Context: an optimization exercise on an open-source flow, tuned for small area, a short achievable clock period and few clock cycles per item. The choices shown serve that exercise and are no tape-out recipe.
At most, simulation tests tie the RTL to the original design; equivalence was not proved.
The series may have gaps, and a smaller design here may also do less where the tests do not look.
No functional check of the RTL was part of runs 2 and 3.
Power and IR drop assume default switching activity.

Figure 1. A small window of the routed layout (run 1).
Bar = 5 um. Window x 193 to 213, y 275 to 295 um. Cells in gray, sequential cells in the stronger gray; small squares are vias.
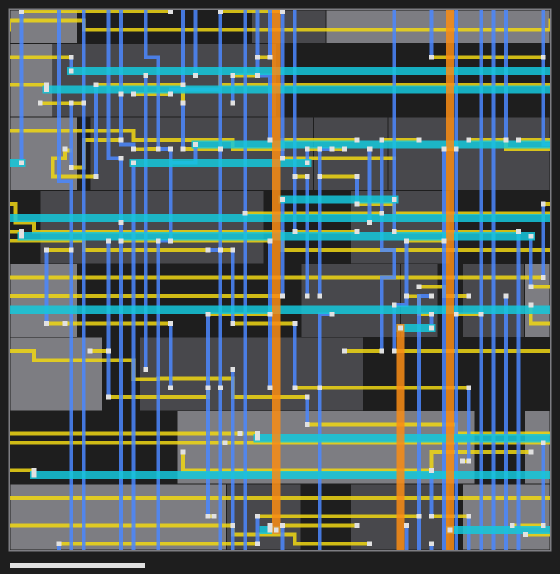
Figure 2. Final layout (run 1).
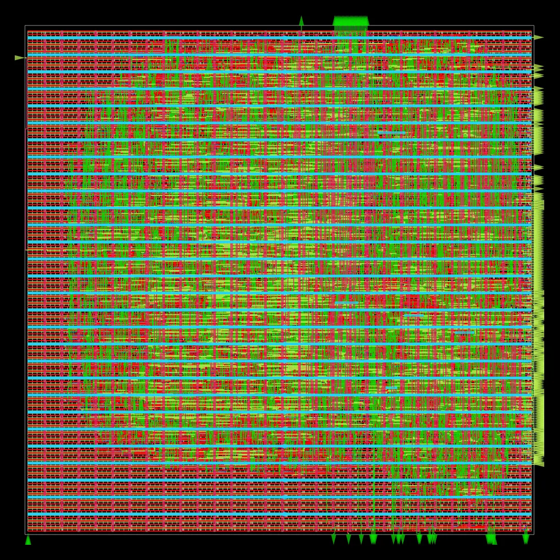
Figure 3. Supply voltage drop heat map (run 1).
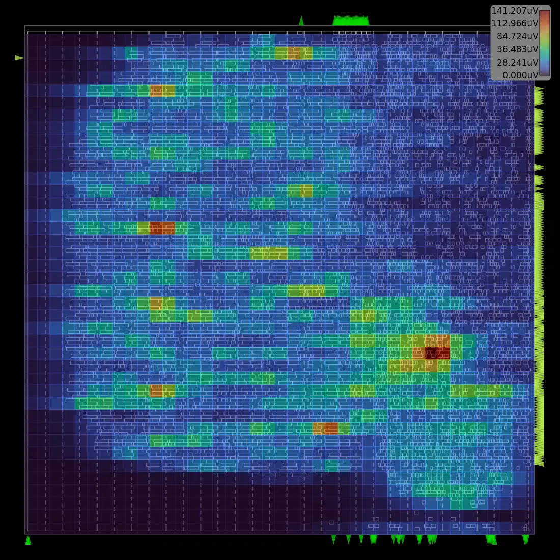
[design/flow/config.mk]
export PLATFORM = sky130hd
export DESIGN_NAME = core
export DESIGN_NICKNAME = core
export VERILOG_FILES = /design/flow/design.v
export SDC_FILE = /design/flow/constraint.sdc
export NUM_CORES = 4
export LEC_CHECK = 0
export CAP_MARGIN = 20
export CORE_MARGIN = 2
export CORE_UTILIZATION = 40
export SLEW_MARGIN = 20
[design/flow/constraint.sdc]
create_clock -name core_clock -period 13.0 [get_ports {clk}]
set_input_delay 2.6000 -clock core_clock [delete_from_list [all_inputs] [get_ports {clk}]]
set_output_delay 2.6000 -clock core_clock [all_outputs]
set_load 0.01 [all_outputs]
[design/flow/run.sh]
#!/bin/bash
# synth_recipe.tcl (not shown) runs the flow's synth.tcl, then flattens the netlist and writes it again
# the make line also repeats each setting of config.mk as NAME=value (left out here)
make -C /OpenROAD-flow-scripts/flow DESIGN_CONFIG=/design/flow/config.mk WORK_HOME=/design/flow/orfs CLKGATE_MAP_FILE= SYNTH_SCRIPT=/design/flow/synth_recipe.tcl finish
[design/flow/design.v]
typedef enum logic[3:0] {
    ADD     = 4'b0000,
    SLL     = 4'b0001, 
    SLT     = 4'b0010, 
    SLTU    = 4'b0011, 
    XOR     = 4'b0100, 
    SRL     = 4'b0101,
    OR      = 4'b0110, 
    AND     = 4'b0111, 
    SRA     = 4'b1101,
    NOP     = 4'b1000,
    SUB     = 4'b1001
} alu_op_t;
typedef struct packed {
    logic LOAD;
    logic LOAD_FP;
    logic MISC_MEM;
    logic OP_IMM;
    logic AUIPC;
    logic OP_IMM_32;
    logic STORE;
    logic STORE_FP;
    logic AMO;
    logic OP;
    logic LUI;
    logic OP_32;
    logic MADD;
    logic MSUB;
    logic NMSUB;
    logic NMADD;
    logic OP_FP;
    logic BRANCH;
    logic JALR;
    logic JAL;
    logic SYSTEM;
} opcode_map;
typedef struct packed {
    logic [6:0] funct7;
    logic [2:0] funct3;
    logic [4:0] rs2;
    logic [4:0] rs1;
    logic [4:0] rd;
    logic [6:0] opcode;
    logic [11:0] imm_i;
    logic [11:0] imm_s;
    logic [11:0] imm_b;
    logic [19:0] imm_u;
    logic [19:0] imm_j;
} instr_field;
typedef struct packed {
    logic [31:0] rs1_val;
    logic [31:0] rs2_val;
} regval_t;
typedef struct packed {  
    logic ADDI;
    logic SLTI;
    logic SLTIU;
    logic XORI;
    logic ORI;
    logic ANDI;
    logic SLLI;
    logic SRLI;
    logic SRAI;
    logic LUI;
    logic AUIPC;
    logic JAL;
    logic JALR;
    logic ADD;
    logic SUB;
    logic SLL;
    logic SLT;
    logic SLTU;
    logic XOR;
    logic SRL;
    logic SRA;
    logic OR;
    logic AND;
    logic BEQ;
    logic BNE;
    logic BLT;
    logic BGE;
    logic BLTU;
    logic BGEU;
    logic LB;
    logic LH;
    logic LW;
    logic LBU;
    logic LHU;
    logic SB;
    logic SH;
    logic SW;
} instruction_decode_t;
module alu (
    input logic [32-1:0] a,
    input logic [32-1:0] b,
    input alu_op_t op,
    output logic [32-1:0] result,
    output logic EQ,
    output logic NE,
    output logic LT,
    output logic LTU,
    output logic GE,
    output logic GEU
);
    logic [32-2:0] zeros;
    logic cmp_EQ, cmp_NE, cmp_LT, cmp_LTU, cmp_GE, cmp_GEU;  
    assign zeros = 0;
    always_comb begin : result_mux
        case (op)
            AND : result = a & b;
            OR  : result = a | b;
            XOR : result = a ^ b;
            SLT : result = {zeros, cmp_LT};
            SLTU : result = {zeros, cmp_LTU};
            SLL : result = a << b[4:0]; 
            SRA : result = $signed(a) >>> b[4:0];
            SRL : result = a >> b[4:0];
            ADD : result = a + b;
            SUB : result = a - b;
            NOP: result = 0; 
            default : result = 0;
        endcase
    end
    always_comb begin : compare
        cmp_EQ = a == b;
        cmp_NE = ~cmp_EQ;
        cmp_LT = $signed(a) < $signed(b);
        cmp_LTU = a < b;
        cmp_GE = ~cmp_LT;
        cmp_GEU = ~cmp_LTU;
    end
    assign EQ = cmp_EQ;
    assign NE = cmp_NE;
    assign LT = cmp_LT;
    assign LTU = cmp_LTU;
    assign GE = cmp_GE;
    assign GEU = cmp_GEU;
endmodule
module decoder
(
    input logic [31:0] i,  
    output instr_field i_field_pkt,
    output opcode_map op_decode_pkt,
    output instruction_decode_t instruction_decode_pkt,
    output logic illegal_instruction 
);
    logic _0_0_x;
    logic _0_1_x;
    logic _1_0_x;
    logic _1_1_x;
    logic x_0_0_0;
    logic x_0_0_1;
    logic x_0_1_0;
    logic x_0_1_1;
    logic x_1_0_0;
    logic x_1_0_1;
    logic x_1_1_0;
    logic x_1_1_1;
    assign i_field_pkt.funct7 = i[31:25];
    assign i_field_pkt.funct3 = i[14:12];
    assign i_field_pkt.rs2 = i[24:20];
    assign i_field_pkt.rs1 = i[19:15];
    assign i_field_pkt.rd = i[11:7];
    assign i_field_pkt.opcode = i[6:0];
    assign i_field_pkt.imm_i = i[31:20];
    assign i_field_pkt.imm_s = { i[31:25], i[11:7]};
    assign i_field_pkt.imm_b = { i[31], i[7], i[30:25], i[11:8]};
    assign i_field_pkt.imm_u = i[31:12];
    assign i_field_pkt.imm_j = {i[31], i[19:12], i[20], i[30:21]};
    assign _0_0_x = !i[6] & !i[5];
    assign _0_1_x = !i[6] & i[5];
    assign _1_0_x = i[6] & !i[5];
    assign _1_1_x = i[6] & i[5];
    assign x_0_0_0 = !i[4] & !i[3] & !i[2];
    assign x_0_0_1 = !i[4] & !i[3] & i[2];
    assign x_0_1_0 = !i[4] & i[3] & !i[2];
    assign x_0_1_1 = !i[4] & i[3] & i[2];
    assign x_1_0_0 = i[4] & !i[3] & !i[2];
    assign x_1_0_1 = i[4] & !i[3] & i[2];
    assign x_1_1_0 = i[4] & i[3] & !i[2];
    assign x_1_1_1 = i[4] & i[3] & i[2];
    assign op_decode_pkt.LOAD = _0_0_x & x_0_0_0;
    assign op_decode_pkt.STORE = _0_1_x & x_0_0_0;
    assign op_decode_pkt.MADD = _1_0_x & x_0_0_0;
    assign op_decode_pkt.BRANCH = _1_1_x & x_0_0_0;
    assign op_decode_pkt.LOAD_FP = _0_0_x & x_0_0_1;
    assign op_decode_pkt.STORE_FP = _0_1_x & x_0_0_1;
    assign op_decode_pkt.MSUB = _1_0_x & x_0_0_1;
    assign op_decode_pkt.JALR = _1_1_x & x_0_0_1;
    assign op_decode_pkt.NMSUB = _1_0_x & x_0_1_0;
    assign op_decode_pkt.MISC_MEM = _0_0_x & x_0_1_1;
    assign op_decode_pkt.AMO = _0_1_x & x_0_1_1;
    assign op_decode_pkt.NMADD = _1_0_x & x_0_1_1;
    assign op_decode_pkt.JAL = _1_1_x & x_0_1_1;
    assign op_decode_pkt.OP_IMM = _0_0_x & x_1_0_0;
    assign op_decode_pkt.OP = _0_1_x & x_1_0_0;
    assign op_decode_pkt.OP_FP = _1_0_x & x_1_0_0;
    assign op_decode_pkt.SYSTEM = _1_1_x & x_1_0_0;
    assign op_decode_pkt.AUIPC = _0_0_x & x_1_0_1;
    assign op_decode_pkt.LUI = _0_1_x & x_1_0_1;
    assign op_decode_pkt.OP_IMM_32 = _0_0_x & x_1_1_1;
    assign op_decode_pkt.OP_32 = _0_1_x & x_1_1_1;
    assign instruction_decode_pkt.ADDI = op_decode_pkt.OP_IMM & (i_field_pkt.funct3 == 3'b000);
    assign instruction_decode_pkt.SLTI = op_decode_pkt.OP_IMM & (i_field_pkt.funct3 == 3'b010);
    assign instruction_decode_pkt.SLTIU = op_decode_pkt.OP_IMM & (i_field_pkt.funct3 == 3'b011);
    assign instruction_decode_pkt.XORI = op_decode_pkt.OP_IMM & (i_field_pkt.funct3 == 3'b100);
    assign instruction_decode_pkt.ORI = op_decode_pkt.OP_IMM & (i_field_pkt.funct3 == 3'b110);
    assign instruction_decode_pkt.ANDI = op_decode_pkt.OP_IMM & (i_field_pkt.funct3 == 3'b111);
    assign instruction_decode_pkt.SLLI = op_decode_pkt.OP_IMM & (i_field_pkt.funct3 == 3'b001) & i_field_pkt.imm_i[11:5] == 7'b0000000;
    assign instruction_decode_pkt.SRLI = op_decode_pkt.OP_IMM & (i_field_pkt.funct3 == 3'b101) & i_field_pkt.imm_i[11:5] == 7'b0000000;
    assign instruction_decode_pkt.SRAI = op_decode_pkt.OP_IMM & (i_field_pkt.funct3 == 3'b101) & i_field_pkt.imm_i[11:5] == 7'b0100000;
    assign instruction_decode_pkt.LUI = op_decode_pkt.LUI;
    assign instruction_decode_pkt.AUIPC = op_decode_pkt.AUIPC;
    assign instruction_decode_pkt.JAL = op_decode_pkt.JAL;
    assign instruction_decode_pkt.JALR = op_decode_pkt.JALR;
    assign instruction_decode_pkt.ADD = op_decode_pkt.OP & (i_field_pkt.funct3 == 3'b000) & (i_field_pkt.funct7 == 7'b0000000);
    assign instruction_decode_pkt.SUB = op_decode_pkt.OP & (i_field_pkt.funct3 == 3'b000) & (i_field_pkt.funct7 == 7'b0100000);
    assign instruction_decode_pkt.SLL = op_decode_pkt.OP & (i_field_pkt.funct3 == 3'b001) & (i_field_pkt.funct7 == 7'b0000000);
    assign instruction_decode_pkt.SLT = op_decode_pkt.OP & (i_field_pkt.funct3 == 3'b010) & (i_field_pkt.funct7 == 7'b0000000);
    assign instruction_decode_pkt.SLTU = op_decode_pkt.OP & (i_field_pkt.funct3 == 3'b011) & (i_field_pkt.funct7 == 7'b0000000);
    assign instruction_decode_pkt.XOR = op_decode_pkt.OP & (i_field_pkt.funct3 == 3'b100) & (i_field_pkt.funct7 == 7'b0000000);
    assign instruction_decode_pkt.SRL = op_decode_pkt.OP & (i_field_pkt.funct3 == 3'b101) & (i_field_pkt.funct7 == 7'b0000000);
    assign instruction_decode_pkt.SRA = op_decode_pkt.OP & (i_field_pkt.funct3 == 3'b101) & (i_field_pkt.funct7 == 7'b0100000);
    assign instruction_decode_pkt.OR = op_decode_pkt.OP & (i_field_pkt.funct3 == 3'b110) & (i_field_pkt.funct7 == 7'b0000000);
    assign instruction_decode_pkt.AND = op_decode_pkt.OP & (i_field_pkt.funct3 == 3'b111) & (i_field_pkt.funct7 == 7'b0000000);
    assign instruction_decode_pkt.BEQ = op_decode_pkt.BRANCH & (i_field_pkt.funct3 == 3'b000);
    assign instruction_decode_pkt.BNE = op_decode_pkt.BRANCH & (i_field_pkt.funct3 == 3'b001);
    assign instruction_decode_pkt.BLT = op_decode_pkt.BRANCH & (i_field_pkt.funct3 == 3'b100);
    assign instruction_decode_pkt.BGE = op_decode_pkt.BRANCH & (i_field_pkt.funct3 == 3'b101);
    assign instruction_decode_pkt.BLTU = op_decode_pkt.BRANCH & (i_field_pkt.funct3 == 3'b110);
    assign instruction_decode_pkt.BGEU = op_decode_pkt.BRANCH & (i_field_pkt.funct3 == 3'b111);
    assign instruction_decode_pkt.LB = op_decode_pkt.LOAD & (i_field_pkt.funct3 == 3'b000);
    assign instruction_decode_pkt.LH = op_decode_pkt.LOAD & (i_field_pkt.funct3 == 3'b001);
    assign instruction_decode_pkt.LW = op_decode_pkt.LOAD & (i_field_pkt.funct3 == 3'b010);
    assign instruction_decode_pkt.LBU = op_decode_pkt.LOAD & (i_field_pkt.funct3 == 3'b100);
    assign instruction_decode_pkt.LHU = op_decode_pkt.LOAD & (i_field_pkt.funct3 == 3'b101);
    assign instruction_decode_pkt.SB = op_decode_pkt.STORE & (i_field_pkt.funct3 == 3'b000);
    assign instruction_decode_pkt.SH = op_decode_pkt.STORE & (i_field_pkt.funct3 == 3'b001);
    assign instruction_decode_pkt.SW = op_decode_pkt.STORE & (i_field_pkt.funct3 == 3'b010);
    assign illegal_instruction = instruction_decode_pkt == 0;
endmodule
module regfile_32b(
    input logic [4:0] r0addr,
    input logic [4:0] r1addr,
    output logic [31:0] r0data,
    output logic [31:0] r1data,
    input logic [4:0] waddr,
    input logic [31:0] wdata,
    input logic wren,
    input logic clk
);
    logic [31:0]regs[1:31];
    assign r0data = (r0addr == 0) ? 0 : regs[r0addr];
    assign r1data = (r1addr == 0) ? 0 : regs[r1addr];
    always_ff @(posedge clk) begin
            if (wren && (waddr != 0)) begin
                regs[waddr] <= wdata;
            end
    end
endmodule
module core
(
    input logic clk,
    input logic cpu_rstn,
    output logic [32-1:0] instr_rd_addr,
    output logic [32-1:0] instr_wr_addr,
    output logic [32-1:0] instr_wr_data,
    input logic [32-1:0] instr_rd_data,
    output logic [3:0] instr_wr_strobe,
    output logic [32-1:0] data_rd_addr,
    output logic [32-1:0] data_wr_addr,
    output logic [32-1:0] data_wr_data,
    input logic [32-1:0] data_rd_data,
    output logic [3:0] data_wr_strobe
);
    logic [32-1:0] fetch_addr;
    logic fetch_addr_misaligned;
    logic next_pc_sel;
    logic [32-1:0] current_pc;
    logic [32-1:0] next_pc;
    logic [32-1:0] pc_plus_4;
    logic [32-1:0] instruction;
    logic [32-1:0] target_address;
    instr_field i_field_pkt;
    opcode_map op_decode_pkt;
    instruction_decode_t instruction_decode_pkt;
    logic is_illegal_instruction;
    logic [$bits(i_field_pkt.imm_i)-1:0] offset_i;
    logic [$bits(i_field_pkt.imm_j)-1:0] offset_j;
    logic [$bits(i_field_pkt.imm_s)-1:0] offset_s;
    logic [$bits(i_field_pkt.imm_b)-1:0] offset_b;
    logic [32-1:0] regfile_wr_data;
    logic [32-1:0] alu_a;
    logic [32-1:0] alu_b;
    logic [32-1:0] alu_result;
    alu_op_t alu_op;
    regval_t regval;
    logic alu_eq;
    logic alu_ne;
    logic alu_lt;
    logic alu_ltu;
    logic alu_ge;
    logic alu_geu;
    logic [32-1:0] return_address;
    logic [32-1:0] address_generate;
    logic [32-1:0] link_address;
    logic [32-1:0] load_val_mux_out;
    localparam offset_i_nbits = $bits(offset_i);
    localparam offset_j_nbits = $bits(offset_j);
    localparam offset_s_nbits = $bits(offset_s);
    localparam offset_b_nbits = $bits(offset_b);
    localparam sign_extend_i_nbits = $bits(alu_b) - offset_i_nbits;
    localparam sign_extend_j_nbits = $bits(alu_b) - offset_j_nbits;
    localparam sign_extend_s_nbits = $bits(alu_b) - offset_s_nbits;
    localparam sign_extend_b_nbits = $bits(alu_b) - offset_b_nbits;
    logic alu_b_use_imm_i;
    logic alu_b_use_imm_s;
    logic next_pc_jump; 
    logic regfile_use_imm_u;
    logic regfile_use_link_address;
    logic regfile_use_alu_result;
    logic regfile_use_load_val;
    logic use_aligned_address_generate;
    logic use_raw_address_generate;
    logic adder_use_imm_u;
    logic adder_use_offset_j;
    logic adder_use_offset_i;
    logic adder_use_offset_b;
    logic regfile_wr_en;
    logic dmem_write_req;
    logic target_address_sel;
    assign target_address_sel = use_aligned_address_generate;
    assign target_address = target_address_sel ? (alu_result & 32'hFFFF_FFFE) : address_generate;
    always_comb begin : address_gen
        logic [3:0] address_generate_sel;
        address_generate_sel = {adder_use_imm_u, adder_use_offset_b, adder_use_offset_i, adder_use_offset_j};       
        case (address_generate_sel)
            4'b1000: address_generate = current_pc + {i_field_pkt.imm_u, 12'h000};
            4'b0100: address_generate = current_pc + {{(sign_extend_b_nbits-1){offset_b[offset_b_nbits-1]}}, offset_b, 1'b0};
            4'b0010: address_generate = current_pc + {{sign_extend_i_nbits{offset_i[offset_i_nbits-1]}}, offset_i};
            4'b0001: address_generate = current_pc + {{(sign_extend_j_nbits-1){offset_j[offset_j_nbits-1]}}, offset_j, 1'b0};
            default : address_generate = current_pc + {i_field_pkt.imm_u, 12'h000};
        endcase
    end
    assign pc_plus_4 = current_pc + 4; 
    assign fetch_addr = current_pc;
    assign next_pc = next_pc_sel ? target_address : pc_plus_4;
    assign fetch_addr_misaligned = fetch_addr[0] | fetch_addr[1];
    assign next_pc_sel = next_pc_jump;
    assign instr_rd_addr = current_pc[31:2];
    assign instr_wr_addr = 0;
    assign instr_wr_data = 0; 
    assign instr_wr_strobe = 0; 
    assign instruction = instr_rd_data;
  always_ff @(posedge (clk) or negedge (cpu_rstn)) begin                           
    if (!cpu_rstn) begin                                                             
      current_pc <= (0);                                                        
    end else begin                                                                   
      current_pc <= (next_pc);                                                                  
    end                                                                              
  end;
    assign offset_i = i_field_pkt.imm_i;
    assign offset_j = i_field_pkt.imm_j;
    assign offset_s = i_field_pkt.imm_s;
    assign offset_b = i_field_pkt.imm_b;
    assign alu_a = regval.rs1_val;
    always_comb begin: controls
        alu_b_use_imm_i = instruction_decode_pkt.ADDI
                            | instruction_decode_pkt.SLTI
                            | instruction_decode_pkt.SLTIU
                            | instruction_decode_pkt.XORI
                            | instruction_decode_pkt.ORI
                            | instruction_decode_pkt.ANDI
                            | instruction_decode_pkt.SLLI
                            | instruction_decode_pkt.SRLI
                            | instruction_decode_pkt.SRAI
                            | instruction_decode_pkt.LB
                            | instruction_decode_pkt.LH
                            | instruction_decode_pkt.LW
                            | instruction_decode_pkt.LBU
                            | instruction_decode_pkt.LHU
                            | instruction_decode_pkt.JALR;
        alu_b_use_imm_s = instruction_decode_pkt.SB
                        | instruction_decode_pkt.SH
                        | instruction_decode_pkt.SW;
        next_pc_jump = instruction_decode_pkt.JAL | instruction_decode_pkt.JALR 
                            | (instruction_decode_pkt.BEQ & alu_eq)
                            | (instruction_decode_pkt.BNE & alu_ne)
                            | (instruction_decode_pkt.BLT & alu_lt)
                            | (instruction_decode_pkt.BGE & alu_ge)
                            | (instruction_decode_pkt.BLTU & alu_ltu)
                            | (instruction_decode_pkt.BGEU & alu_geu);
        regfile_use_imm_u = instruction_decode_pkt.LUI;
        regfile_use_link_address = instruction_decode_pkt.JAL 
                                | instruction_decode_pkt.JALR ;
        regfile_use_alu_result = op_decode_pkt.OP | op_decode_pkt.OP_IMM;
        regfile_use_load_val = instruction_decode_pkt.LB
                                | instruction_decode_pkt.LH
                                | instruction_decode_pkt.LW
                                | instruction_decode_pkt.LBU
                                | instruction_decode_pkt.LHU;
        use_aligned_address_generate = instruction_decode_pkt.JALR;
        use_raw_address_generate = ~use_aligned_address_generate;
        adder_use_imm_u = instruction_decode_pkt.AUIPC;
        adder_use_offset_j = instruction_decode_pkt.JAL;
        adder_use_offset_i = instruction_decode_pkt.JALR;
        adder_use_offset_b = op_decode_pkt.BRANCH;
        regfile_wr_en = ~is_illegal_instruction 
                        & (instruction_decode_pkt.LUI 
                        | instruction_decode_pkt.AUIPC 
                        | instruction_decode_pkt.JAL 
                        | instruction_decode_pkt.JALR
                        | op_decode_pkt.LOAD
                        | op_decode_pkt.OP
                        | op_decode_pkt.OP_IMM);
        dmem_write_req = ~is_illegal_instruction & op_decode_pkt.STORE;
    end
    always_comb begin: alu_rs2_sel_mux
        if (alu_b_use_imm_i) alu_b = {{sign_extend_i_nbits{offset_i[offset_i_nbits-1]}}, offset_i};
        else if (alu_b_use_imm_s) alu_b = {{sign_extend_s_nbits{offset_s[offset_s_nbits-1]}}, offset_s};
        else alu_b = regval.rs2_val;
    end
    always_comb begin : alu_op_decode
        logic alu_use_qualifier;
        logic alu_op_and;
        logic alu_op_or;
        logic alu_op_xor;
        logic alu_op_slt;
        logic alu_op_sltu;
        logic alu_op_sll;
        logic alu_op_srl;
        logic alu_op_sra;
        logic alu_op_add;
        logic alu_op_sub;
        alu_use_qualifier = op_decode_pkt.OP | op_decode_pkt.OP_IMM 
                            | op_decode_pkt.LOAD | op_decode_pkt.STORE
                            | op_decode_pkt.JALR;
        alu_op_add = instruction_decode_pkt.ADD | instruction_decode_pkt.ADDI
                   | op_decode_pkt.LOAD | op_decode_pkt.STORE | op_decode_pkt.JALR;
        alu_op_sub = instruction_decode_pkt.SUB;
        alu_op_or = instruction_decode_pkt.OR | instruction_decode_pkt.ORI;
        alu_op_xor = instruction_decode_pkt.XOR | instruction_decode_pkt.XORI;
        alu_op_and = instruction_decode_pkt.AND | instruction_decode_pkt.ANDI;
        alu_op_slt = instruction_decode_pkt.SLT | instruction_decode_pkt.SLTI;
        alu_op_sltu = instruction_decode_pkt.SLTU | instruction_decode_pkt.SLTIU;
        alu_op_sll = instruction_decode_pkt.SLL | instruction_decode_pkt.SLLI;
        alu_op_srl = instruction_decode_pkt.SRL | instruction_decode_pkt.SRLI;
        alu_op_sra = instruction_decode_pkt.SRA | instruction_decode_pkt.SRAI;
        if (alu_use_qualifier) begin
            case (1'b1)
                alu_op_add : alu_op = ADD;
                alu_op_sub : alu_op = SUB;
                alu_op_or : alu_op = OR;
                alu_op_xor : alu_op = XOR;
                alu_op_and : alu_op = AND;
                alu_op_slt : alu_op = SLT;
                alu_op_sltu : alu_op = SLTU;
                alu_op_sll : alu_op = SLL;
                alu_op_srl : alu_op = SRL;
                alu_op_sra : alu_op = SRA;
                default : alu_op = NOP;
            endcase 
        end else begin
            alu_op = NOP;
        end
    end
    always_comb begin : regfile_wr_data_mux
        link_address = pc_plus_4;
        if (regfile_use_imm_u) regfile_wr_data = {i_field_pkt.imm_u, 12'b0};
        else if (regfile_use_link_address) regfile_wr_data = link_address;
        else if (regfile_use_alu_result) regfile_wr_data = alu_result;
        else if (regfile_use_load_val) regfile_wr_data = load_val_mux_out;
        else regfile_wr_data = address_generate;  
    end
    assign data_rd_addr = alu_result[31:2];
    assign data_wr_addr = alu_result[31:2];
    logic data_addr_misaligned;
    logic data_wren;
    assign data_addr_misaligned = data_wren & (alu_result[1] | alu_result[0]); 
    assign data_wren = dmem_write_req;
    always_comb begin : store_wr_strobe_logic
        if (instruction_decode_pkt.SB & data_wren) begin
            data_wr_strobe = 4'b0001 << alu_result[1:0];
            data_wr_data = {4{regval.rs2_val[7:0]}};
        end else if (instruction_decode_pkt.SH & data_wren) begin
            data_wr_strobe = alu_result[1] ? 4'b1100 : 4'b0011;
            data_wr_data = {2{regval.rs2_val[15:0]}};
        end else if (instruction_decode_pkt.SW & data_wren) begin
            data_wr_strobe = 4'b1111;
            data_wr_data = regval.rs2_val;
        end else begin
            data_wr_strobe = '0;
            data_wr_data = regval.rs2_val;
        end
    end
    always_comb begin : load_transform_mux
        logic [32-1:0] load_raw;
        logic [32-1:0] load_val_byte;
        logic [32-1:0] load_val_byte_unsigned;
        logic [32-1:0] load_val_word;
        logic [32-1:0] load_val_halfword;
        logic [32-1:0] load_val_halfword_unsigned;
        load_raw = data_rd_data >> {alu_result[1:0], 3'b000};
        load_val_byte = {{24{load_raw[7]}}, load_raw[7:0]};
        load_val_byte_unsigned = {24'b0, load_raw[7:0]};
        load_val_word = load_raw;
        load_val_halfword = {{16{load_raw[15]}}, load_raw[15:0]};
        load_val_halfword_unsigned = {16'b0, load_raw[15:0]};
        if (instruction_decode_pkt.LB) load_val_mux_out = load_val_byte;
        else if (instruction_decode_pkt.LH) load_val_mux_out = load_val_halfword;
        else if (instruction_decode_pkt.LW) load_val_mux_out = load_val_word;
        else if (instruction_decode_pkt.LBU) load_val_mux_out = load_val_byte_unsigned;
        else if (instruction_decode_pkt.LHU) load_val_mux_out = load_val_halfword_unsigned;
        else load_val_mux_out = '0;
    end
    decoder decode(
        .i(instruction),
        .i_field_pkt(i_field_pkt),
        .op_decode_pkt(op_decode_pkt),
        .instruction_decode_pkt(instruction_decode_pkt),
        .illegal_instruction(is_illegal_instruction)
    );
    alu alu(
        .a(alu_a),
        .b(alu_b),
        .op(alu_op),
        .result(alu_result),
        .EQ(alu_eq),
        .NE(alu_ne),
        .LT(alu_lt),
        .LTU(alu_ltu),
        .GE(alu_ge),
        .GEU(alu_geu)
    );
    regfile_32b regfile(
        .r0addr(i_field_pkt.rs1),
        .r1addr(i_field_pkt.rs2),
        .r0data(regval.rs1_val),
        .r1data(regval.rs2_val),
        .waddr(i_field_pkt.rd),
        .wdata(regfile_wr_data),
        .wren(regfile_wr_en),
        .clk(clk)
    );
endmodule
==> summary.txt, run 1 <==
status=timing/DRC/antenna clean; Inst Count DP=7502; share of Yosys cell area claimed by the top area cell type=0.459; Met3 Wirelength=28300 um; GRT met3 Usage=0.0620; most used flip-flop cell after synthesis=edfxtp_1; min-delay worst type=reg2reg; Remaining DRCs=0; M1 WL=96700 um; LEAKAGE=25.4 nW; postcts setup bufs=0; commonest non-fill, non-tap cell in the layout=edfxtp_1; Synth Area in Compound Gates=0.133; min Tclk post-route=12.72 ns; die area=166000 sq um; Place WS=0.556 ns; largest family of logic cells by synthesized area=multiplexers; Final Cycle Share=0.979; clock buffer count=135; mux share of post-synthesis cell area=0.200; worst-margin pin slew=1.22 ns; final clock skew=0.0786 ns; Hold Path Origin=current_pc[0]; vias in the first global route=48187; initial antenna violation count=18; CTS Hold Bufs=0; total grt overflow=0; Gate Count Post-Synth=5319; Reg-to-Reg Start=regfile.regs[3][0]; Total GRT Usage=0.309; grt met1 use=0.401; inverters=142; Clock Sink Count=1024; Synth top cells by count=edfxtp_1 (992), nand2_1 (467), mux4_2 (442), a21oi_1 (380), nor2_1 (374); Rel. slew slack=0.186; highest routed layer=met5; CP Capture Type=output port; Initial Util=0.404; peak supply drop=111 uV; Synth Area in XOR/XNOR=0.0124; Worst-path clk slew=0.07 ns; worst skew pair latency=0.77 ns; Reg area=30600 sq um; Tap Cells=2160; synthesized cell area=65000 sq um; max_cap viols=0; fraction of standard cell area that is sequential=0.418; fill count=14398; Max clock buf depth=3; Worst Path Max Fanout=10; final hold viol count=0; GR Util met2=0.480; final worst slack=0.279 ns; first-pass GRT wire length=362000 um; per-cell routed wire length=33.8 um; Multi-In Gates=3703; synth warn=3; Final Hold Slack=0.546 ns; critical path arrival=10.12 ns; Clock buf/inv share=0.0476; Avg Inst Size Synth=12.2 sq um; Num CTS Buffers=108; Synth Register Bits=1024; FMAX=78.6 MHz; GP Congestion=1.02; FF-to-FF path depth=24; # setup viols final=0; Crit Path Class=in2out
Testbench counts for the RTL of run 1, summed over its fixed seeds: cycles 132,254, instructions 132,254.
-- Figure 1 (at the start) --
| color | layer |
|---|---|
| cyan | M3 |
| blue | M2 |
| orange | M4 |
| yellow | M1 |
most frequent: mux4_2 (5), mux2i_1 (2), edfxtp_1 (2)
netlist names of flops here include: regfile.regs (2)
sequential cells in the window: 2
cells with their middle in the window: 14

-- Figure 2 (at the start) --
Die X-Extent: 407 um
Finished Layout Cells: 7709
Top Ports: 266
WL final: 260000 um
post-route cell area: 73100 sq um

-- Figure 3 (at the start) --
NetSw: 4.39 mW
power per cell area: 163 nW/um^2

==> run 1: report_power, final <==
part,switching [mW],internal [mW]
sequential,0.149,4.35
clock,1.35,1.72
combinational,2.90,1.42
total,4.39,7.50
==> run 1: registers in the layout (all words and copies together), names as in the netlist <==
signal	count
regfile.regs	992
current_pc	32
==> run 1: critical path, stage by stage <==
cell and delay (ns):
clkdlybuf4s50_1 0.72, or4b_1 0.35, nor4_4 0.08, buf_4 0.17, a2111oi_2 0.64, nand2_2 0.30
o211a_4 0.36, fa_1 0.44, a21o_1 0.17, a21o_1 0.21, a21oi_1 0.15, o21bai_1 0.11
a2111o_1 0.49, a311oi_2 0.50, nor2_1 0.13, or4_1 0.48, xnor2_1 0.78, o31ai_1 0.29
nor3_4 0.27, a21oi_1 0.11, o21ai_0 0.18, clkdlybuf4s50_1 0.57
==> run 1: kinds of logic after synthesis <==
kind of cell,after synthesis
buffers and inverters,665
other,1
XOR/XNOR,92
multiplexers,734
AND/OR/NAND/NOR,1334
AO/OA/AOI/OAI,1303
adder cells (fa/ha/maj),166
flip-flops,1024
Figure 4. I/O nets highlighted (run 1).
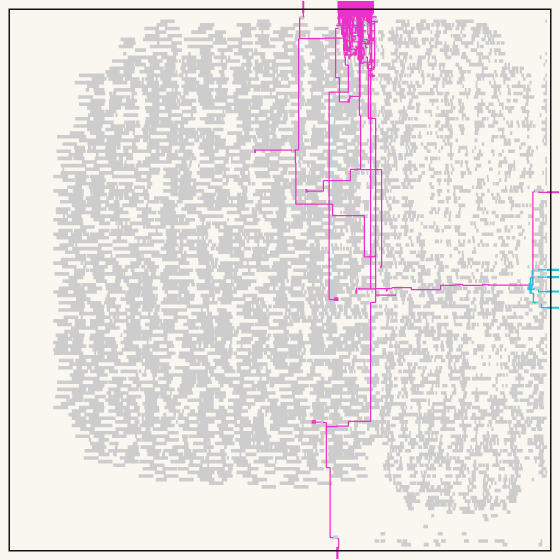

## Run 2: files that changed since run 1, shown whole
==> design/flow/design.v <==
module core
(
    input  logic        clk,
    input  logic        cpu_rstn,
    output logic [31:0] instr_rd_addr,
    output logic [31:0] instr_wr_addr,
    output logic [31:0] instr_wr_data,
    input  logic [31:0] instr_rd_data,
    output logic [3:0]  instr_wr_strobe,
    output logic [31:0] data_rd_addr,
    output logic [31:0] data_wr_addr,
    output logic [31:0] data_wr_data,
    input  logic [31:0] data_rd_data,
    output logic [3:0]  data_wr_strobe
);
    logic [29:0] pc_f;           
    logic        v_d;
    logic [31:0] ir_d;
    logic [29:0] pc_d;
    logic        v_x;
    logic [31:0] a_x, b_x, s_x;   
    logic [29:0] alt_x;           
    logic [4:0]  rd_x;
    logic        wen_x, ld_x, st_x, br_x, jalr_x, link_x, pred_x;
    logic [2:0]  f3_x;
    logic        sub_x, sra_x;
    logic [3:0]  sel_x;           
    logic        fa_m_x, fa_w_x, fb_m_x, fb_w_x, fs_m_x, fs_w_x;
    logic        wen_m, ld_m;
    logic [4:0]  rd_m;
    logic [2:0]  f3_m;
    logic [31:0] res_m, sd_m;
    logic [3:0]  stb_m;
    logic        wen_w;
    logic [4:0]  rd_w;
    logic [31:0] res_w;
    logic [31:0] rf [1:31];
    assign instr_rd_addr   = {2'b00, pc_f};
    assign instr_wr_addr   = '0;
    assign instr_wr_data   = '0;
    assign instr_wr_strobe = '0;
    logic [6:0] opc;
    logic [4:0] rs1, rs2, rd;
    logic [2:0] f3;
    assign opc = ir_d[6:0];
    assign rs1 = ir_d[19:15];
    assign rs2 = ir_d[24:20];
    assign rd  = ir_d[11:7];
    assign f3  = ir_d[14:12];
    logic is_lui, is_auipc, is_jal, is_jalr, is_br, is_ld, is_st, is_opi, is_op;
    assign is_lui   = opc[6:2] == 5'b01101;
    assign is_auipc = opc[6:2] == 5'b00101;
    assign is_jal   = opc[6:2] == 5'b11011;
    assign is_jalr  = opc[6:2] == 5'b11001;
    assign is_br    = opc[6:2] == 5'b11000;
    assign is_ld    = opc[6:2] == 5'b00000;
    assign is_st    = opc[6:2] == 5'b01000;
    assign is_opi   = opc[6:2] == 5'b00100;
    assign is_op    = opc[6:2] == 5'b01100;
    logic use_rs1, use_rs2, wen_d;
    assign use_rs1 = is_jalr | is_br | is_ld | is_st | is_opi | is_op;
    assign use_rs2 = is_br | is_st | is_op;
    assign wen_d   = (is_lui | is_auipc | is_jal | is_jalr | is_ld | is_opi | is_op) & (rd != 5'd0);
    logic [31:0] imm_i, imm_s, imm_b, imm_u, imm_j;
    assign imm_i = {{20{ir_d[31]}}, ir_d[31:20]};
    assign imm_s = {{20{ir_d[31]}}, ir_d[31:25], ir_d[11:7]};
    assign imm_b = {{19{ir_d[31]}}, ir_d[31], ir_d[7], ir_d[30:25], ir_d[11:8], 1'b0};
    assign imm_u = {ir_d[31:12], 12'b0};
    assign imm_j = {{11{ir_d[31]}}, ir_d[31], ir_d[19:12], ir_d[20], ir_d[30:21], 1'b0};
    logic [31:0] r1, r2;
    always_comb begin
        if (wen_w && rd_w == rs1) r1 = res_w;
        else if (rs1 == 5'd0)     r1 = '0;
        else                      r1 = rf[rs1];
        if (wen_w && rd_w == rs2) r2 = res_w;
        else if (rs2 == 5'd0)     r2 = '0;
        else                      r2 = rf[rs2];
    end
    logic h1x, h2x, h1m, h2m, stall;
    assign h1x = v_x & wen_x & (rd_x == rs1);
    assign h2x = v_x & wen_x & (rd_x == rs2);
    assign h1m = wen_m & (rd_m == rs1);
    assign h2m = wen_m & (rd_m == rs2);
    assign stall = v_d & ld_x & ((use_rs1 & h1x) | (use_rs2 & h2x));
    logic        pred_d;
    logic [29:0] tgt_d, pc1_d;
    assign pc1_d  = pc_d + 30'd1;
    assign tgt_d  = pc_d + (is_jal ? imm_j[31:2] : imm_b[31:2]);
    assign pred_d = is_jal | (is_br & ir_d[31]);
    logic [31:0] a_d, b_d;
    always_comb begin
        if (is_auipc)    a_d = {pc_d, 2'b00};
        else if (is_lui) a_d = '0;
        else             a_d = r1;
        if (is_op | is_br)           b_d = r2;
        else if (is_st)              b_d = imm_s;
        else if (is_lui | is_auipc)  b_d = imm_u;
        else                         b_d = imm_i;
    end
    logic [3:0] sel_d;
    assign sel_d = (is_op | is_opi) ? {1'b0, f3} : 4'd0;
    logic [31:0] a, b, s;
    assign a = fa_m_x ? res_m : fa_w_x ? res_w : a_x;
    assign b = fb_m_x ? res_m : fb_w_x ? res_w : b_x;
    assign s = fs_m_x ? res_m : fs_w_x ? res_w : s_x;
    logic [31:0] sum;
    assign sum = sub_x ? a - b : a + b;
    logic eq, lt, ltu;
    assign eq  = a == b;
    assign ltu = a < b;
    assign lt  = $signed(a) < $signed(b);
    logic [31:0] sra_r, srl_r;
    assign sra_r = $signed(a) >>> b[4:0];
    assign srl_r = a >> b[4:0];
    logic [31:0] alu;
    always_comb begin
        case (sel_x[2:0])
            3'd0: alu = sum;
            3'd1: alu = a << b[4:0];
            3'd2: alu = {31'b0, lt};
            3'd3: alu = {31'b0, ltu};
            3'd4: alu = a ^ b;
            3'd5: alu = sra_x ? sra_r : srl_r;
            3'd6: alu = a | b;
            default: alu = a & b;
        endcase
    end
    logic taken, redir_x;
    logic [29:0] tgt_x;
    always_comb begin
        case (f3_x)
            3'b000: taken = eq;
            3'b001: taken = ~eq;
            3'b100: taken = lt;
            3'b101: taken = ~lt;
            3'b110: taken = ltu;
            default: taken = ~ltu;
        endcase
    end
    assign redir_x = v_x & (jalr_x | (br_x & (taken ^ pred_x)));
    assign tgt_x   = jalr_x ? sum[31:2] : alt_x;
    logic [3:0]  stb_x;
    logic [31:0] sd_x;
    always_comb begin
        case (f3_x[1:0])
            2'b00:   begin stb_x = 4'b0001 << sum[1:0];           sd_x = {4{s[7:0]}}; end
            2'b01:   begin stb_x = sum[1] ? 4'b1100 : 4'b0011;    sd_x = {2{s[15:0]}}; end
            default: begin stb_x = 4'b1111;                        sd_x = s; end
        endcase
    end
    assign data_rd_addr   = {2'b00, res_m[31:2]};
    assign data_wr_addr   = {2'b00, res_m[31:2]};
    assign data_wr_data   = sd_m;
    assign data_wr_strobe = stb_m;
    logic [31:0] ldw, ldv;
    assign ldw = data_rd_data >> {res_m[1:0], 3'b000};
    always_comb begin
        case (f3_m)
            3'b000:  ldv = {{24{ldw[7]}}, ldw[7:0]};
            3'b001:  ldv = {{16{ldw[15]}}, ldw[15:0]};
            3'b100:  ldv = {24'b0, ldw[7:0]};
            3'b101:  ldv = {16'b0, ldw[15:0]};
            default: ldv = ldw;
        endcase
    end
    logic redir_d;
    assign redir_d = v_d & pred_d & ~stall & ~redir_x;
    always_ff @(posedge clk or negedge cpu_rstn) begin
        if (!cpu_rstn) begin
            pc_f  <= '0;
            v_d   <= 1'b0;
            v_x   <= 1'b0;
            wen_x <= 1'b0;
            ld_x  <= 1'b0;
            st_x  <= 1'b0;
            br_x  <= 1'b0;
            jalr_x <= 1'b0;
            wen_m <= 1'b0;
            stb_m <= '0;
            wen_w <= 1'b0;
        end else begin
            if (redir_x)      pc_f <= tgt_x;
            else if (stall)   pc_f <= pc_f;
            else if (redir_d) pc_f <= tgt_d;
            else              pc_f <= pc_f + 30'd1;
            if (redir_x | redir_d) v_d <= 1'b0;
            else if (!stall)       v_d <= 1'b1;
            if (redir_x | stall | ~v_d) begin
                v_x <= 1'b0; wen_x <= 1'b0; ld_x <= 1'b0; st_x <= 1'b0; br_x <= 1'b0; jalr_x <= 1'b0;
            end else begin
                v_x <= 1'b1; wen_x <= wen_d; ld_x <= is_ld; st_x <= is_st; br_x <= is_br; jalr_x <= is_jalr;
            end
            wen_m <= wen_x;
            stb_m <= (v_x & st_x) ? stb_x : 4'b0000;
            wen_w <= wen_m;
        end
    end
    always_ff @(posedge clk) begin
        if (!stall) begin
            ir_d <= instr_rd_data;
            pc_d <= pc_f;
        end
        a_x    <= a_d;
        b_x    <= b_d;
        s_x    <= r2;
        alt_x  <= (is_br & ~ir_d[31]) ? tgt_d : pc1_d;
        rd_x   <= rd;
        link_x <= is_jal | is_jalr;
        pred_x <= ir_d[31];
        f3_x   <= f3;
        sub_x  <= is_op & ir_d[30] & (f3 == 3'b000);
        sra_x  <= ir_d[30];
        sel_x  <= sel_d;
        fa_m_x <= use_rs1 & h1x;
        fa_w_x <= use_rs1 & h1m;
        fb_m_x <= (is_op | is_br) & h2x;
        fb_w_x <= (is_op | is_br) & h2m;
        fs_m_x <= h2x;
        fs_w_x <= h2m;
        rd_m  <= rd_x;
        ld_m  <= ld_x;
        f3_m  <= f3_x;
        res_m <= link_x ? {alt_x, 2'b00} : alu;
        sd_m  <= sd_x;
        rd_w  <= rd_m;
        res_w <= ld_m ? ldv : res_m;
        if (wen_w) rf[rd_w] <= res_w;
    end
endmodule
Figure 5. I/O nets highlighted (run 2).
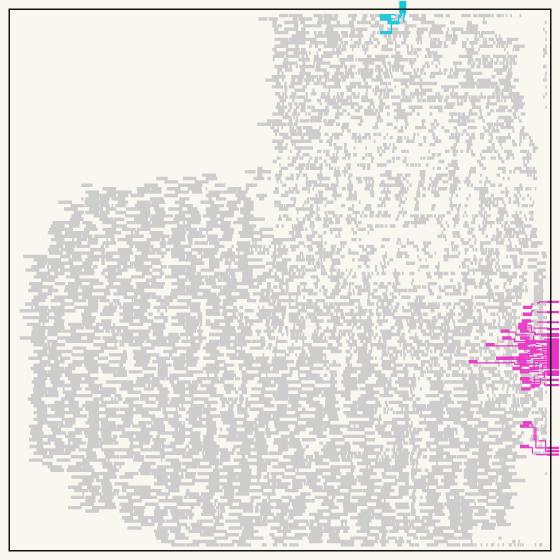
| color | port | bits | direction | edge | end cells | buffers | wire |
|---|---|---|---|---|---|---|---|
| magenta | data_wr_data | 32 | output | right | 32 | 32 | 666 um |
| cyan | data_wr_strobe | 4 | output | top | 4 | 4 | 54.9 um |

Figure 6. Supply voltage drop heat map (run 2).
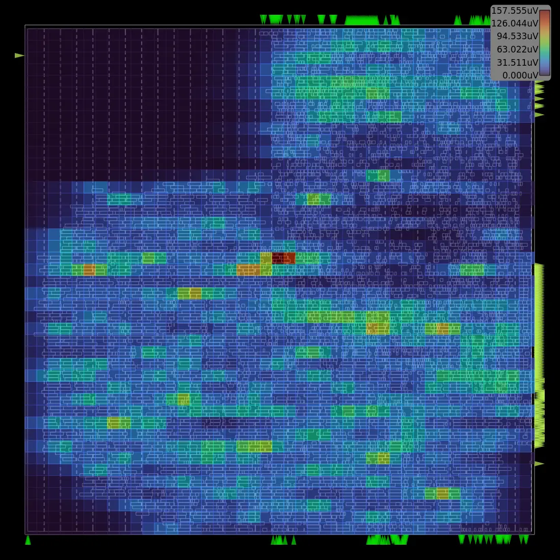
Tot Pwr: 13.7 mW
NetSw: 4.69 mW
power per cell area: 166 nW/um^2
Int Pwr: 9.05 mW

Figure 7. A small window of the routed layout (run 2).
Bar = 5 um. Window x 206 to 226, y 293 to 313 um. Cells in gray, sequential cells in the stronger gray; small squares are vias.
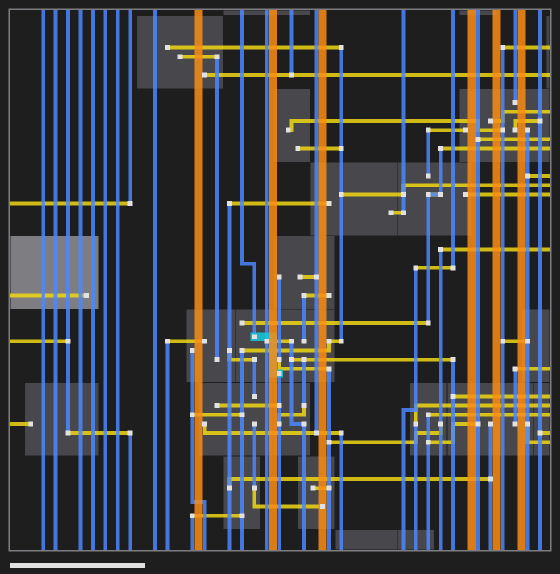
| color | layer |
|---|---|
| cyan | M3 |
| blue | M2 |
| yellow | M1 |
| orange | M4 |
sequential cells in the window: 0
most frequent: nor2_1 (3), inv_1 (2)
cells with their middle in the window: 16

Figure 8. Cell classes on the final placement (run 2).
Bar = 100 um.
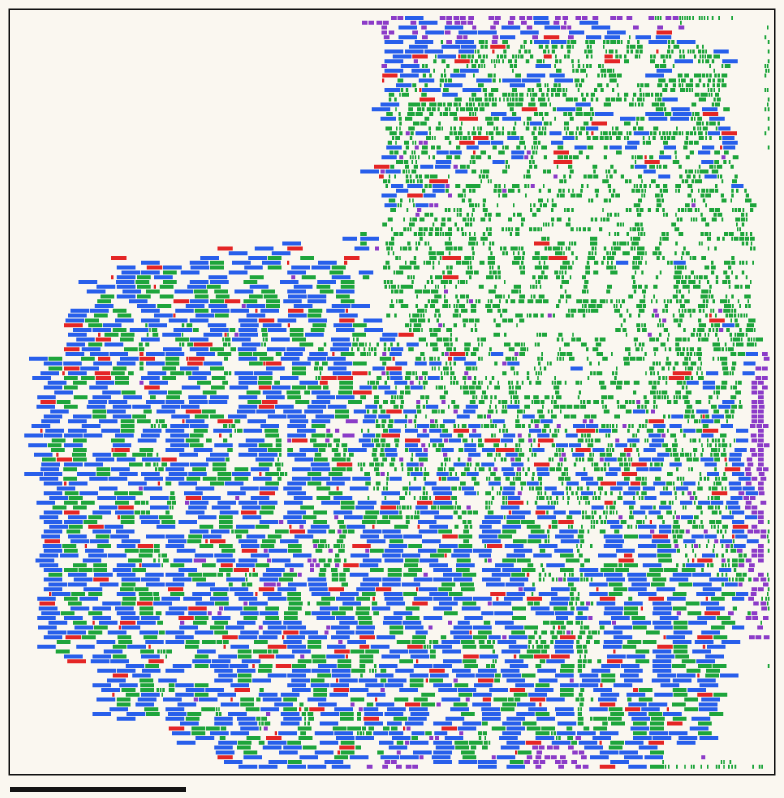
| color | class | cells |
|---|---|---|
| green | remaining logic cells | 3805 |
| blue | registers | 1362 |
| red | clock drivers and dummy loads | 272 |
| purple | remaining buffers and delay cells | 357 |

==> run 2 against run 1 <==
  * Critical path depth shrank 6
  * Critical endpoint is now pc_f[29]
  * Global-route usage shrank 2.7 points
  * Sequential power increased by 33%
  * Via count rose by 2.2%
  * Setup slack better by 6.5 ns
  * Non-clock buffer count down 116
  * Design area up 13%
==> summary.txt, run 2 <==
Clock buf/inv share=0.0584 (was 0.0476); Top Ports=266 (unchanged); status=timing/DRC/antenna clean (unchanged); postcts setup bufs=0 (unchanged); Total GRT Usage=0.283 (was 0.309); Num CTS Buffers=148 (was 108); Initial Util=0.402 (was 0.404); buffers plus inverters on the worst setup path=3 (unchanged); synth warn=1 (was 3); Final Hold Slack=0.397 ns (was 0.546 ns); Final Cycle Share=0.478 (was 0.979); FMAX=161 MHz (was 78.6 MHz); Synth Register Bits=1362 (was 1024); Rel. slew slack=0.184 (was 0.186); Die X-Extent=433 um (was 407 um); worst-margin pin slew=1.19 ns (was 1.22 ns); max_cap viols=0 (unchanged); final hold viol count=0 (unchanged); clock buffer count=191 (was 135); sequential share of power=0.435 (was 0.378); LEAKAGE=28.3 nW (was 25.4 nW); Hold Path Origin=rd_m[0] (was current_pc[0]); CP peak stage delay=0.73 ns (was 0.78 ns); critical path arrival=6.90 ns (was 10.12 ns); CP max stage cell=clkinv_1 (was xnor2_1); Seq. pwr=5.98 mW (was 4.50 mW); Remaining DRCs=0 (unchanged); # setup viols final=0 (unchanged); most used flip-flop cell after synthesis=edfxtp_1 (unchanged); die area=187000 sq um (was 166000 sq um); Synth top cells by count=edfxtp_1 (1052), mux4_2 (553), nor2_1 (478), mux2i_1 (422), a21oi_1 (395) (was edfxtp_1 (992), nand2_1 (467), mux4_2 (442), a21oi_1 (380), nor2_1 (374)); worst skew pair latency=0.84 ns (was 0.77 ns); final clock skew=0.0732 ns (was 0.0786 ns); fill count=16334 (was 14398); GP Congestion=1.01 (was 1.02); Critical Path Stages=16 (was 22); Reg-to-Reg Start=fb_w_x (was regfile.regs[3][0]); fraction of standard cell area that is sequential=0.460 (was 0.418); Worst Path Max Fanout=32 (was 10); Switching Fraction=0.341 (was 0.370); initial antenna violation count=17 (was 18); Worst-path clk slew=0.06 ns (was 0.07 ns); critical path, cell by cell=buf_4 > mux2i_1 > o21a_2 > clkinv_1 > buf_4 > ha_1 > a21oi_1 > o31a_1 > a21o_1 > o211ai_1 > o211ai_1 > a2111oi_0 > o41a_1 > a222oi_1 > o311ai_0 > mux2_1 (was clkdlybuf4s50_1 > or4b_1 > nor4_4 > buf_4 > a2111oi_2 > nand2_2 > o211a_4 > fa_1 > a21o_1 > a21o_1 > a21oi_1 > o21bai_1 > a2111o_1 > a311oi_2 > nor2_1 > or4_1 > xnor2_1 > o31ai_1 > nor3_4 > a21oi_1 > o21ai_0 > clkdlybuf4s50_1); Top Consumer=sequential cells (unchanged); total grt overflow=0 (unchanged); Finished Layout Cells=8268 (was 7709); min-delay worst type=reg2reg (unchanged); per-cell routed wire length=32.6 um (was 33.8 um); min Tclk post-route=6.21 ns (was 12.72 ns); CTS Hold Bufs=0 (unchanged); share of Yosys cell area claimed by the top area cell type=0.429 (was 0.459); CP Capture Type=register (was output port); FF-to-FF path depth=16 (was 24); inverters=134 (was 142); peak supply drop=121 uV (was 111 uV); largest delay contributor family on the critical path=compound AO/OA/AOI/OAI gates (unchanged); Gate Count Post-Synth=5649 (was 5319); Max clock buf depth=3 (unchanged); Multi-In Gates=3671 (was 3703); Clock net power=4.23 mW (was 3.07 mW); first-pass GRT wire length=376000 um (was 362000 um)
## run 2: changes by cell type in the layout (fill, tap and decap cells not counted), moves of 33 or more
cell	previous run	this run
a22oi_1	61	11
ha_1	161	128
nand2_1	466	311
dfxtp_1	0	241
edfxtp_1	992	1052
o21a_1	10	57
mux2i_1	210	421
mux4_2	442	553
mux2_2	79	35
clkbuf_16	109	148
and2_1	48	11
buf_4	270	164
nor3_1	145	55
nor2_1	339	445
## run 2: metal layers
| metal | vias up | wire (um) | GRT usage |
|---|---|---|---|
| met5 | - | 83 | 0 |
| met4 | 12 | 16300 | 0.154 |
| met3 | 566 | 25400 | 0.0587 |
| met2 | 2947 | 122000 | 0.434 |
| met1 | 26683 | 105000 | 0.375 |
| li1 | 21768 | - | - |
## run 2: cells by family (layout without fill, tap and decap cells)
group / after synthesis / count (layout) / share of synthesized area
AOI/OAI and AO/OA: 1169 / 1169 / 0.0986
muxes: 1018 / 1018 / 0.233
DFF: 1362 / 1362 / 0.516
buffers and inverters: 689 / 763 / 0.0433
xor gates and xnor gates: 119 / 119 / 0.0142
and+or+nand+nor: 1160 / 1160 / 0.0716
other: 1 / 82 / 0.0000510
adders and majority gates: 131 / 131 / 0.0226
Figure 9. Final layout (run 2).
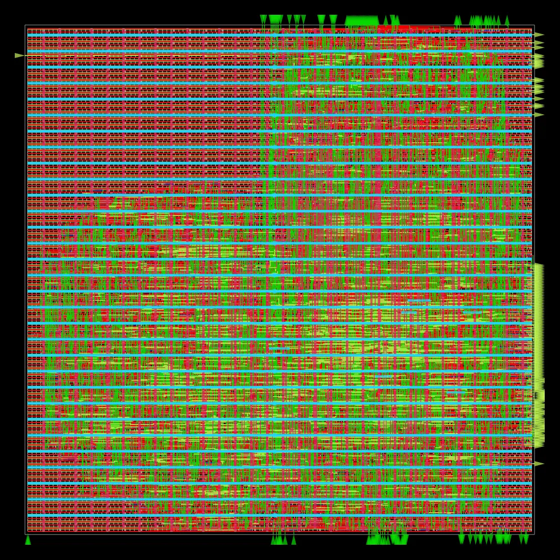

==> run 2 -> run 3 <==
==> design/flow/flow/run.sh (new file) <==
#!/bin/bash
# Standard ORFS layout, with the resizer asked for extra setup slack so that it
# optimises the paths well below the 13 ns constraint.
set -euo pipefail
bash standard.sh SETUP_SLACK_MARGIN=9 finish > flow_std.log 2>&1
==> design/flow/standard.sh (new file) <==
#!/bin/bash
# synth_recipe.tcl (not shown) runs the flow's synth.tcl, then flattens the netlist and writes it again
# the make line also repeats each setting of config.mk as NAME=value (left out here)
make -C /OpenROAD-flow-scripts/flow DESIGN_CONFIG=/design/flow/config.mk WORK_HOME=/design/flow/orfs CLKGATE_MAP_FILE= SYNTH_SCRIPT=/design/flow/synth_recipe.tcl "${@:-finish}"
--- a/design/flow/config.mk
+++ b/design/flow/config.mk
@@ -5,6 +5,7 @@
 export SDC_FILE = /design/flow/constraint.sdc
 export NUM_CORES = 4
 export LEC_CHECK = 0
+export ABC_CLOCK_PERIOD_IN_PS = 4000
 export CAP_MARGIN = 20
 export CORE_MARGIN = 2
 export CORE_UTILIZATION = 40
removed: design/flow/run.sh
Figure 10. Final layout (run 3).
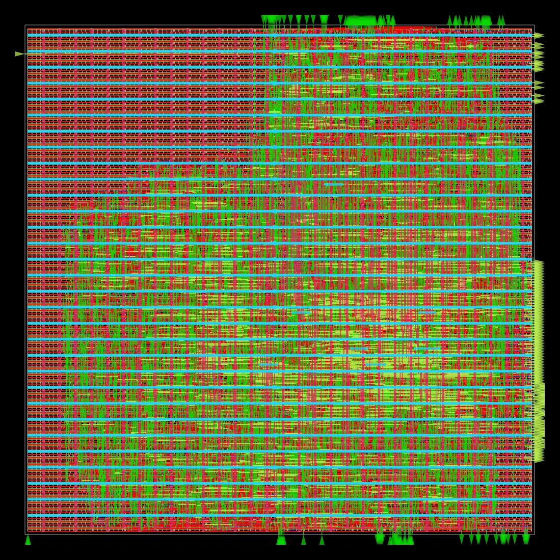
Die Y: 433 um
Finished Layout Cells: 8560
post-route cell area: 88000 sq um

Figure 11. Supply voltage drop heat map (run 3).
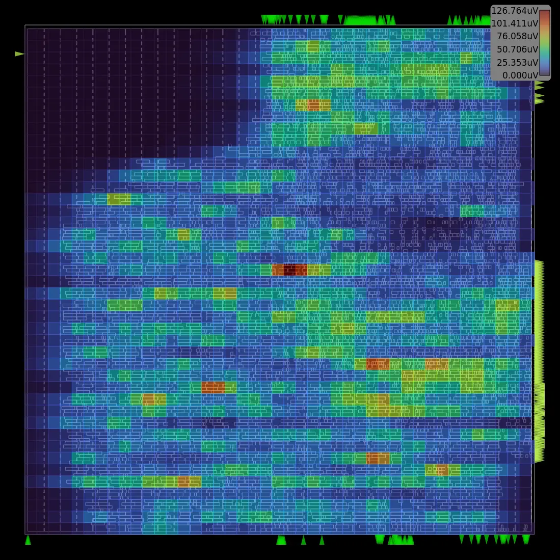
NetSw: 5.11 mW
power per cell area: 167 nW/um^2
Tot Pwr: 14.7 mW
Int Pwr: 9.59 mW

==> run 3 against run 2 <==
  * Still clean
  * Register-to-register slack better by 1.7 ns
  * Non-clock buffer count is 296 higher
  * Sequential share of layout area is 2.6 points lower
  * Setup slack better by 1.7 ns
  * Clock skew is 0.022 ns lower
  * Routed wire length is 7.4% higher
  * Power is 6.9% higher
  * Flip-flop and latch count stayed put
  * First-iteration DRC count is 6.6% higher
  * Maximum frequency is 38% higher
  * Largest cell class unchanged
  * Largest power group unchanged
==> summary.txt, run 3 <==
status=timing/DRC/antenna clean (unchanged); area grow syn2layout=19.6% (was 12.3%); Avg Inst Size Synth=13.0 sq um (unchanged); final hold viol count=0 (unchanged); Initial Util=0.402 (unchanged); largest register by flop count=rf (unchanged); Synth Area in Compound Gates=0.0986 (unchanged); Top Ports=266 (unchanged); final worst slack=8.51 ns (was 6.79 ns); adder-cell share of the synthesized area=0.0226 (unchanged); min-delay worst type=reg2reg (unchanged); worst skew pair latency=0.82 ns (was 0.84 ns); LEAKAGE=30.7 nW (was 28.3 nW); Yosys top cell by area=edfxtp_1 (unchanged); CTS Hold Bufs=0 (unchanged); Synth Register Bits=1362 (unchanged); Die X-Extent=433 um (unchanged); CP Capture Type=register (unchanged); Clock Sink Count=1362 (unchanged); Switching Fraction=0.348 (was 0.341); Synth top cells by count=edfxtp_1 (1052), mux4_2 (553), nor2_1 (478), mux2i_1 (422), a21oi_1 (395) (unchanged); Top Consumer=sequential cells (unchanged); Hold Path Origin=rd_x[1] (was rd_m[0]); Worst Path Max Fanout=7 (was 32); Remaining DRCs=0 (unchanged); commonest non-fill, non-tap cell in the layout=edfxtp_1 (unchanged); max_cap viols=0 (unchanged); first-pass GRT wire length=397000 um (was 376000 um); per-cell routed wire length=33.8 um (was 32.6 um); Seq. pwr=6.02 mW (was 5.98 mW); peak supply drop=139 uV (was 121 uV); fill count=15862 (was 16334); sequential share of power=0.410 (was 0.435); CP peak stage delay=0.44 ns (was 0.73 ns); buffers plus inverters on the worst setup path=4 (was 3); largest delay contributor family on the critical path=compound AO/OA/AOI/OAI gates (unchanged); Inst Count DP=7963 (was 7988); Clock power frac=0.283 (was 0.308); largest family of logic cells by synthesized area=multiplexers (unchanged); Simple-Gate Fraction of Synth Area=0.0716 (unchanged); total grt overflow=0 (unchanged); vias=54234 (was 51976); Yosys cell types=98 (unchanged); share of Yosys cell area claimed by the top area cell type=0.429 (unchanged); worst-margin pin slew=1.25 ns (was 1.19 ns); min Tclk post-route=4.49 ns (was 6.21 ns); Place WS=6.97 ns (was 6.68 ns); GP Congestion=1.02 (was 1.01); Total GRT Usage=0.301 (was 0.283); critical path arrival=5.19 ns (was 6.90 ns); die area=187000 sq um (unchanged); final clock skew=0.0511 ns (was 0.0732 ns); max-slew violation count=0 (unchanged); Reg area=38300 sq um (was 38100 sq um); worst hold stages=0 (unchanged); WL final=289000 um (was 269000 um); synth warn=1 (unchanged); CP max stage cell=dfxtp_4 (was clkinv_1); Crit Path Class=reg2reg (unchanged); comb pwr=4.51 mW (was 3.53 mW); critical path, cell by cell=buf_16 > buf_4 > mux2i_1 > o21a_1 > inv_1 > ha_1 > a21o_1 > a21oi_1 > o41a_1 > o21bai_1 > a21oi_1 > a2111oi_1 > o41a_1 > buf_4 > a222oi_1 > o311ai_1 > mux2_4 (was buf_4 > mux2i_1 > o21a_2 > clkinv_1 > buf_4 > ha_1 > a21oi_1 > o31a_1 > a21o_1 > o211ai_1 > o211ai_1 > a2111oi_0 > o41a_1 > a222oi_1 > o311ai_0 > mux2_1); Rel. slew slack=0.145 (was 0.184); # setup viols final=0 (unchanged); Final Cycle Share=0.346 (was 0.478); FF-to-FF path depth=17 (was 16); Max clock buf depth=3 (unchanged); async set-reset flop share out of synthesis=0.0316 (unchanged); share of cells above drive strength 1=0.299 (was 0.185); Num CTS Buffers=148 (unchanged); Gate Count Post-Synth=5649 (unchanged); Final Hold Slack=0.387 ns (was 0.397 ns); FMAX=223 MHz (was 161 MHz); vias in the first global route=51795 (was 49775); synthesized cell area=73600 sq um (unchanged); Setup TNS=0 ns (unchanged); most used flip-flop cell after synthesis=edfxtp_1 (unchanged); combinational share of power=0.307 (was 0.257); Placed Area=77700 sq um (was 77800 sq um); number of flops mapped to enable cells by yosys=1052 (unchanged); Worst-path clk slew=0.06 ns (about the same); Hold Crit Endpoint=rd_m[1] (was rd_w[0]); initial antenna violation count=14 (was 17); max FFs per register=992 (unchanged)
Figure 12. Sequential cells grouped by signal name (run 3).
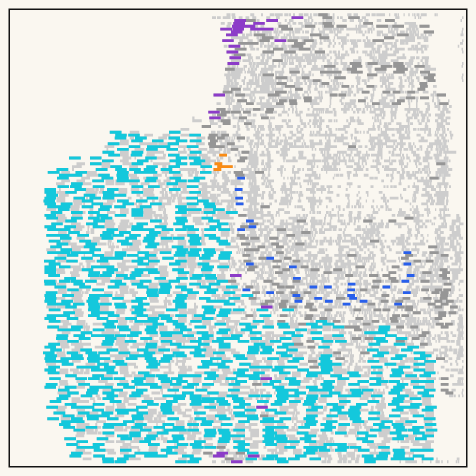
| color | signal | placed flops |
|---|---|---|
| orange | rd_w | 5 |
| cyan | rf | 992 |
| blue | a_x | 32 |
| purple | ir_d | 30 |
not colored: 303

Figure 13. Cell classes on the final placement (run 3).
Bar = 100 um.
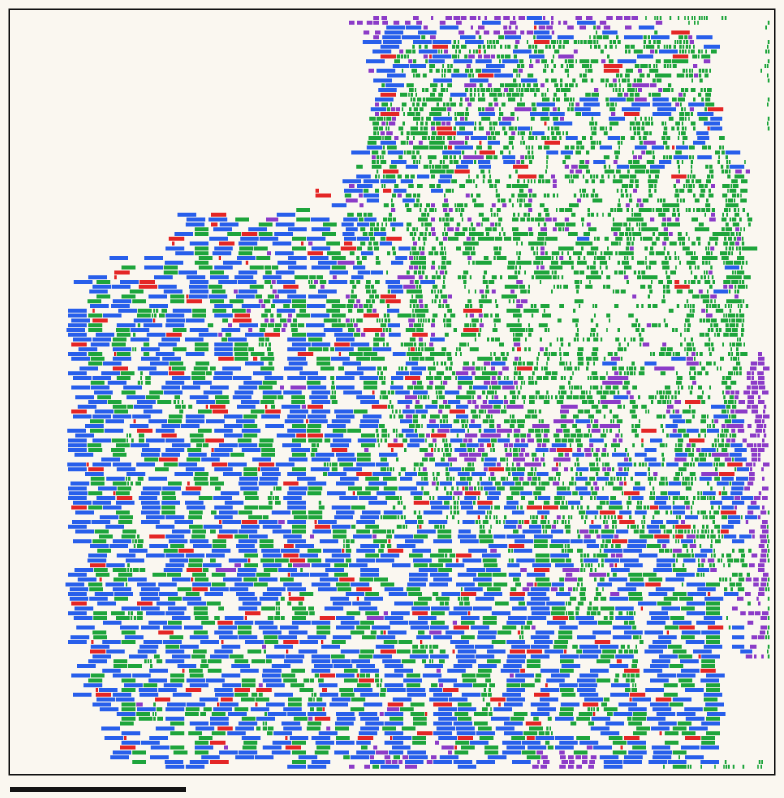
| color | class | cells |
|---|---|---|
| purple | remaining buffers and delay cells | 653 |
| red | clock drivers and dummy loads | 270 |
| blue | registers | 1362 |
| green | remaining logic cells | 3806 |

==> run 3: layer usage <==
layer	track usage	vias up	wire, um
met5	0	-	103
met4	0.162	14	17600
li1	-	22381	-
met2	0.463	3312	131000
met1	0.394	27827	112000
met3	0.0699	700	29000
==> run 3: layout make-up <==
class	count	area share
Antenna cell	5	0.000142
Multi-Input combinational cell	3672	0.396
Clock buffer	193	0.0452
Tap cell	2464	0.0350
Clock inverter	77	0.00867
Inverter	134	0.00623
Sequential cell	1362	0.435
Timing Repair Buffer	653	0.0744
==> run 3: how the worst max path moves through the flow <==
stage / from / end / slack [ns] / depth (start not counted)
after floorplan: fa_w_x / pc_f[29] / 8.88 / 18
after global placement: fa_w_x / pc_f[0] / 7.00 / 16
after detailed placement: fb_m_x / pc_f[0] / 6.97 / 20
after CTS: fa_w_x / pc_f[24] / 8.55 / 16
after global routing: fb_w_x / pc_f[7] / 8.49 / 18
final: fa_w_x / pc_f[29] / 8.51 / 17
==> run 3: repair_timing <==
| action | in CTS | in global routing |
|---|---|---|
| cloned | 17 | 5 |
| gates resized for setup | 948 | 208 |
| setup endpoints to repair | 328 | 154 |
| endpoints found under the hold margin | 0 | 0 |
| pin swaps | 73 | 131 |
| buffers inserted | 195 | 105 |
Figure 14. A small window of the routed layout (run 3).
Bar = 5 um. Window x 206 to 226, y 293 to 313 um. Cells in gray, sequential cells in the stronger gray; small squares are vias.
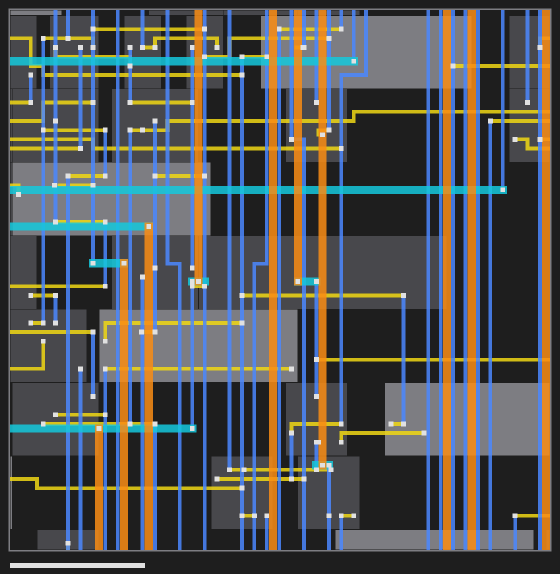

==> run 3 -> run 4 <==
--- a/design/flow/design.v
+++ b/design/flow/design.v
@@ -14,14 +14,18 @@
     output logic [3:0]  data_wr_strobe
 );
     logic [29:0] pc_f;           
+    logic        btb_v;          
+    logic [29:0] btb_pc;         
+    logic [29:0] btb_tgt;
     logic        v_d;
+    logic        bp_d;           
     logic [31:0] ir_d;
     logic [29:0] pc_d;
-    logic        v_x;
     logic [31:0] a_x, b_x, s_x;   
     logic [29:0] alt_x;           
     logic [4:0]  rd_x;
-    logic        wen_x, ld_x, st_x, br_x, jalr_x, link_x, pred_x;
+    logic        wen_x, ld_x, st_x, jalr_x, link_x;
+    logic [5:0]  mc_x;
     logic [2:0]  f3_x;
     logic        sub_x, sra_x;
     logic [3:0]  sel_x;           
@@ -77,8 +81,8 @@
         else                      r2 = rf[rs2];
     end
     logic h1x, h2x, h1m, h2m, stall;
-    assign h1x = v_x & wen_x & (rd_x == rs1);
-    assign h2x = v_x & wen_x & (rd_x == rs2);
+    assign h1x = wen_x & (rd_x == rs1);
+    assign h2x = wen_x & (rd_x == rs2);
     assign h1m = wen_m & (rd_m == rs1);
     assign h2m = wen_m & (rd_m == rs2);
     assign stall = v_d & ld_x & ((use_rs1 & h1x) | (use_rs2 & h2x));
@@ -97,47 +101,62 @@
         else if (is_lui | is_auipc)  b_d = imm_u;
         else                         b_d = imm_i;
     end
+    logic [5:0] mc_d;
+    always_comb begin
+        mc_d = '0;
+        if (is_br) begin
+            case (f3)
+                3'b000: mc_d[ir_d[31] ? 1 : 0] = 1'b1;
+                3'b001: mc_d[ir_d[31] ? 0 : 1] = 1'b1;
+                3'b100: mc_d[ir_d[31] ? 3 : 2] = 1'b1;
+                3'b101: mc_d[ir_d[31] ? 2 : 3] = 1'b1;
+                3'b110: mc_d[ir_d[31] ? 5 : 4] = 1'b1;
+                3'b111: mc_d[ir_d[31] ? 4 : 5] = 1'b1;
+                default: ;
+            endcase
+        end
+    end
     logic [3:0] sel_d;
     assign sel_d = (is_op | is_opi) ? {1'b0, f3} : 4'd0;
     logic [31:0] a, b, s;
     assign a = fa_m_x ? res_m : fa_w_x ? res_w : a_x;
     assign b = fb_m_x ? res_m : fb_w_x ? res_w : b_x;
     assign s = fs_m_x ? res_m : fs_w_x ? res_w : s_x;
+    logic [33:0] addo;
     logic [31:0] sum;
-    assign sum = sub_x ? a - b : a + b;
-    logic eq, lt, ltu;
-    assign eq  = a == b;
-    assign ltu = a < b;
-    assign lt  = $signed(a) < $signed(b);
-    logic [31:0] sra_r, srl_r;
-    assign sra_r = $signed(a) >>> b[4:0];
-    assign srl_r = a >> b[4:0];
+    logic        eq, lt, ltu;
+    assign addo = {1'b0, a, 1'b1} + {1'b0, b ^ {32{sub_x}}, sub_x};
+    assign sum  = addo[32:1];
+    assign eq   = a == b;
+    assign ltu  = ~addo[33];
+    assign lt   = (a[31] ^ b[31]) ? a[31] : sum[31];
+    logic [31:0] sh_in, sh_out, sh_rev;
+    logic        sh_fill;
+    always_comb begin
+        for (int k = 0; k < 32; k++) sh_in[k] = sel_x[2] ? a[k] : a[31-k];
+    end
+    assign sh_fill = sra_x & sel_x[2] & a[31];
+    assign sh_out  = $signed({sh_fill, sh_in}) >>> b[4:0];
+    always_comb begin
+        for (int k = 0; k < 32; k++) sh_rev[k] = sh_out[31-k];
+    end
     logic [31:0] alu;
     always_comb begin
         case (sel_x[2:0])
             3'd0: alu = sum;
-            3'd1: alu = a << b[4:0];
+            3'd1: alu = sh_rev;
             3'd2: alu = {31'b0, lt};
             3'd3: alu = {31'b0, ltu};
             3'd4: alu = a ^ b;
-            3'd5: alu = sra_x ? sra_r : srl_r;
+            3'd5: alu = sh_out;
             3'd6: alu = a | b;
             default: alu = a & b;
         endcase
     end
-    logic taken, redir_x;
+    logic redir_x;
     logic [29:0] tgt_x;
-    always_comb begin
-        case (f3_x)
-            3'b000: taken = eq;
-            3'b001: taken = ~eq;
-            3'b100: taken = lt;
-            3'b101: taken = ~lt;
-            3'b110: taken = ltu;
-            default: taken = ~ltu;
-        endcase
-    end
-    assign redir_x = v_x & (jalr_x | (br_x & (taken ^ pred_x)));
+    assign redir_x = jalr_x | (mc_x[0] & eq) | (mc_x[1] & ~eq) | (mc_x[2] & lt)
+                   | (mc_x[3] & ~lt) | (mc_x[4] & ltu) | (mc_x[5] & ~ltu);
     assign tgt_x   = jalr_x ? sum[31:2] : alt_x;
     logic [3:0]  stb_x;
     logic [31:0] sd_x;
@@ -164,16 +183,18 @@
         endcase
     end
     logic redir_d;
-    assign redir_d = v_d & pred_d & ~stall & ~redir_x;
+    assign redir_d = v_d & pred_d & ~bp_d & ~stall & ~redir_x;
+    logic hit_f;
+    assign hit_f = btb_v & (pc_f == btb_pc);
     always_ff @(posedge clk or negedge cpu_rstn) begin
         if (!cpu_rstn) begin
             pc_f  <= '0;
+            btb_v <= 1'b0;
             v_d   <= 1'b0;
-            v_x   <= 1'b0;
             wen_x <= 1'b0;
             ld_x  <= 1'b0;
             st_x  <= 1'b0;
-            br_x  <= 1'b0;
+            mc_x  <= '0;
             jalr_x <= 1'b0;
             wen_m <= 1'b0;
             stb_m <= '0;
@@ -182,16 +203,18 @@
             if (redir_x)      pc_f <= tgt_x;
             else if (stall)   pc_f <= pc_f;
             else if (redir_d) pc_f <= tgt_d;
+            else if (hit_f)   pc_f <= btb_tgt;
             else              pc_f <= pc_f + 30'd1;
+            if (redir_d & is_br) btb_v <= 1'b1;
             if (redir_x | redir_d) v_d <= 1'b0;
             else if (!stall)       v_d <= 1'b1;
             if (redir_x | stall | ~v_d) begin
-                v_x <= 1'b0; wen_x <= 1'b0; ld_x <= 1'b0; st_x <= 1'b0; br_x <= 1'b0; jalr_x <= 1'b0;
+                wen_x <= 1'b0; ld_x <= 1'b0; st_x <= 1'b0; mc_x <= '0; jalr_x <= 1'b0;
             end else begin
-                v_x <= 1'b1; wen_x <= wen_d; ld_x <= is_ld; st_x <= is_st; br_x <= is_br; jalr_x <= is_jalr;
+                wen_x <= wen_d; ld_x <= is_ld; st_x <= is_st; mc_x <= mc_d; jalr_x <= is_jalr;
             end
             wen_m <= wen_x;
-            stb_m <= (v_x & st_x) ? stb_x : 4'b0000;
+            stb_m <= st_x ? stb_x : 4'b0000;
             wen_w <= wen_m;
         end
     end
@@ -199,6 +222,11 @@
         if (!stall) begin
             ir_d <= instr_rd_data;
             pc_d <= pc_f;
+            bp_d <= hit_f;
+        end
+        if (redir_d & is_br) begin
+            btb_pc  <= pc_d;
+            btb_tgt <= tgt_d;
         end
         a_x    <= a_d;
         b_x    <= b_d;
@@ -206,9 +234,8 @@
         alt_x  <= (is_br & ~ir_d[31]) ? tgt_d : pc1_d;
         rd_x   <= rd;
         link_x <= is_jal | is_jalr;
-        pred_x <= ir_d[31];
         f3_x   <= f3;
-        sub_x  <= is_op & ir_d[30] & (f3 == 3'b000);
+        sub_x  <= (is_op & ir_d[30] & (f3 == 3'b000)) | ((is_op | is_opi) & (f3[2:1] == 2'b01)) | is_br;
         sra_x  <= ir_d[30];
         sel_x  <= sel_d;
         fa_m_x <= use_rs1 & h1x;
Figure 15. A small window of the routed layout (run 4).
Bar = 5 um. Window x 209 to 229, y 296 to 316 um. Cells in gray, sequential cells in the stronger gray; small squares are vias.
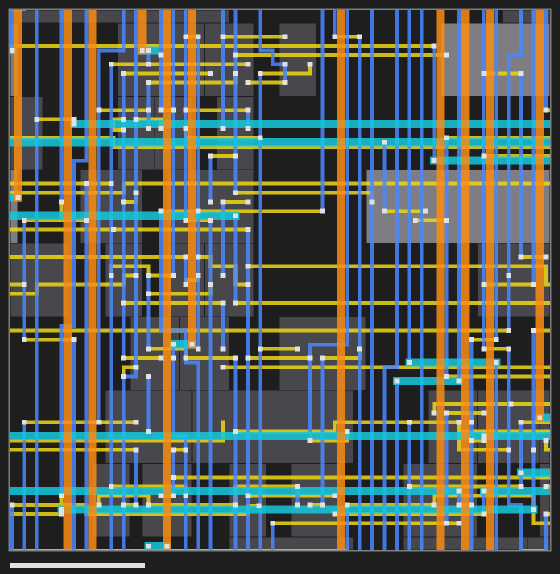
| color | layer |
|---|---|
| orange | M4 |
| yellow | M1 |
| blue | M2 |
| cyan | M3 |
most frequent: nand2_1 (6), o21ai_0 (4)
sequential cells in the window: 1
netlist names of flops here include: btb_tgt (1)
cells with their middle in the window: 26

Figure 16. Cell classes on the final placement (run 4).
Bar = 100 um.
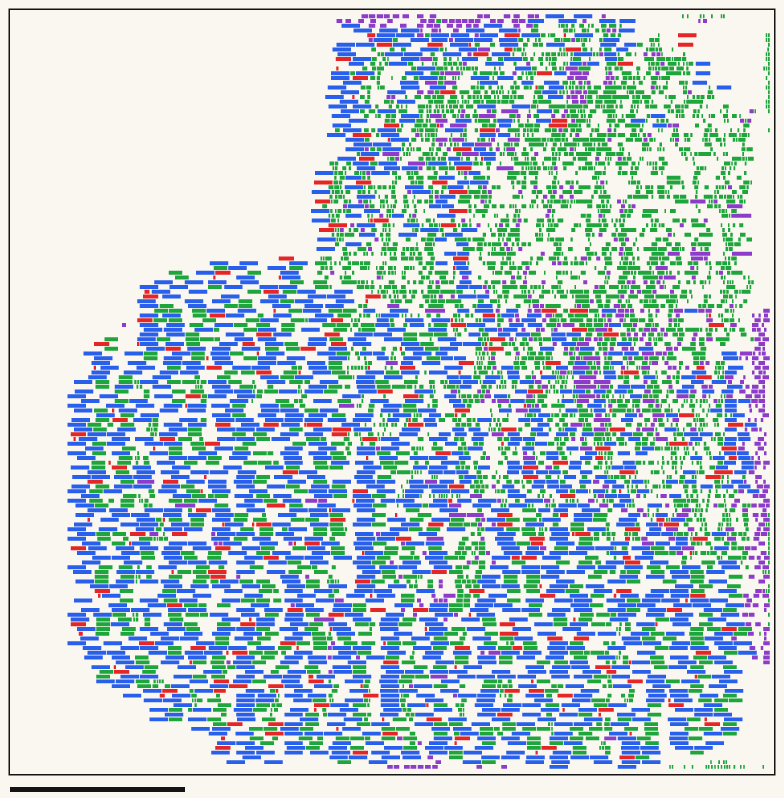
| color | class | cells |
|---|---|---|
| red | clock drivers and dummy loads | 285 |
| green | remaining logic cells | 3675 |
| purple | remaining buffers and delay cells | 655 |
| blue | registers | 1427 |

Figure 17. Final layout (run 4).
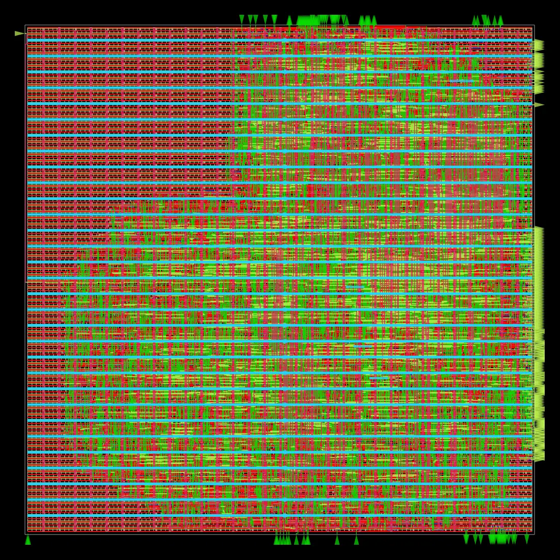
Die X-Extent: 437 um
Finished Layout Cells: 8541

Figure 18. Supply voltage drop heat map (run 4).
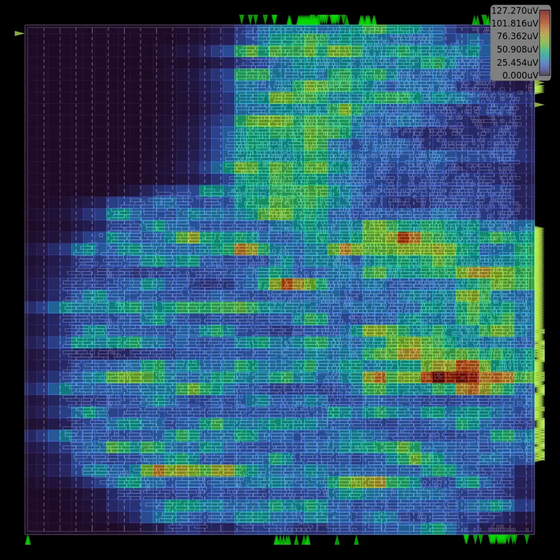
Int Pwr: 10.3 mW
power per cell area: 175 nW/um^2

==> run 4 against run 3 <==
  * Still clean on timing, DRC and antenna
  * Via count increased by 0.69%
  * Clock power up 7.0%
  * Largest cell class unchanged
  * Cell count shrank 0.22%
  * Die area grew 2.1%
==> summary.txt, run 4 <==
status=timing/DRC/antenna clean (unchanged); worst-margin pin slew=1.21 ns (was 1.25 ns); Clock net power=4.45 mW (was 4.16 mW); M1 WL=110000 um (was 112000 um); Worst Path Max Fanout=8 (was 7); CP Capture Type=register (unchanged); Worst-path clk slew=0.06 ns (about the same); worst hold stages=0 (unchanged); peak supply drop=144 uV (was 139 uV); vias=54610 (was 54234); Avg Inst Size Synth=13.5 sq um (was 13.0 sq um); CTS Hold Bufs=0 (unchanged); Setup TNS=0 ns (unchanged); area grow syn2layout=20.6% (was 19.6%); Inst Count DP=7918 (was 7963); buffers plus inverters on the worst setup path=7 (was 4); async set-reset flop share out of synthesis=0.0336 (was 0.0316); Rel. slew slack=0.192 (was 0.145); GRT met3 Usage=0.0614 (was 0.0699); sequential share of power=0.408 (was 0.410); Clock Sink Count=1427 (was 1362); max_cap viols=0 (unchanged); worst skew pair latency=0.83 ns (was 0.82 ns); Num CTS Buffers=153 (was 148); Final Cycle Share=0.365 (was 0.346); Final Hold Slack=0.347 ns (was 0.387 ns); NetSw=5.59 mW (was 5.11 mW); Total GRT Usage=0.298 (was 0.301); CP Launch Point=fb_w_x (was fa_w_x); total grt overflow=0 (unchanged); Yosys top cell by area=edfxtp_1 (unchanged); Yosys cell types=91 (was 98); commonest non-fill, non-tap cell in the layout=edfxtp_1 (unchanged); Met2 Wirelength=130000 um (was 131000 um); die area=191000 sq um (was 187000 sq um); grt met1 use=0.396 (was 0.394); critical path arrival=5.39 ns (was 5.19 ns); max-slew violation count=0 (unchanged); # setup viols final=0 (unchanged); share of Yosys cell area claimed by the top area cell type=0.445 (was 0.429); fill count=16079 (was 15862); final worst slack=8.26 ns (was 8.51 ns); Synth Register Bits=1427 (was 1362); synthesized cell area=75100 sq um (was 73600 sq um); share of cells above drive strength 1=0.318 (was 0.299); CP max stage cell=ha_2 (was dfxtp_4); Seq. pwr=6.47 mW (was 6.02 mW); Tot Pwr=15.8 mW (was 14.7 mW); Crit Path Class=reg2reg (unchanged); CP peak stage delay=0.43 ns (was 0.44 ns); min-delay worst type=reg2reg (unchanged); final hold viol count=0 (unchanged); Hold Path Origin=f3_x[2] (was rd_x[1]); Initial Util=0.401 (was 0.402); max FFs per register=992 (unchanged); LEAKAGE=31.6 nW (was 30.7 nW); Met3 Wirelength=30700 um (was 29000 um); post-route cell area=90600 sq um (was 88000 sq um); Max clock buf depth=3 (unchanged); Place WS=6.20 ns (was 6.97 ns); vias in the first global route=51895 (was 51795)
Testbench counts for the RTL of run 4, summed over its fixed seeds: cycles 149,464, instructions 132,254.
[run 4: cells by family (layout without fill, tap and decap cells)]
logic type / Yosys count / count (layout) / synth area share
DFF: 1427 / 1427 / 0.532
and+or+nand+nor: 1147 / 1150 / 0.0697
AOI/OAI and AO/OA: 1057 / 1059 / 0.0895
muxes: 955 / 955 / 0.224
buffers and inverters: 649 / 1044 / 0.0400
xor gates and xnor gates: 204 / 204 / 0.0238
adders and majority gates: 129 / 129 / 0.0216
other: 1 / 78 / 0.0000499
[run 4: path summary, 6_finish.rpt]
path / end / slack (ns)
min in group asynchronous: pc_f[22] / 2.01
hold reg to reg: f3_m[2] / 0.35
setup / recovery: pc_f[29] / 8.26
hold / removal: f3_m[2] / 0.35
setup reg to reg: pc_f[29] / 8.26
max in group asynchronous: pc_f[3] / 10.25
[run 4: cell type report]
class / instances / area (sq um) / share of cell area
Inverter: 104 / 408 / 0.00450
Antenna cell: 4 / 10.0 / 0.000110
Clock inverter: 87 / 941 / 0.0104
Sequential cell: 1427 / 40200 / 0.444
Multi-Input combinational cell: 3571 / 35000 / 0.386
Timing Repair Buffer: 655 / 6810 / 0.0752
Clock buffer: 198 / 4160 / 0.0459
Tap cell: 2495 / 3120 / 0.0344
Figure 19. I/O nets highlighted (run 4).
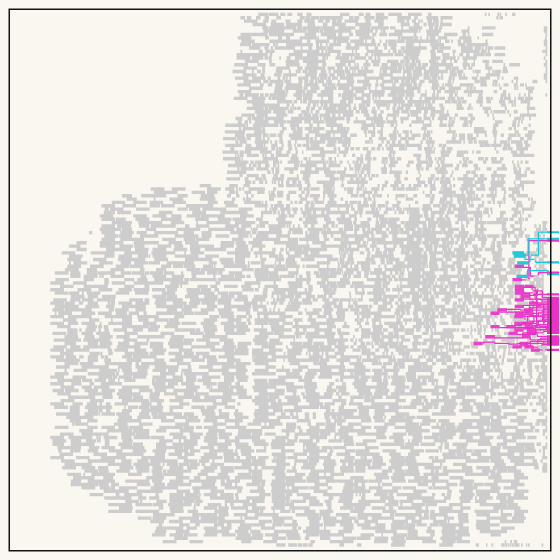

## Run 5: files that changed since run 4, shown whole
==> design/flow/design.v <==
module core
(
    input  logic        clk,
    input  logic        cpu_rstn,
    output logic [31:0] instr_rd_addr,
    output logic [31:0] instr_wr_addr,
    output logic [31:0] instr_wr_data,
    input  logic [31:0] instr_rd_data,
    output logic [3:0]  instr_wr_strobe,
    output logic [31:0] data_rd_addr,
    output logic [31:0] data_wr_addr,
    output logic [31:0] data_wr_data,
    input  logic [31:0] data_rd_data,
    output logic [3:0]  data_wr_strobe
);
    logic [29:0] pc_f;            
    logic        v_d;
    logic        fr_d;            
    logic [31:0] ir_d;
    logic [29:0] pc_d;
    logic [31:0] a_x, b_x;        
    logic [29:0] alt_x;           
    logic [4:0]  rd_x;
    logic        wen_x, ld_x, st_x, jalr_x, ar_x;
    logic        kill_x;          
    logic [5:0]  mc_x;            
    logic [2:0]  f3_x;
    logic        sub_x, sra_x;
    logic [2:0]  sel_x;           
    logic        fa_x, fb_x;      
    logic        wen_m, ld_m;
    logic [4:0]  rd_m;
    logic [2:0]  f3_m;
    logic [31:0] res_m, sd_m;
    logic [3:0]  stb_m;
    logic [31:0] rf [1:31];
    assign instr_rd_addr   = {2'b00, pc_f};
    assign instr_wr_addr   = '0;
    assign instr_wr_data   = '0;
    assign instr_wr_strobe = '0;
    assign data_rd_addr   = {2'b00, res_m[31:2]};
    assign data_wr_addr   = {2'b00, res_m[31:2]};
    assign data_wr_data   = sd_m;
    assign data_wr_strobe = stb_m;
    logic [31:0] ldw, ldv, wdata;
    assign ldw = data_rd_data >> {res_m[1:0], 3'b000};
    always_comb begin
        case (f3_m)
            3'b000:  ldv = {{24{ldw[7]}}, ldw[7:0]};
            3'b001:  ldv = {{16{ldw[15]}}, ldw[15:0]};
            3'b100:  ldv = {24'b0, ldw[7:0]};
            3'b101:  ldv = {16'b0, ldw[15:0]};
            default: ldv = ldw;
        endcase
    end
    assign wdata = ld_m ? ldv : res_m;
    localparam int SK = 8;
    logic [31:0] ins, imm_f;
    logic        take_f, near_f;
    logic [SK:0] lo_f;
    assign ins    = instr_rd_data;
    assign take_f = (ins[6:2] == 5'b11011) | ((ins[6:2] == 5'b11000) & ins[31]);
    assign imm_f  = ins[2] ? {{11{ins[31]}}, ins[31], ins[19:12], ins[20], ins[30:21], 1'b0}
                           : {{19{ins[31]}}, ins[31], ins[7], ins[30:25], ins[11:8], 1'b0};
    assign lo_f   = {1'b0, pc_f[SK-1:0]} + {1'b0, imm_f[SK+1:2]};
    assign near_f = (((imm_f[31:SK+2] == '0) & ~lo_f[SK]) | ((imm_f[31:SK+2] == '1) & lo_f[SK]))
                  & ~(&pc_f[SK-1:0]);
    logic [6:0] opc;
    logic [4:0] rs1, rs2, rd;
    logic [2:0] f3;
    assign opc = ir_d[6:0];
    assign rs1 = ir_d[19:15];
    assign rs2 = ir_d[24:20];
    assign rd  = ir_d[11:7];
    assign f3  = ir_d[14:12];
    logic is_lui, is_auipc, is_jal, is_jalr, is_br, is_ld, is_st, is_opi, is_op;
    assign is_lui   = opc[6:2] == 5'b01101;
    assign is_auipc = opc[6:2] == 5'b00101;
    assign is_jal   = opc[6:2] == 5'b11011;
    assign is_jalr  = opc[6:2] == 5'b11001;
    assign is_br    = opc[6:2] == 5'b11000;
    assign is_ld    = opc[6:2] == 5'b00000;
    assign is_st    = opc[6:2] == 5'b01000;
    assign is_opi   = opc[6:2] == 5'b00100;
    assign is_op    = opc[6:2] == 5'b01100;
    logic use_rs1, use_rs2, wen_d;
    assign use_rs1 = is_jalr | is_br | is_ld | is_st | is_opi | is_op;
    assign use_rs2 = is_br | is_st | is_op;
    assign wen_d   = (is_lui | is_auipc | is_jal | is_jalr | is_ld | is_opi | is_op) & (rd != 5'd0);
    logic [31:0] imm_i, imm_s, imm_b, imm_u, imm_j;
    assign imm_j = {{11{ir_d[31]}}, ir_d[31], ir_d[19:12], ir_d[20], ir_d[30:21], 1'b0};
    assign imm_i = {{20{ir_d[31]}}, ir_d[31:20]};
    assign imm_s = {{20{ir_d[31]}}, ir_d[31:25], ir_d[11:7]};
    assign imm_b = {{19{ir_d[31]}}, ir_d[31], ir_d[7], ir_d[30:25], ir_d[11:8], 1'b0};
    assign imm_u = {ir_d[31:12], 12'b0};
    logic [31:1] rs1_oh, rs2_oh;
    logic [31:0] q1, q2, r1, r2;
    always_comb begin
        for (int k = 1; k < 32; k++) begin
            rs1_oh[k] = rs1 == k[4:0];
            rs2_oh[k] = rs2 == k[4:0];
        end
        q1 = '0;
        q2 = '0;
        for (int k = 1; k < 32; k++) begin
            q1 = q1 | (rf[k] & {32{rs1_oh[k]}});
            q2 = q2 | (rf[k] & {32{rs2_oh[k]}});
        end
        if (wen_m && rd_m == rs1) r1 = wdata;
        else                      r1 = q1;
        if (wen_m && rd_m == rs2) r2 = wdata;
        else                      r2 = q2;
    end
    logic h1x, h2x, stall;
    assign h1x   = wen_x & ~kill_x & (rd_x == rs1);
    assign h2x   = wen_x & ~kill_x & (rd_x == rs2);
    assign stall = v_d & ld_x & ((use_rs1 & h1x) | (use_rs2 & h2x));
    logic [29:0] add_d, pc1_d, alt_d;
    logic        redir_d;
    assign pc1_d = pc_d + 30'd1;
    assign add_d = pc_d + (is_br ? imm_b[31:2] : is_jal ? imm_j[31:2] : imm_u[31:2]);
    assign redir_d = v_d & ~fr_d & (is_jal | (is_br & ir_d[31])) & ~stall;
    always_comb begin
        if ((is_br & ~ir_d[31]) | is_auipc) alt_d = add_d;
        else if (is_lui)                    alt_d = imm_u[31:2];
        else if (is_st)                     alt_d = imm_s[29:0];
        else                                alt_d = pc1_d;
    end
    logic [5:0] mc_d;
    always_comb begin
        mc_d = '0;
        if (is_br) begin
            case (f3)
                3'b000: mc_d[ir_d[31] ? 1 : 0] = 1'b1;
                3'b001: mc_d[ir_d[31] ? 0 : 1] = 1'b1;
                3'b100: mc_d[ir_d[31] ? 3 : 2] = 1'b1;
                3'b101: mc_d[ir_d[31] ? 2 : 3] = 1'b1;
                3'b110: mc_d[ir_d[31] ? 5 : 4] = 1'b1;
                3'b111: mc_d[ir_d[31] ? 4 : 5] = 1'b1;
                default: ;
            endcase
        end
    end
    logic [31:0] a, b, bs;
    assign a  = fa_x ? res_m : a_x;
    assign bs = fb_x ? res_m : b_x;                        
    assign b  = st_x ? {{2{alt_x[29]}}, alt_x} : bs;       
    logic [32:0] addo;
    logic [31:0] sum;
    assign addo = {a, 1'b1} + {b ^ {32{sub_x}}, sub_x};
    assign sum  = addo[32:1];
    logic eq, lt, ltu;
    assign eq  = a == bs;
    assign ltu = a < bs;
    assign lt  = (a[31] ^ bs[31]) ? a[31] : ltu;
    logic [31:0] sh_in, sh_out, sh_rev;
    logic        sh_fill;
    always_comb begin
        for (int k = 0; k < 32; k++) sh_in[k] = sel_x[2] ? a[k] : a[31-k];
    end
    assign sh_fill = sra_x & sel_x[2] & a[31];
    assign sh_out  = $signed({sh_fill, sh_in}) >>> b[4:0];
    always_comb begin
        for (int k = 0; k < 32; k++) sh_rev[k] = sh_out[31-k];
    end
    logic [31:0] alu;
    always_comb begin
        case (sel_x)
            3'd0: alu = sum;
            3'd1: alu = sh_rev;
            3'd2: alu = {31'b0, lt};
            3'd3: alu = {31'b0, ltu};
            3'd4: alu = a ^ b;
            3'd5: alu = sh_out;
            3'd6: alu = a | b;
            default: alu = a & b;
        endcase
    end
    logic        redir_x;
    logic [29:0] tgt_x;
    logic [5:0] mc;
    logic       jalr;
    assign mc      = mc_x & {6{~kill_x}};
    assign jalr    = jalr_x & ~kill_x;
    assign redir_x = jalr | (mc[0] & eq) | (mc[1] & ~eq) | (mc[2] & lt)
                   | (mc[3] & ~lt) | (mc[4] & ltu) | (mc[5] & ~ltu);
    assign tgt_x   = jalr ? sum[31:2] : alt_x;
    logic [3:0]  stb_x;
    logic [31:0] sd_x;
    always_comb begin
        case (f3_x[1:0])
            2'b00:   begin stb_x = 4'b0001 << sum[1:0];           sd_x = {4{bs[7:0]}}; end
            2'b01:   begin stb_x = sum[1] ? 4'b1100 : 4'b0011;    sd_x = {2{bs[15:0]}}; end
            default: begin stb_x = 4'b1111;                        sd_x = bs; end
        endcase
    end
    always_ff @(posedge clk or negedge cpu_rstn) begin
        if (!cpu_rstn) begin
            pc_f   <= '0;
            v_d    <= 1'b0;
            wen_x  <= 1'b0;
            ld_x   <= 1'b0;
            st_x   <= 1'b0;
            mc_x   <= '0;
            jalr_x <= 1'b0;
            kill_x <= 1'b0;
            wen_m  <= 1'b0;
            stb_m  <= '0;
        end else begin
            if (redir_x)      pc_f <= tgt_x;
            else if (stall)   pc_f <= pc_f;
            else if (redir_d) pc_f <= add_d;
            else begin
                pc_f[29:SK]   <= pc_f[29:SK] + {{(29-SK){1'b0}}, &pc_f[SK-1:0]};
                pc_f[SK-1:0]  <= (take_f & near_f) ? lo_f[SK-1:0] : pc_f[SK-1:0] + 1'b1;
            end
            if (redir_x | redir_d) v_d <= 1'b0;
            else if (!stall)  v_d <= 1'b1;
            kill_x <= redir_x;
            if (stall | ~v_d) begin
                wen_x <= 1'b0; ld_x <= 1'b0; st_x <= 1'b0; mc_x <= '0; jalr_x <= 1'b0;
            end else begin
                wen_x <= wen_d; ld_x <= is_ld; st_x <= is_st; mc_x <= mc_d; jalr_x <= is_jalr;
            end
            wen_m <= wen_x & ~kill_x;
            stb_m <= (st_x & ~kill_x) ? stb_x : 4'b0000;
        end
    end
    always_ff @(posedge clk) begin
        if (!stall) begin
            ir_d <= instr_rd_data;
            pc_d <= pc_f;
            fr_d <= near_f;
        end
        a_x   <= r1;
        b_x   <= (is_op | is_br | is_st) ? r2 : imm_i;
        alt_x <= alt_d;
        rd_x  <= rd;
        ar_x  <= is_jal | is_jalr | is_lui | is_auipc;
        f3_x  <= f3;
        sub_x <= is_op & ir_d[30] & (f3 == 3'b000);
        sra_x <= ir_d[30];
        sel_x <= (is_op | is_opi) ? f3 : 3'd0;
        fa_x  <= use_rs1 & h1x;
        fb_x  <= use_rs2 & h2x;
        rd_m  <= rd_x;
        ld_m  <= ld_x;
        f3_m  <= f3_x;
        res_m <= ar_x ? {alt_x, 2'b00} : alu;
        sd_m  <= sd_x;
        for (int k = 1; k < 32; k++)
            if (wen_m && rd_m == k[4:0]) rf[k] <= wdata;
    end
endmodule
Figure 20. I/O nets highlighted (run 5).
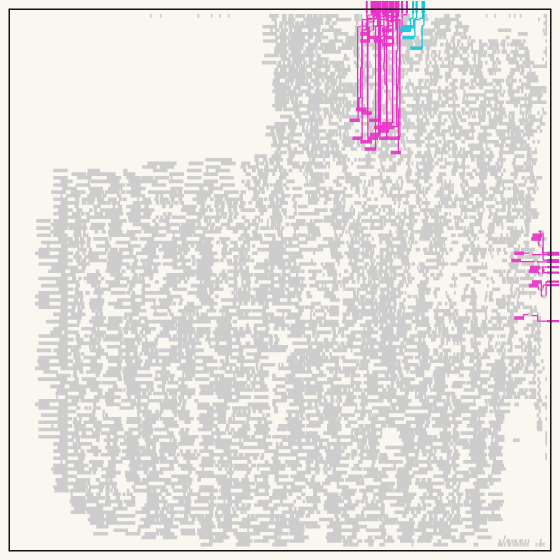
| color | port | bits | direction | edge | end cells | buffers | wire |
|---|---|---|---|---|---|---|---|
| cyan | data_wr_strobe | 4 | output | top | 4 | 4 | 84.3 um |
| magenta | data_wr_data | 32 | output | 23 top, 9 right | 32 | 32 | 1920 um |

Figure 21. Supply voltage drop heat map (run 5).
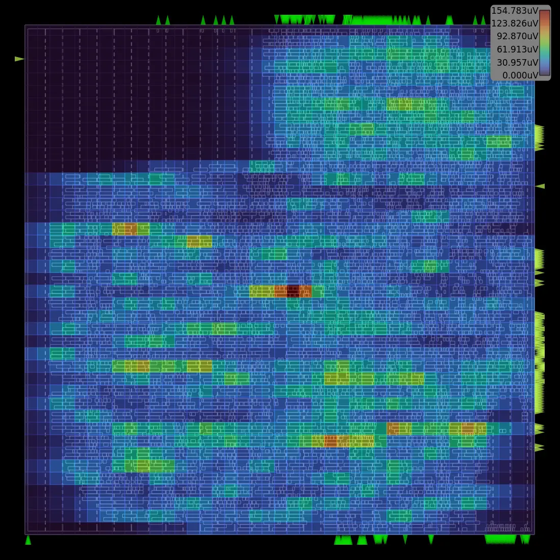
Int Pwr: 9.10 mW
power per cell area: 175 nW/um^2

Figure 22. Sequential cells grouped by signal name (run 5).
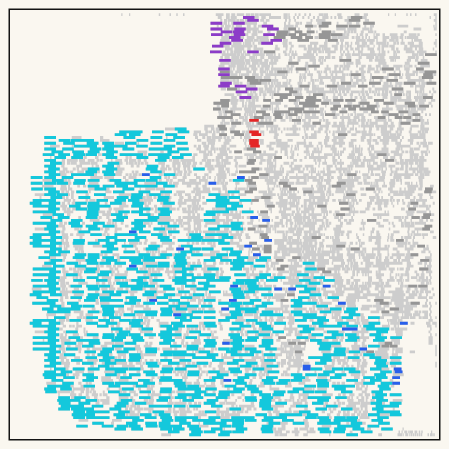
| color | signal | placed flops |
|---|---|---|
| red | mc_x | 6 |
| blue | a_x | 32 |
| purple | ir_d | 30 |
| cyan | rf | 992 |
not colored: 223

Figure 23. Final layout (run 5).
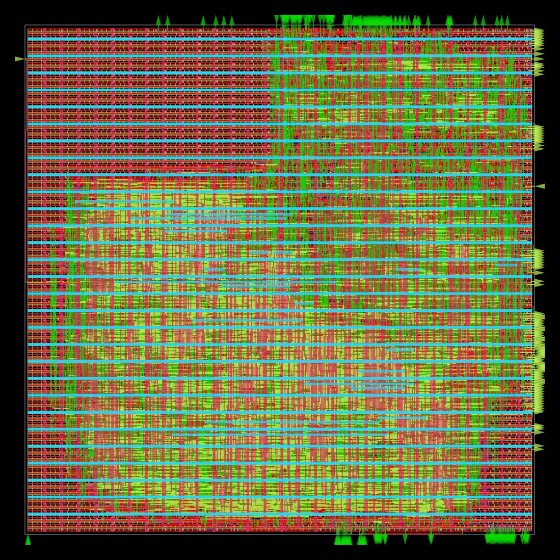
Die Y: 408 um
WL final: 351000 um
die area: 167000 sq um
Final Util: 0.501
post-route cell area: 81500 sq um

==> run 5 against run 4 <==
  * Still clean
  * Flip-flop and latch count decreased by 144
  * Synthesized cell count decreased by 0.27%
  * Maximum frequency increased by 8.5%
  * Critical endpoint is now pc_f[6]
  * Highest routed layer unchanged
==> summary.txt, run 5 <==
GP Congestion=1.01 (was 1.00); Final Hold Slack=0.404 ns (was 0.347 ns); synth warn=2 (was 1); Worst-path clk slew=0.06 ns (about the same); share of cells above drive strength 1=0.247 (was 0.318); Synth Area in XOR/XNOR=0.0196 (was 0.0238); Num CTS Buffers=139 (was 153); Finished Layout Cells=8282 (was 8541); CP endpoint=pc_f[6] (was pc_f[29]); Tot Pwr=14.2 mW (was 15.8 mW); Reg-to-Reg Start=fb_x (was fb_w_x); synthesized cell area=65400 sq um (was 75100 sq um); LEAKAGE=28.7 nW (was 31.6 nW); Final Cycle Share=0.336 (was 0.365); CP Capture Type=register (unchanged); CP Launch Point=instr_rd_data[16] (was fb_w_x); largest register by flop count=rf (unchanged); mux share of post-synthesis cell area=0.0438 (was 0.224); Top Ports=266 (unchanged); final clock skew=0.0741 ns (was 0.0698 ns); Rel. slew slack=0.0933 (was 0.192); Worst Path Max Fanout=4 (was 8); initial antenna violation count=21 (was 13); Avg Inst Size Synth=11.8 sq um (was 13.5 sq um); Inst Count DP=7647 (was 7918); number of flops mapped to enable cells by yosys=1053 (was 1113); min-delay worst type=reg2reg (unchanged); per-cell routed wire length=42.4 um (was 34.2 um); worst-margin pin slew=1.35 ns (was 1.21 ns); status=timing/DRC/antenna clean (unchanged); FF-to-FF path depth=18 (was 22); Total GRT Usage=0.397 (was 0.298); max FFs per register=992 (unchanged); CTS Hold Bufs=0 (unchanged); share of Yosys cell area claimed by the top area cell type=0.483 (was 0.445); min Tclk post-route=4.37 ns (was 4.74 ns); total grt overflow=0 (unchanged); final hold viol count=0 (unchanged); Initial Util=0.402 (was 0.401); Hold Crit Endpoint=rd_m[2] (was f3_m[2]); Max clock buf depth=3 (unchanged); largest delay contributor family on the critical path=compound AO/OA/AOI/OAI gates (unchanged); critical path, cell by cell=clkdlybuf4s50_1 > nor4_1 > nand3_1 > a2111o_1 > a21o_1 > a21oi_4 > nand2_4 > buf_12 > mux2i_4 > o211ai_1 > a22oi_1 (was buf_4 > buf_16 > mux2i_2 > nor2_2 > a21oi_4 > xnor2_1 > ha_2 > nand2_2 > nor4_4 > and3_4 > nor2_1 > a31o_2 > a311oi_4 > mux2i_2 > a2111oi_4 > buf_4 > buf_6 > buf_6 > buf_12 > buf_16 > a211oi_4 > a21oi_2); critical path arrival=5.07 ns (was 5.39 ns); largest family of logic cells by synthesized area=compound AO/OA/AOI/OAI gates (was multiplexers); Placed Area=70200 sq um (was 79400 sq um); Gate Count Post-Synth=5554 (was 5569); FF-to-FF End=res_m[26] (was pc_f[29]); vias in the first global route=55984 (was 51895); Hold Path Origin=rd_x[2] (was f3_x[2]); Synth Area in Compound Gates=0.210 (was 0.0895); Crit Path Class=in2reg (was reg2reg); final worst slack=8.63 ns (was 8.26 ns); commonest non-fill, non-tap cell in the layout=edfxtp_1 (unchanged); Synth top cells by count=edfxtp_1 (1053), nor2_1 (390), a22oi_1 (378), clkbuf_1 (313), a221oi_1 (287) (was edfxtp_1 (1113), mux4_2 (573), nor2_1 (435), mux2i_1 (337), nand2_1 (337)); vias=61322 (was 54610); max-slew violation count=0 (unchanged); Yosys top cell by area=edfxtp_1 (unchanged); CP peak stage delay=0.45 ns (was 0.43 ns); Setup TNS=0 ns (unchanged)
Testbench counts for the RTL of run 5, summed over its fixed seeds: cycles 145,876, instructions 132,254.
[run 5: timing repair]
action	4_1_cts	5_1_grt
gates cloned	34	6
hold endpoints to repair	0	0
endpoints found under the setup margin	1000	575
pin swaps	102	115
resized for setup	1008	229
buffers inserted	204	124
[run 5: layer usage]
metal,GRT usage,part of all wire,vias to the layer above
li1,-,-,22988
met1,0.471,0.33,29516
met2,0.556,0.40,6780
met3,0.191,0.18,1997
met4,0.284,0.093,41
met5,0.0365,0.0036,-
[run 5: worst register-to-register path, delay by kind of cell (launching register included)]
family          cells  cell delay [ns]
compound gates      8             2.02
buf+inv             5             0.65
mux                 2             0.52
flops               1             0.37
fa+ha+maj           1             0.37
xor+xnor            2             0.26
[run 5: layout make-up]
class / count / area (sq um)
multi-input combinational: 3717 / 30000
clock inverter: 85 / 990
timing repair buffer: 714 / 6910
antenna: 10 / 25.0
inverter: 126 / 507
sequential: 1283 / 36600
tap: 2175 / 2720
clock buffer: 172 / 3710
fill: 14140 / 81100
[run 5: where the power goes]
group / internal [mW] / switching, mW
sequential: 5.15 / 0.445
combinational: 1.68 / 2.83
clock: 2.27 / 1.86
total: 9.10 / 5.13
Figure 24. Cell classes on the final placement (run 5).
Bar = 100 um.
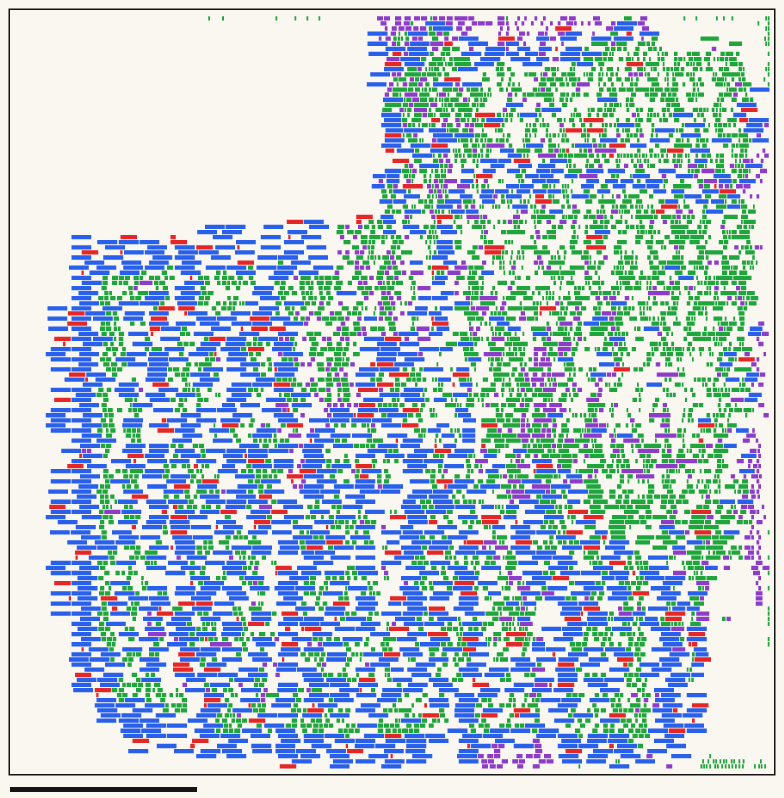

==> run 5 -> run 6 <==
--- a/design/flow/design.v
+++ b/design/flow/design.v
@@ -28,6 +28,7 @@
     logic        sub_x, sra_x;
     logic [2:0]  sel_x;           
     logic        fa_x, fb_x;      
+    logic        bm_x, bx_x, bi_x;  
     logic        wen_m, ld_m;
     logic [4:0]  rd_m;
     logic [2:0]  f3_m;
@@ -144,7 +145,8 @@
     logic [31:0] a, b, bs;
     assign a  = fa_x ? res_m : a_x;
     assign bs = fb_x ? res_m : b_x;                        
-    assign b  = st_x ? {{2{alt_x[29]}}, alt_x} : bs;       
+    assign b  = ({32{bm_x}} & res_m) | ({32{bx_x}} & b_x)   
+              | ({32{bi_x}} & {{2{alt_x[29]}}, alt_x});
     logic [32:0] addo;
     logic [31:0] sum;
     assign addo = {a, 1'b1} + {b ^ {32{sub_x}}, sub_x};
@@ -243,6 +245,9 @@
         sel_x <= (is_op | is_opi) ? f3 : 3'd0;
         fa_x  <= use_rs1 & h1x;
         fb_x  <= use_rs2 & h2x;
+        bm_x  <= use_rs2 & h2x & ~is_st;
+        bx_x  <= ~(use_rs2 & h2x) & ~is_st;
+        bi_x  <= is_st;
         rd_m  <= rd_x;
         ld_m  <= ld_x;
         f3_m  <= f3_x;
==> design/flow/flow/run.sh (replaced) <==
#!/bin/bash
# Standard ORFS layout, with the resizer asked for extra setup slack so that it
# optimises the paths well below the 13 ns constraint, and the ports buffered
# with plain buffers.
set -euo pipefail
bash standard.sh SETUP_SLACK_MARGIN=9 "BUFFER_PORTS_ARGS=-buffer_cell sky130_fd_sc_hd__buf_4" finish > flow_std.log 2>&1
Figure 25. Cell classes on the final placement (run 6).
Bar = 100 um.
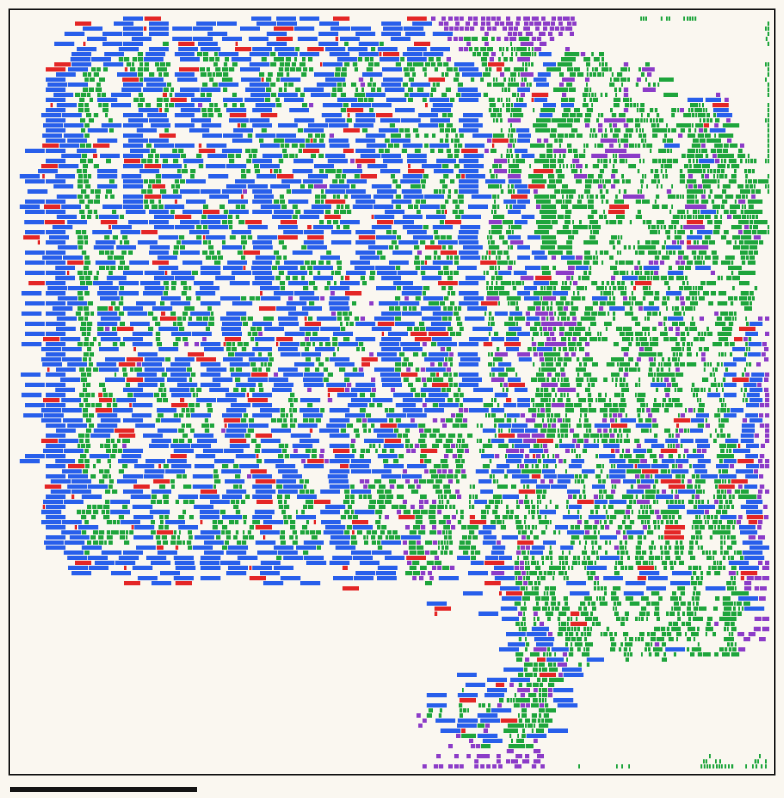
| color | class | cells |
|---|---|---|
| red | clock drivers and dummy loads | 261 |
| green | remaining logic cells | 3829 |
| purple | remaining buffers and delay cells | 586 |
| blue | registers | 1286 |

Figure 26. A small window of the routed layout (run 6).
Bar = 5 um. Window x 194 to 214, y 276 to 296 um. Cells in gray, sequential cells in the stronger gray; small squares are vias.
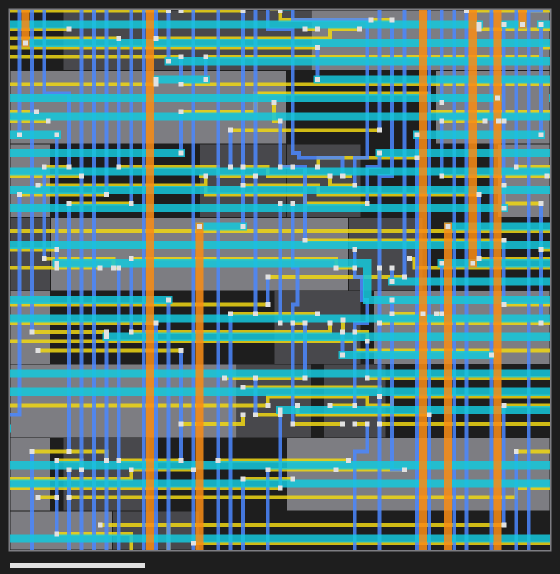
| color | layer |
|---|---|
| orange | M4 |
| blue | M2 |
| cyan | M3 |
| yellow | M1 |
netlist names of flops here include: rf (6)
most frequent: edfxtp_1 (6), a22oi_1 (3), a221oi_1 (3)
cells with their middle in the window: 15
sequential cells in the window: 6

Figure 27. I/O nets highlighted (run 6).
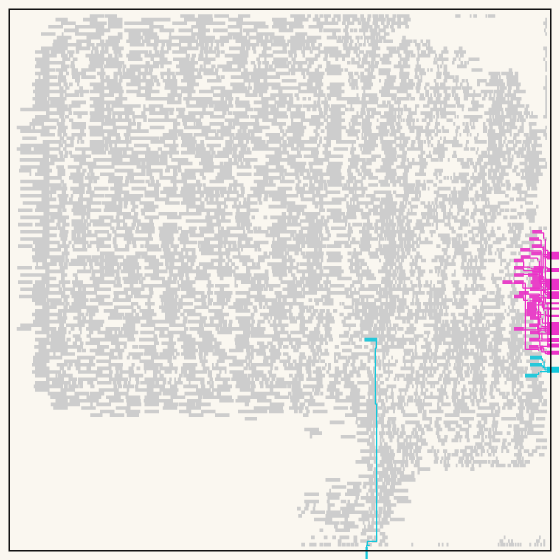
| color | port | bits | direction | edge | end cells | buffers | wire |
|---|---|---|---|---|---|---|---|
| cyan | data_wr_strobe | 4 | output | 3 right, 1 bottom | 4 | 4 | 197 um |
| magenta | data_wr_data | 32 | output | right | 32 | 32 | 726 um |

Figure 28. Sequential cells grouped by signal name (run 6).
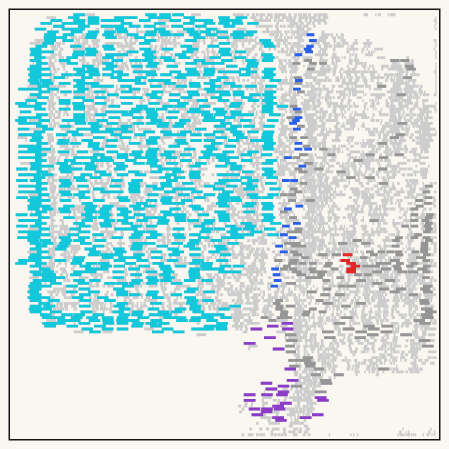
| color | signal | placed flops |
|---|---|---|
| cyan | rf | 992 |
| red | mc_x | 6 |
| blue | a_x | 32 |
| purple | ir_d | 30 |

==> run 6 against run 5 <==
  * Still clean
  * Critical path depth increased by 5
  * Clock power grew 1%
  * Synthesized cell count down 0.22%
  * Power shrank 2.0%
  * Core utilization decreased by 1.4 points
  * Setup slack worse by 0.14 ns
  * Critical endpoint unchanged
  * Largest power group unchanged
==> summary.txt, run 6 <==
Setup TNS=0 ns (unchanged); highest routed layer=met5 (unchanged); Synth Area in Compound Gates=0.212 (was 0.210); Final Util=0.487 (was 0.501); number of flops mapped to enable cells by yosys=1053 (unchanged); async set-reset flop share out of synthesis=0.0365 (was 0.0366); Synth Register Bits=1286 (was 1283); share of Yosys cell area claimed by the top area cell type=0.483 (about the same); GRT Max-Usage Layer=met2 (unchanged); Switching Fraction=0.360 (was 0.361); Clock Sink Count=1286 (was 1283); Inst Count DP=7617 (was 7647); Place WS=6.95 ns (was 6.88 ns); synth warn=2 (unchanged); die area=167000 sq um (about the same); CP max stage cell=fa_2 (was clkdlybuf4s50_1); Die X-Extent=408 um (about the same); power per cell area=176 nW/um^2 (was 175 nW/um^2); Hold Crit Endpoint=rd_m[3] (was rd_m[2]); final hold viol count=0 (unchanged); total grt overflow=0 (unchanged); Yosys top cell by area=edfxtp_1 (unchanged); Clock power frac=0.300 (was 0.290); Final Hold Slack=0.363 ns (was 0.404 ns); grt met1 use=0.446 (was 0.471); Simple-Gate Fraction of Synth Area=0.0871 (was 0.0893); FF-to-FF End=pc_f[3] (was res_m[26]); vias in the first global route=55339 (was 55984); Final Cycle Share=0.347 (was 0.336); Reg-to-Reg Start=fb_x (unchanged); post-route cell area=79100 sq um (was 81500 sq um); FMAX=222 MHz (was 229 MHz); WL final=341000 um (was 351000 um); max_cap viols=0 (unchanged); combinational share of power=0.293 (was 0.317); Gate Count Post-Synth=5542 (was 5554); adder-cell share of the synthesized area=0.0327 (about the same); min-delay worst type=reg2reg (unchanged); most used flip-flop cell after synthesis=edfxtp_1 (unchanged); Worst-path clk slew=0.06 ns (about the same); Worst Path Max Fanout=4 (unchanged); worst skew pair latency=0.85 ns (was 0.84 ns); Rel. slew slack=0.212 (was 0.0933); commonest non-fill, non-tap cell in the layout=edfxtp_1 (unchanged); status=timing/DRC/antenna clean (unchanged); sequential share of power=0.407 (was 0.393); Synth top cells by count=edfxtp_1 (1053), nor2_1 (381), a22oi_1 (380), clkbuf_1 (296), a221oi_1 (284) (was edfxtp_1 (1053), nor2_1 (390), a22oi_1 (378), clkbuf_1 (313), a221oi_1 (287))
Testbench counts for the RTL of run 6, summed over its fixed seeds: cycles 145,876, instructions 132,254.
-- run 6: cell type report --
class	count	area, sq um
multi-input combinational	3705	29000
fill	14294	83500
sequential	1286	36700
clock buffer	173	3770
timing repair buffer	586	5350
tap	2175	2720
antenna	15	37.5
timing repair inverter	4	63.8
clock inverter	88	1040
inverter	120	485
-- run 6: cell families after synthesis --
kind of cell               after synthesis
AOI/OAI and AO/OA                     1867
xor gates and xnor gates               146
adders and majority gates              170
DFF                                   1286
muxes                                  243
and+or+nand+nor                       1188
buffers and inverters                  641
other                                    1
-- run 6: what timing repair did --
item	in CTS	in global routing
endpoints found under the setup margin	455	453
resized for setup	318	215
cloned	25	10
buffers inserted	131	92
pin swaps	58	77
hold endpoints to repair	0	0
-- run 6: worst max-delay path, delay by kind of cell --
kind / cells / cell delay, ns
AOI/OAI and AO/OA: 6 / 0.95
adders and majority gates: 2 / 0.48
buffers and inverters: 4 / 0.41
muxes: 3 / 0.66
and+or+nand+nor: 1 / 0.12
-- run 6: power groups by stage --
stage,registers (mW),clock network [mW],logic (mW)
global route,5.67,4.33,4.19
global placement,5.78,0,2.93
detailed placement,5.78,0,2.95
floorplan,5.44,0,1.90
finish,5.68,4.18,4.08
CTS,5.65,4.15,3.56
Figure 29. Final layout (run 6).
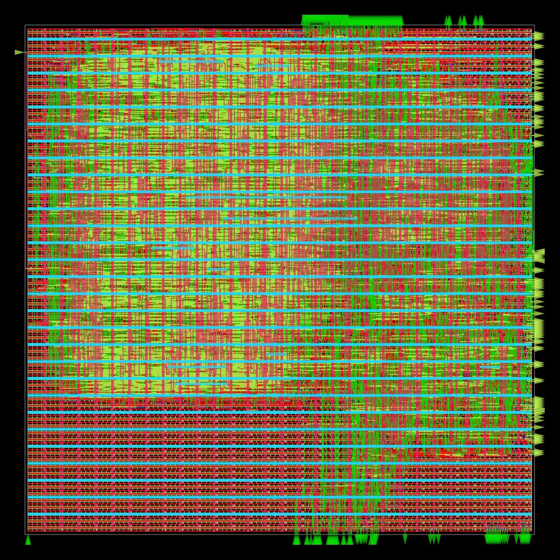

==> run 6 -> run 7 <==
--- a/design/flow/design.v
+++ b/design/flow/design.v
@@ -56,16 +56,20 @@
     end
     assign wdata = ld_m ? ldv : res_m;
     localparam int SK = 8;
-    logic [31:0] ins, imm_f;
-    logic        take_f, near_f;
-    logic [SK:0] lo_f;
+    logic [31:0] ins, imm_jf, imm_bf;
+    logic        jal_f, bb_f, near_j, near_b, last_f, near_f;
+    logic [SK:0] lo_j, lo_b;
     assign ins    = instr_rd_data;
-    assign take_f = (ins[6:2] == 5'b11011) | ((ins[6:2] == 5'b11000) & ins[31]);
-    assign imm_f  = ins[2] ? {{11{ins[31]}}, ins[31], ins[19:12], ins[20], ins[30:21], 1'b0}
-                           : {{19{ins[31]}}, ins[31], ins[7], ins[30:25], ins[11:8], 1'b0};
-    assign lo_f   = {1'b0, pc_f[SK-1:0]} + {1'b0, imm_f[SK+1:2]};
-    assign near_f = (((imm_f[31:SK+2] == '0) & ~lo_f[SK]) | ((imm_f[31:SK+2] == '1) & lo_f[SK]))
-                  & ~(&pc_f[SK-1:0]);
+    assign jal_f  = ins[6:2] == 5'b11011;
+    assign bb_f   = (ins[6:2] == 5'b11000) & ins[31];
+    assign imm_jf = {{11{ins[31]}}, ins[31], ins[19:12], ins[20], ins[30:21], 1'b0};
+    assign imm_bf = {{19{ins[31]}}, ins[31], ins[7], ins[30:25], ins[11:8], 1'b0};
+    assign lo_j   = {1'b0, pc_f[SK-1:0]} + {1'b0, imm_jf[SK+1:2]};
+    assign lo_b   = {1'b0, pc_f[SK-1:0]} + {1'b0, imm_bf[SK+1:2]};
+    assign last_f = &pc_f[SK-1:0];
+    assign near_j = (((imm_jf[31:SK+2] == '0) & ~lo_j[SK]) | ((imm_jf[31:SK+2] == '1) & lo_j[SK])) & ~last_f;
+    assign near_b = (imm_bf[31:SK+2] == '1) & lo_b[SK] & ~last_f;
+    assign near_f = ins[2] ? near_j : near_b;
     logic [6:0] opc;
     logic [4:0] rs1, rs2, rd;
     logic [2:0] f3;
@@ -130,7 +134,7 @@
     logic [5:0] mc_d;
     always_comb begin
         mc_d = '0;
-        if (is_br) begin
+        if (is_br & (imm_b[31:2] != 30'd1)) begin
             case (f3)
                 3'b000: mc_d[ir_d[31] ? 1 : 0] = 1'b1;
                 3'b001: mc_d[ir_d[31] ? 0 : 1] = 1'b1;
@@ -196,6 +200,15 @@
             default: begin stb_x = 4'b1111;                        sd_x = bs; end
         endcase
     end
+    logic        en_f;
+    logic [SK-1:0] lo_o;
+    assign en_f = ~(redir_x | stall | redir_d);
+    always_comb begin
+        if (redir_x)      lo_o = tgt_x[SK-1:0];
+        else if (stall)   lo_o = pc_d[SK-1:0];
+        else if (redir_d) lo_o = add_d[SK-1:0];
+        else              lo_o = pc_f[SK-1:0] + 1'b1;
+    end
     always_ff @(posedge clk or negedge cpu_rstn) begin
         if (!cpu_rstn) begin
             pc_f   <= '0;
@@ -209,15 +222,14 @@
             wen_m  <= 1'b0;
             stb_m  <= '0;
         end else begin
-            if (redir_x)      pc_f <= tgt_x;
-            else if (stall)   pc_f <= pc_f;
-            else if (redir_d) pc_f <= add_d;
-            else begin
-                pc_f[29:SK]   <= pc_f[29:SK] + {{(29-SK){1'b0}}, &pc_f[SK-1:0]};
-                pc_f[SK-1:0]  <= (take_f & near_f) ? lo_f[SK-1:0] : pc_f[SK-1:0] + 1'b1;
-            end
-            if (redir_x | redir_d) v_d <= 1'b0;
-            else if (!stall)  v_d <= 1'b1;
+            if (redir_x)      pc_f[29:SK] <= tgt_x[29:SK];
+            else if (stall)   pc_f[29:SK] <= pc_d[29:SK];
+            else if (redir_d) pc_f[29:SK] <= add_d[29:SK];
+            else              pc_f[29:SK] <= pc_f[29:SK] + {{(29-SK){1'b0}}, last_f};
+            pc_f[SK-1:0] <= ({SK{jal_f & near_j & en_f}} & lo_j[SK-1:0])
+                          | ({SK{bb_f & near_b & en_f}} & lo_b[SK-1:0])
+                          | ({SK{~(((jal_f & near_j) | (bb_f & near_b)) & en_f)}} & lo_o);
+            v_d <= ~(redir_x | redir_d | stall);
             kill_x <= redir_x;
             if (stall | ~v_d) begin
                 wen_x <= 1'b0; ld_x <= 1'b0; st_x <= 1'b0; mc_x <= '0; jalr_x <= 1'b0;
@@ -229,11 +241,9 @@
         end
     end
     always_ff @(posedge clk) begin
-        if (!stall) begin
-            ir_d <= instr_rd_data;
-            pc_d <= pc_f;
-            fr_d <= near_f;
-        end
+        ir_d <= instr_rd_data;
+        pc_d <= pc_f;
+        fr_d <= near_f;
         a_x   <= r1;
         b_x   <= (is_op | is_br | is_st) ? r2 : imm_i;
         alt_x <= alt_d;
Figure 30. Final layout (run 7).
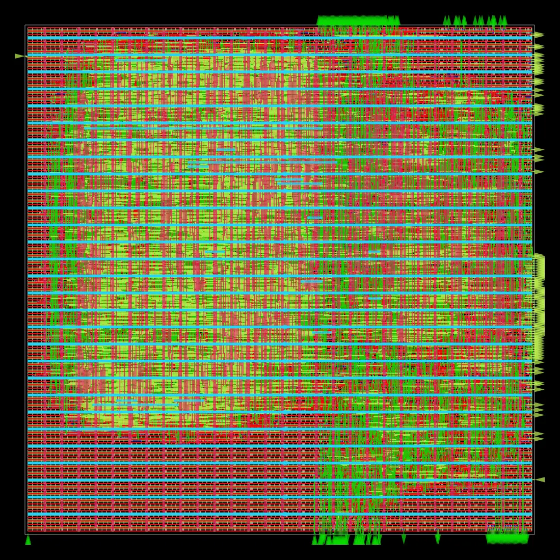
row count: 148
WL final: 350000 um
Finished Layout Cells: 8182
Die Y: 407 um
post-route cell area: 78900 sq um

Figure 31. Supply voltage drop heat map (run 7).
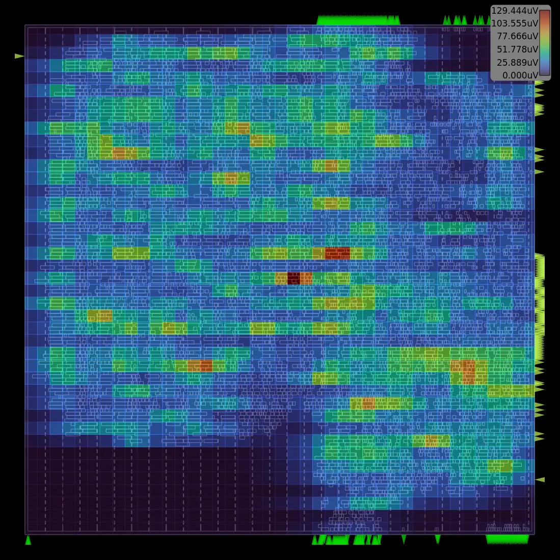
power per cell area: 178 nW/um^2
NetSw: 5.10 mW

Figure 32. A small window of the routed layout (run 7).
Bar = 5 um. Window x 194 to 214, y 275 to 295 um. Cells in gray, sequential cells in the stronger gray; small squares are vias.
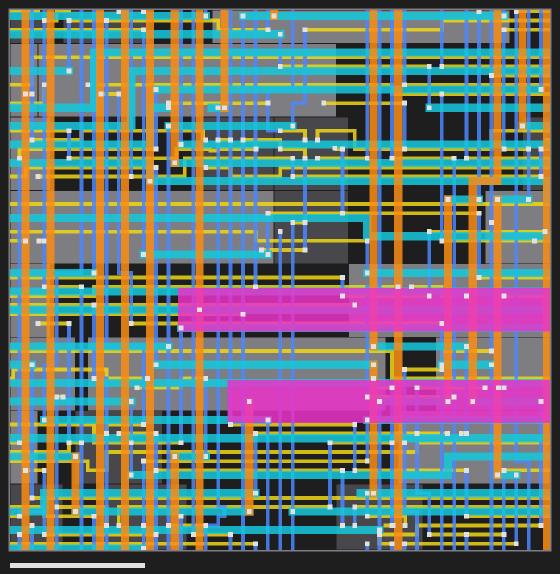
| color | layer |
|---|---|
| yellow | M1 |
| orange | M4 |
| blue | M2 |
| magenta | M5 |
| cyan | M3 |
most frequent: edfxtp_1 (5)
cells with their middle in the window: 12
netlist names of flops here include: rf (5)
sequential cells in the window: 5

Figure 33. I/O nets highlighted (run 7).
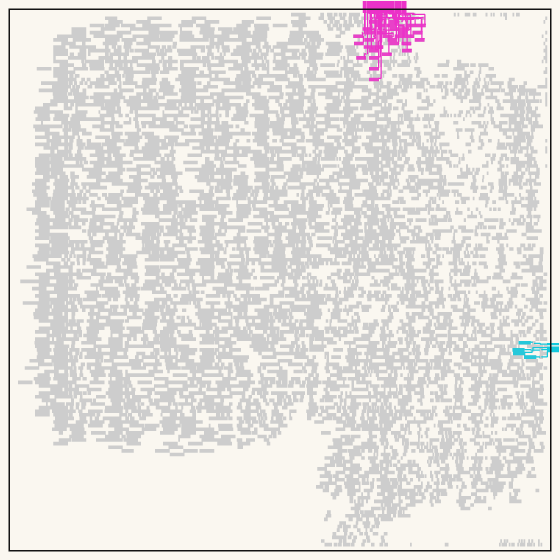
| color | port | bits | direction | edge | end cells | buffers | wire |
|---|---|---|---|---|---|---|---|
| cyan | data_wr_strobe | 4 | output | right | 4 | 4 | 66.6 um |
| magenta | data_wr_data | 32 | output | top | 32 | 32 | 960 um |

==> run 7 against run 6 <==
  * Setup slack better by 0.068 ns
  * Largest power group unchanged
  * Power is 0.56% higher
  * Highest routed layer unchanged
  * Hold slack worse by 0.025 ns
  * Flip-flop and latch count stayed put
  * First-iteration DRC count is 7.3% higher
  * Still clean on timing, DRC and antenna
==> summary.txt, run 7 <==
area grow syn2layout=21.2% (was 20.9%); CP Capture Type=register (unchanged); status=timing/DRC/antenna clean (unchanged); max-slew violation count=0 (unchanged); post_cts resized=356 (was 318); Die X-Extent=407 um (was 408 um); Yosys top cell by area=edfxtp_1 (unchanged)
Testbench counts for the RTL of run 7, summed over its fixed seeds: cycles 144,211, instructions 132,254.
run 7: metrics by stage:
step	setup WS, ns	power, mW	hold slack (ns)
2_1_floorplan	8.01	7.43	0.310
3_3_place_gp	6.80	8.90	0.316
3_5_place_dp	6.82	8.90	0.314
4_1_cts	8.57	13.5	0.337
5_1_grt	8.44	14.3	0.356
6_report	8.56	14.0	0.338
run 7: power breakdown:
part           leakage [nW]  switching, mW  internal, mW
sequential             11.6          0.510          5.13
combinational          13.7           2.77          1.51
clock                  2.24           1.82          2.29
run 7: logic make-up after synthesis:
logic type	count (synthesis)
flip-flops	1286
adder cells (fa/ha/maj)	174
AND/OR/NAND/NOR	1220
multiplexers	200
AO/OA/AOI/OAI	1886
other	1
XOR/XNOR	164
buffers and inverters	635

## Gallery

Sequential cells grouped by signal name.
(a)
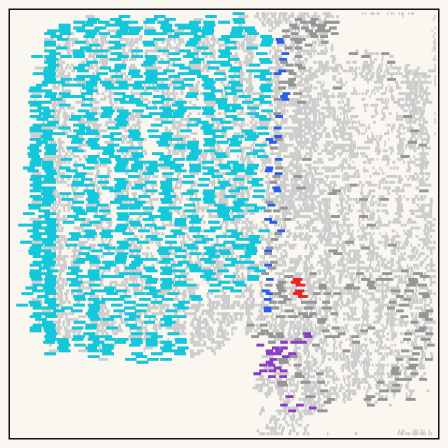
(b)
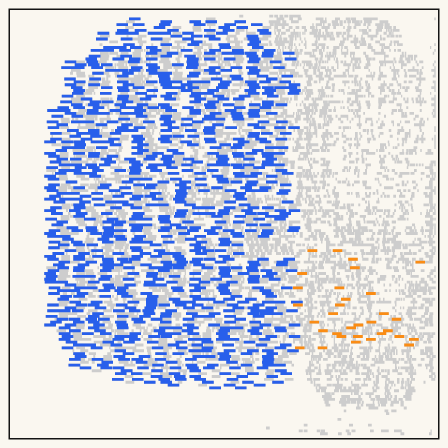
(c)
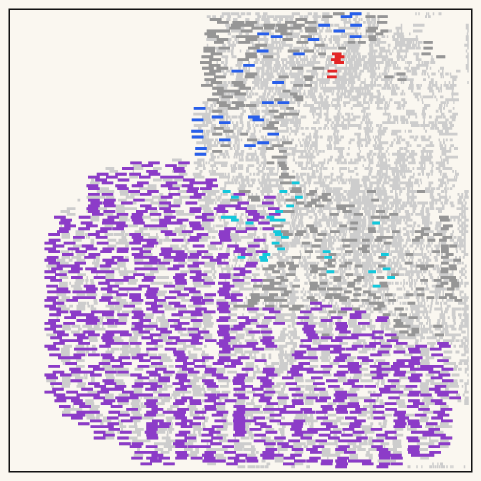
(d)
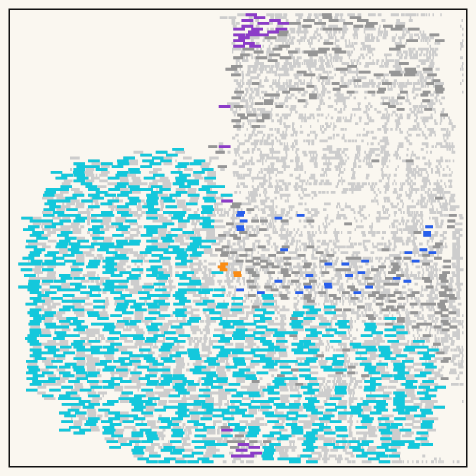
(a) -> run 7
(d) -> run 2
(b) -> run 1
(c) -> run 4
- fewest sequential cells: (b)

static timing again, ports no longer ideal:
The results above use ideal ports. As a check the final layouts listed here were re-extracted and re-timed, cells and wires unchanged.
Step 1 sets driving cells, clkbuf_16 on the clock port and buf_2 on the other inputs (assumed; they add their load-dependent delay and slew).
Step 2 times the ports against the registers' clock, not the clock port: input delays grow and output delays shrink by t, the midpoint of the rising clock arrivals with the driver on.
Three values: no drivers, after step 1, after step 2; two values: the first two.
run	t (ns)	setup slack, ns	worst slew at a driven data input, ns
run 1	0.805	0.279 / 0.242 / 0.242	0.21
run 2	0.883	6.791 / 6.791 / 6.791	0.05
run 3	0.885	8.506 / 8.506 / 8.219	0.09
run 4	0.882	8.256 / 8.256 / 8.256	0.04
run 5	0.882	8.628 / 8.684 / 7.802	0.08
run 6	0.897	8.488 / 8.524 / 7.626	0.10
run 7	0.890	8.556 / 8.613 / 7.723	0.06
After both steps setup and hold are still met in every run listed. The setup slack of run 6, which loses most, moves by +0.036 ns with the drivers and by -0.862 ns with both steps.
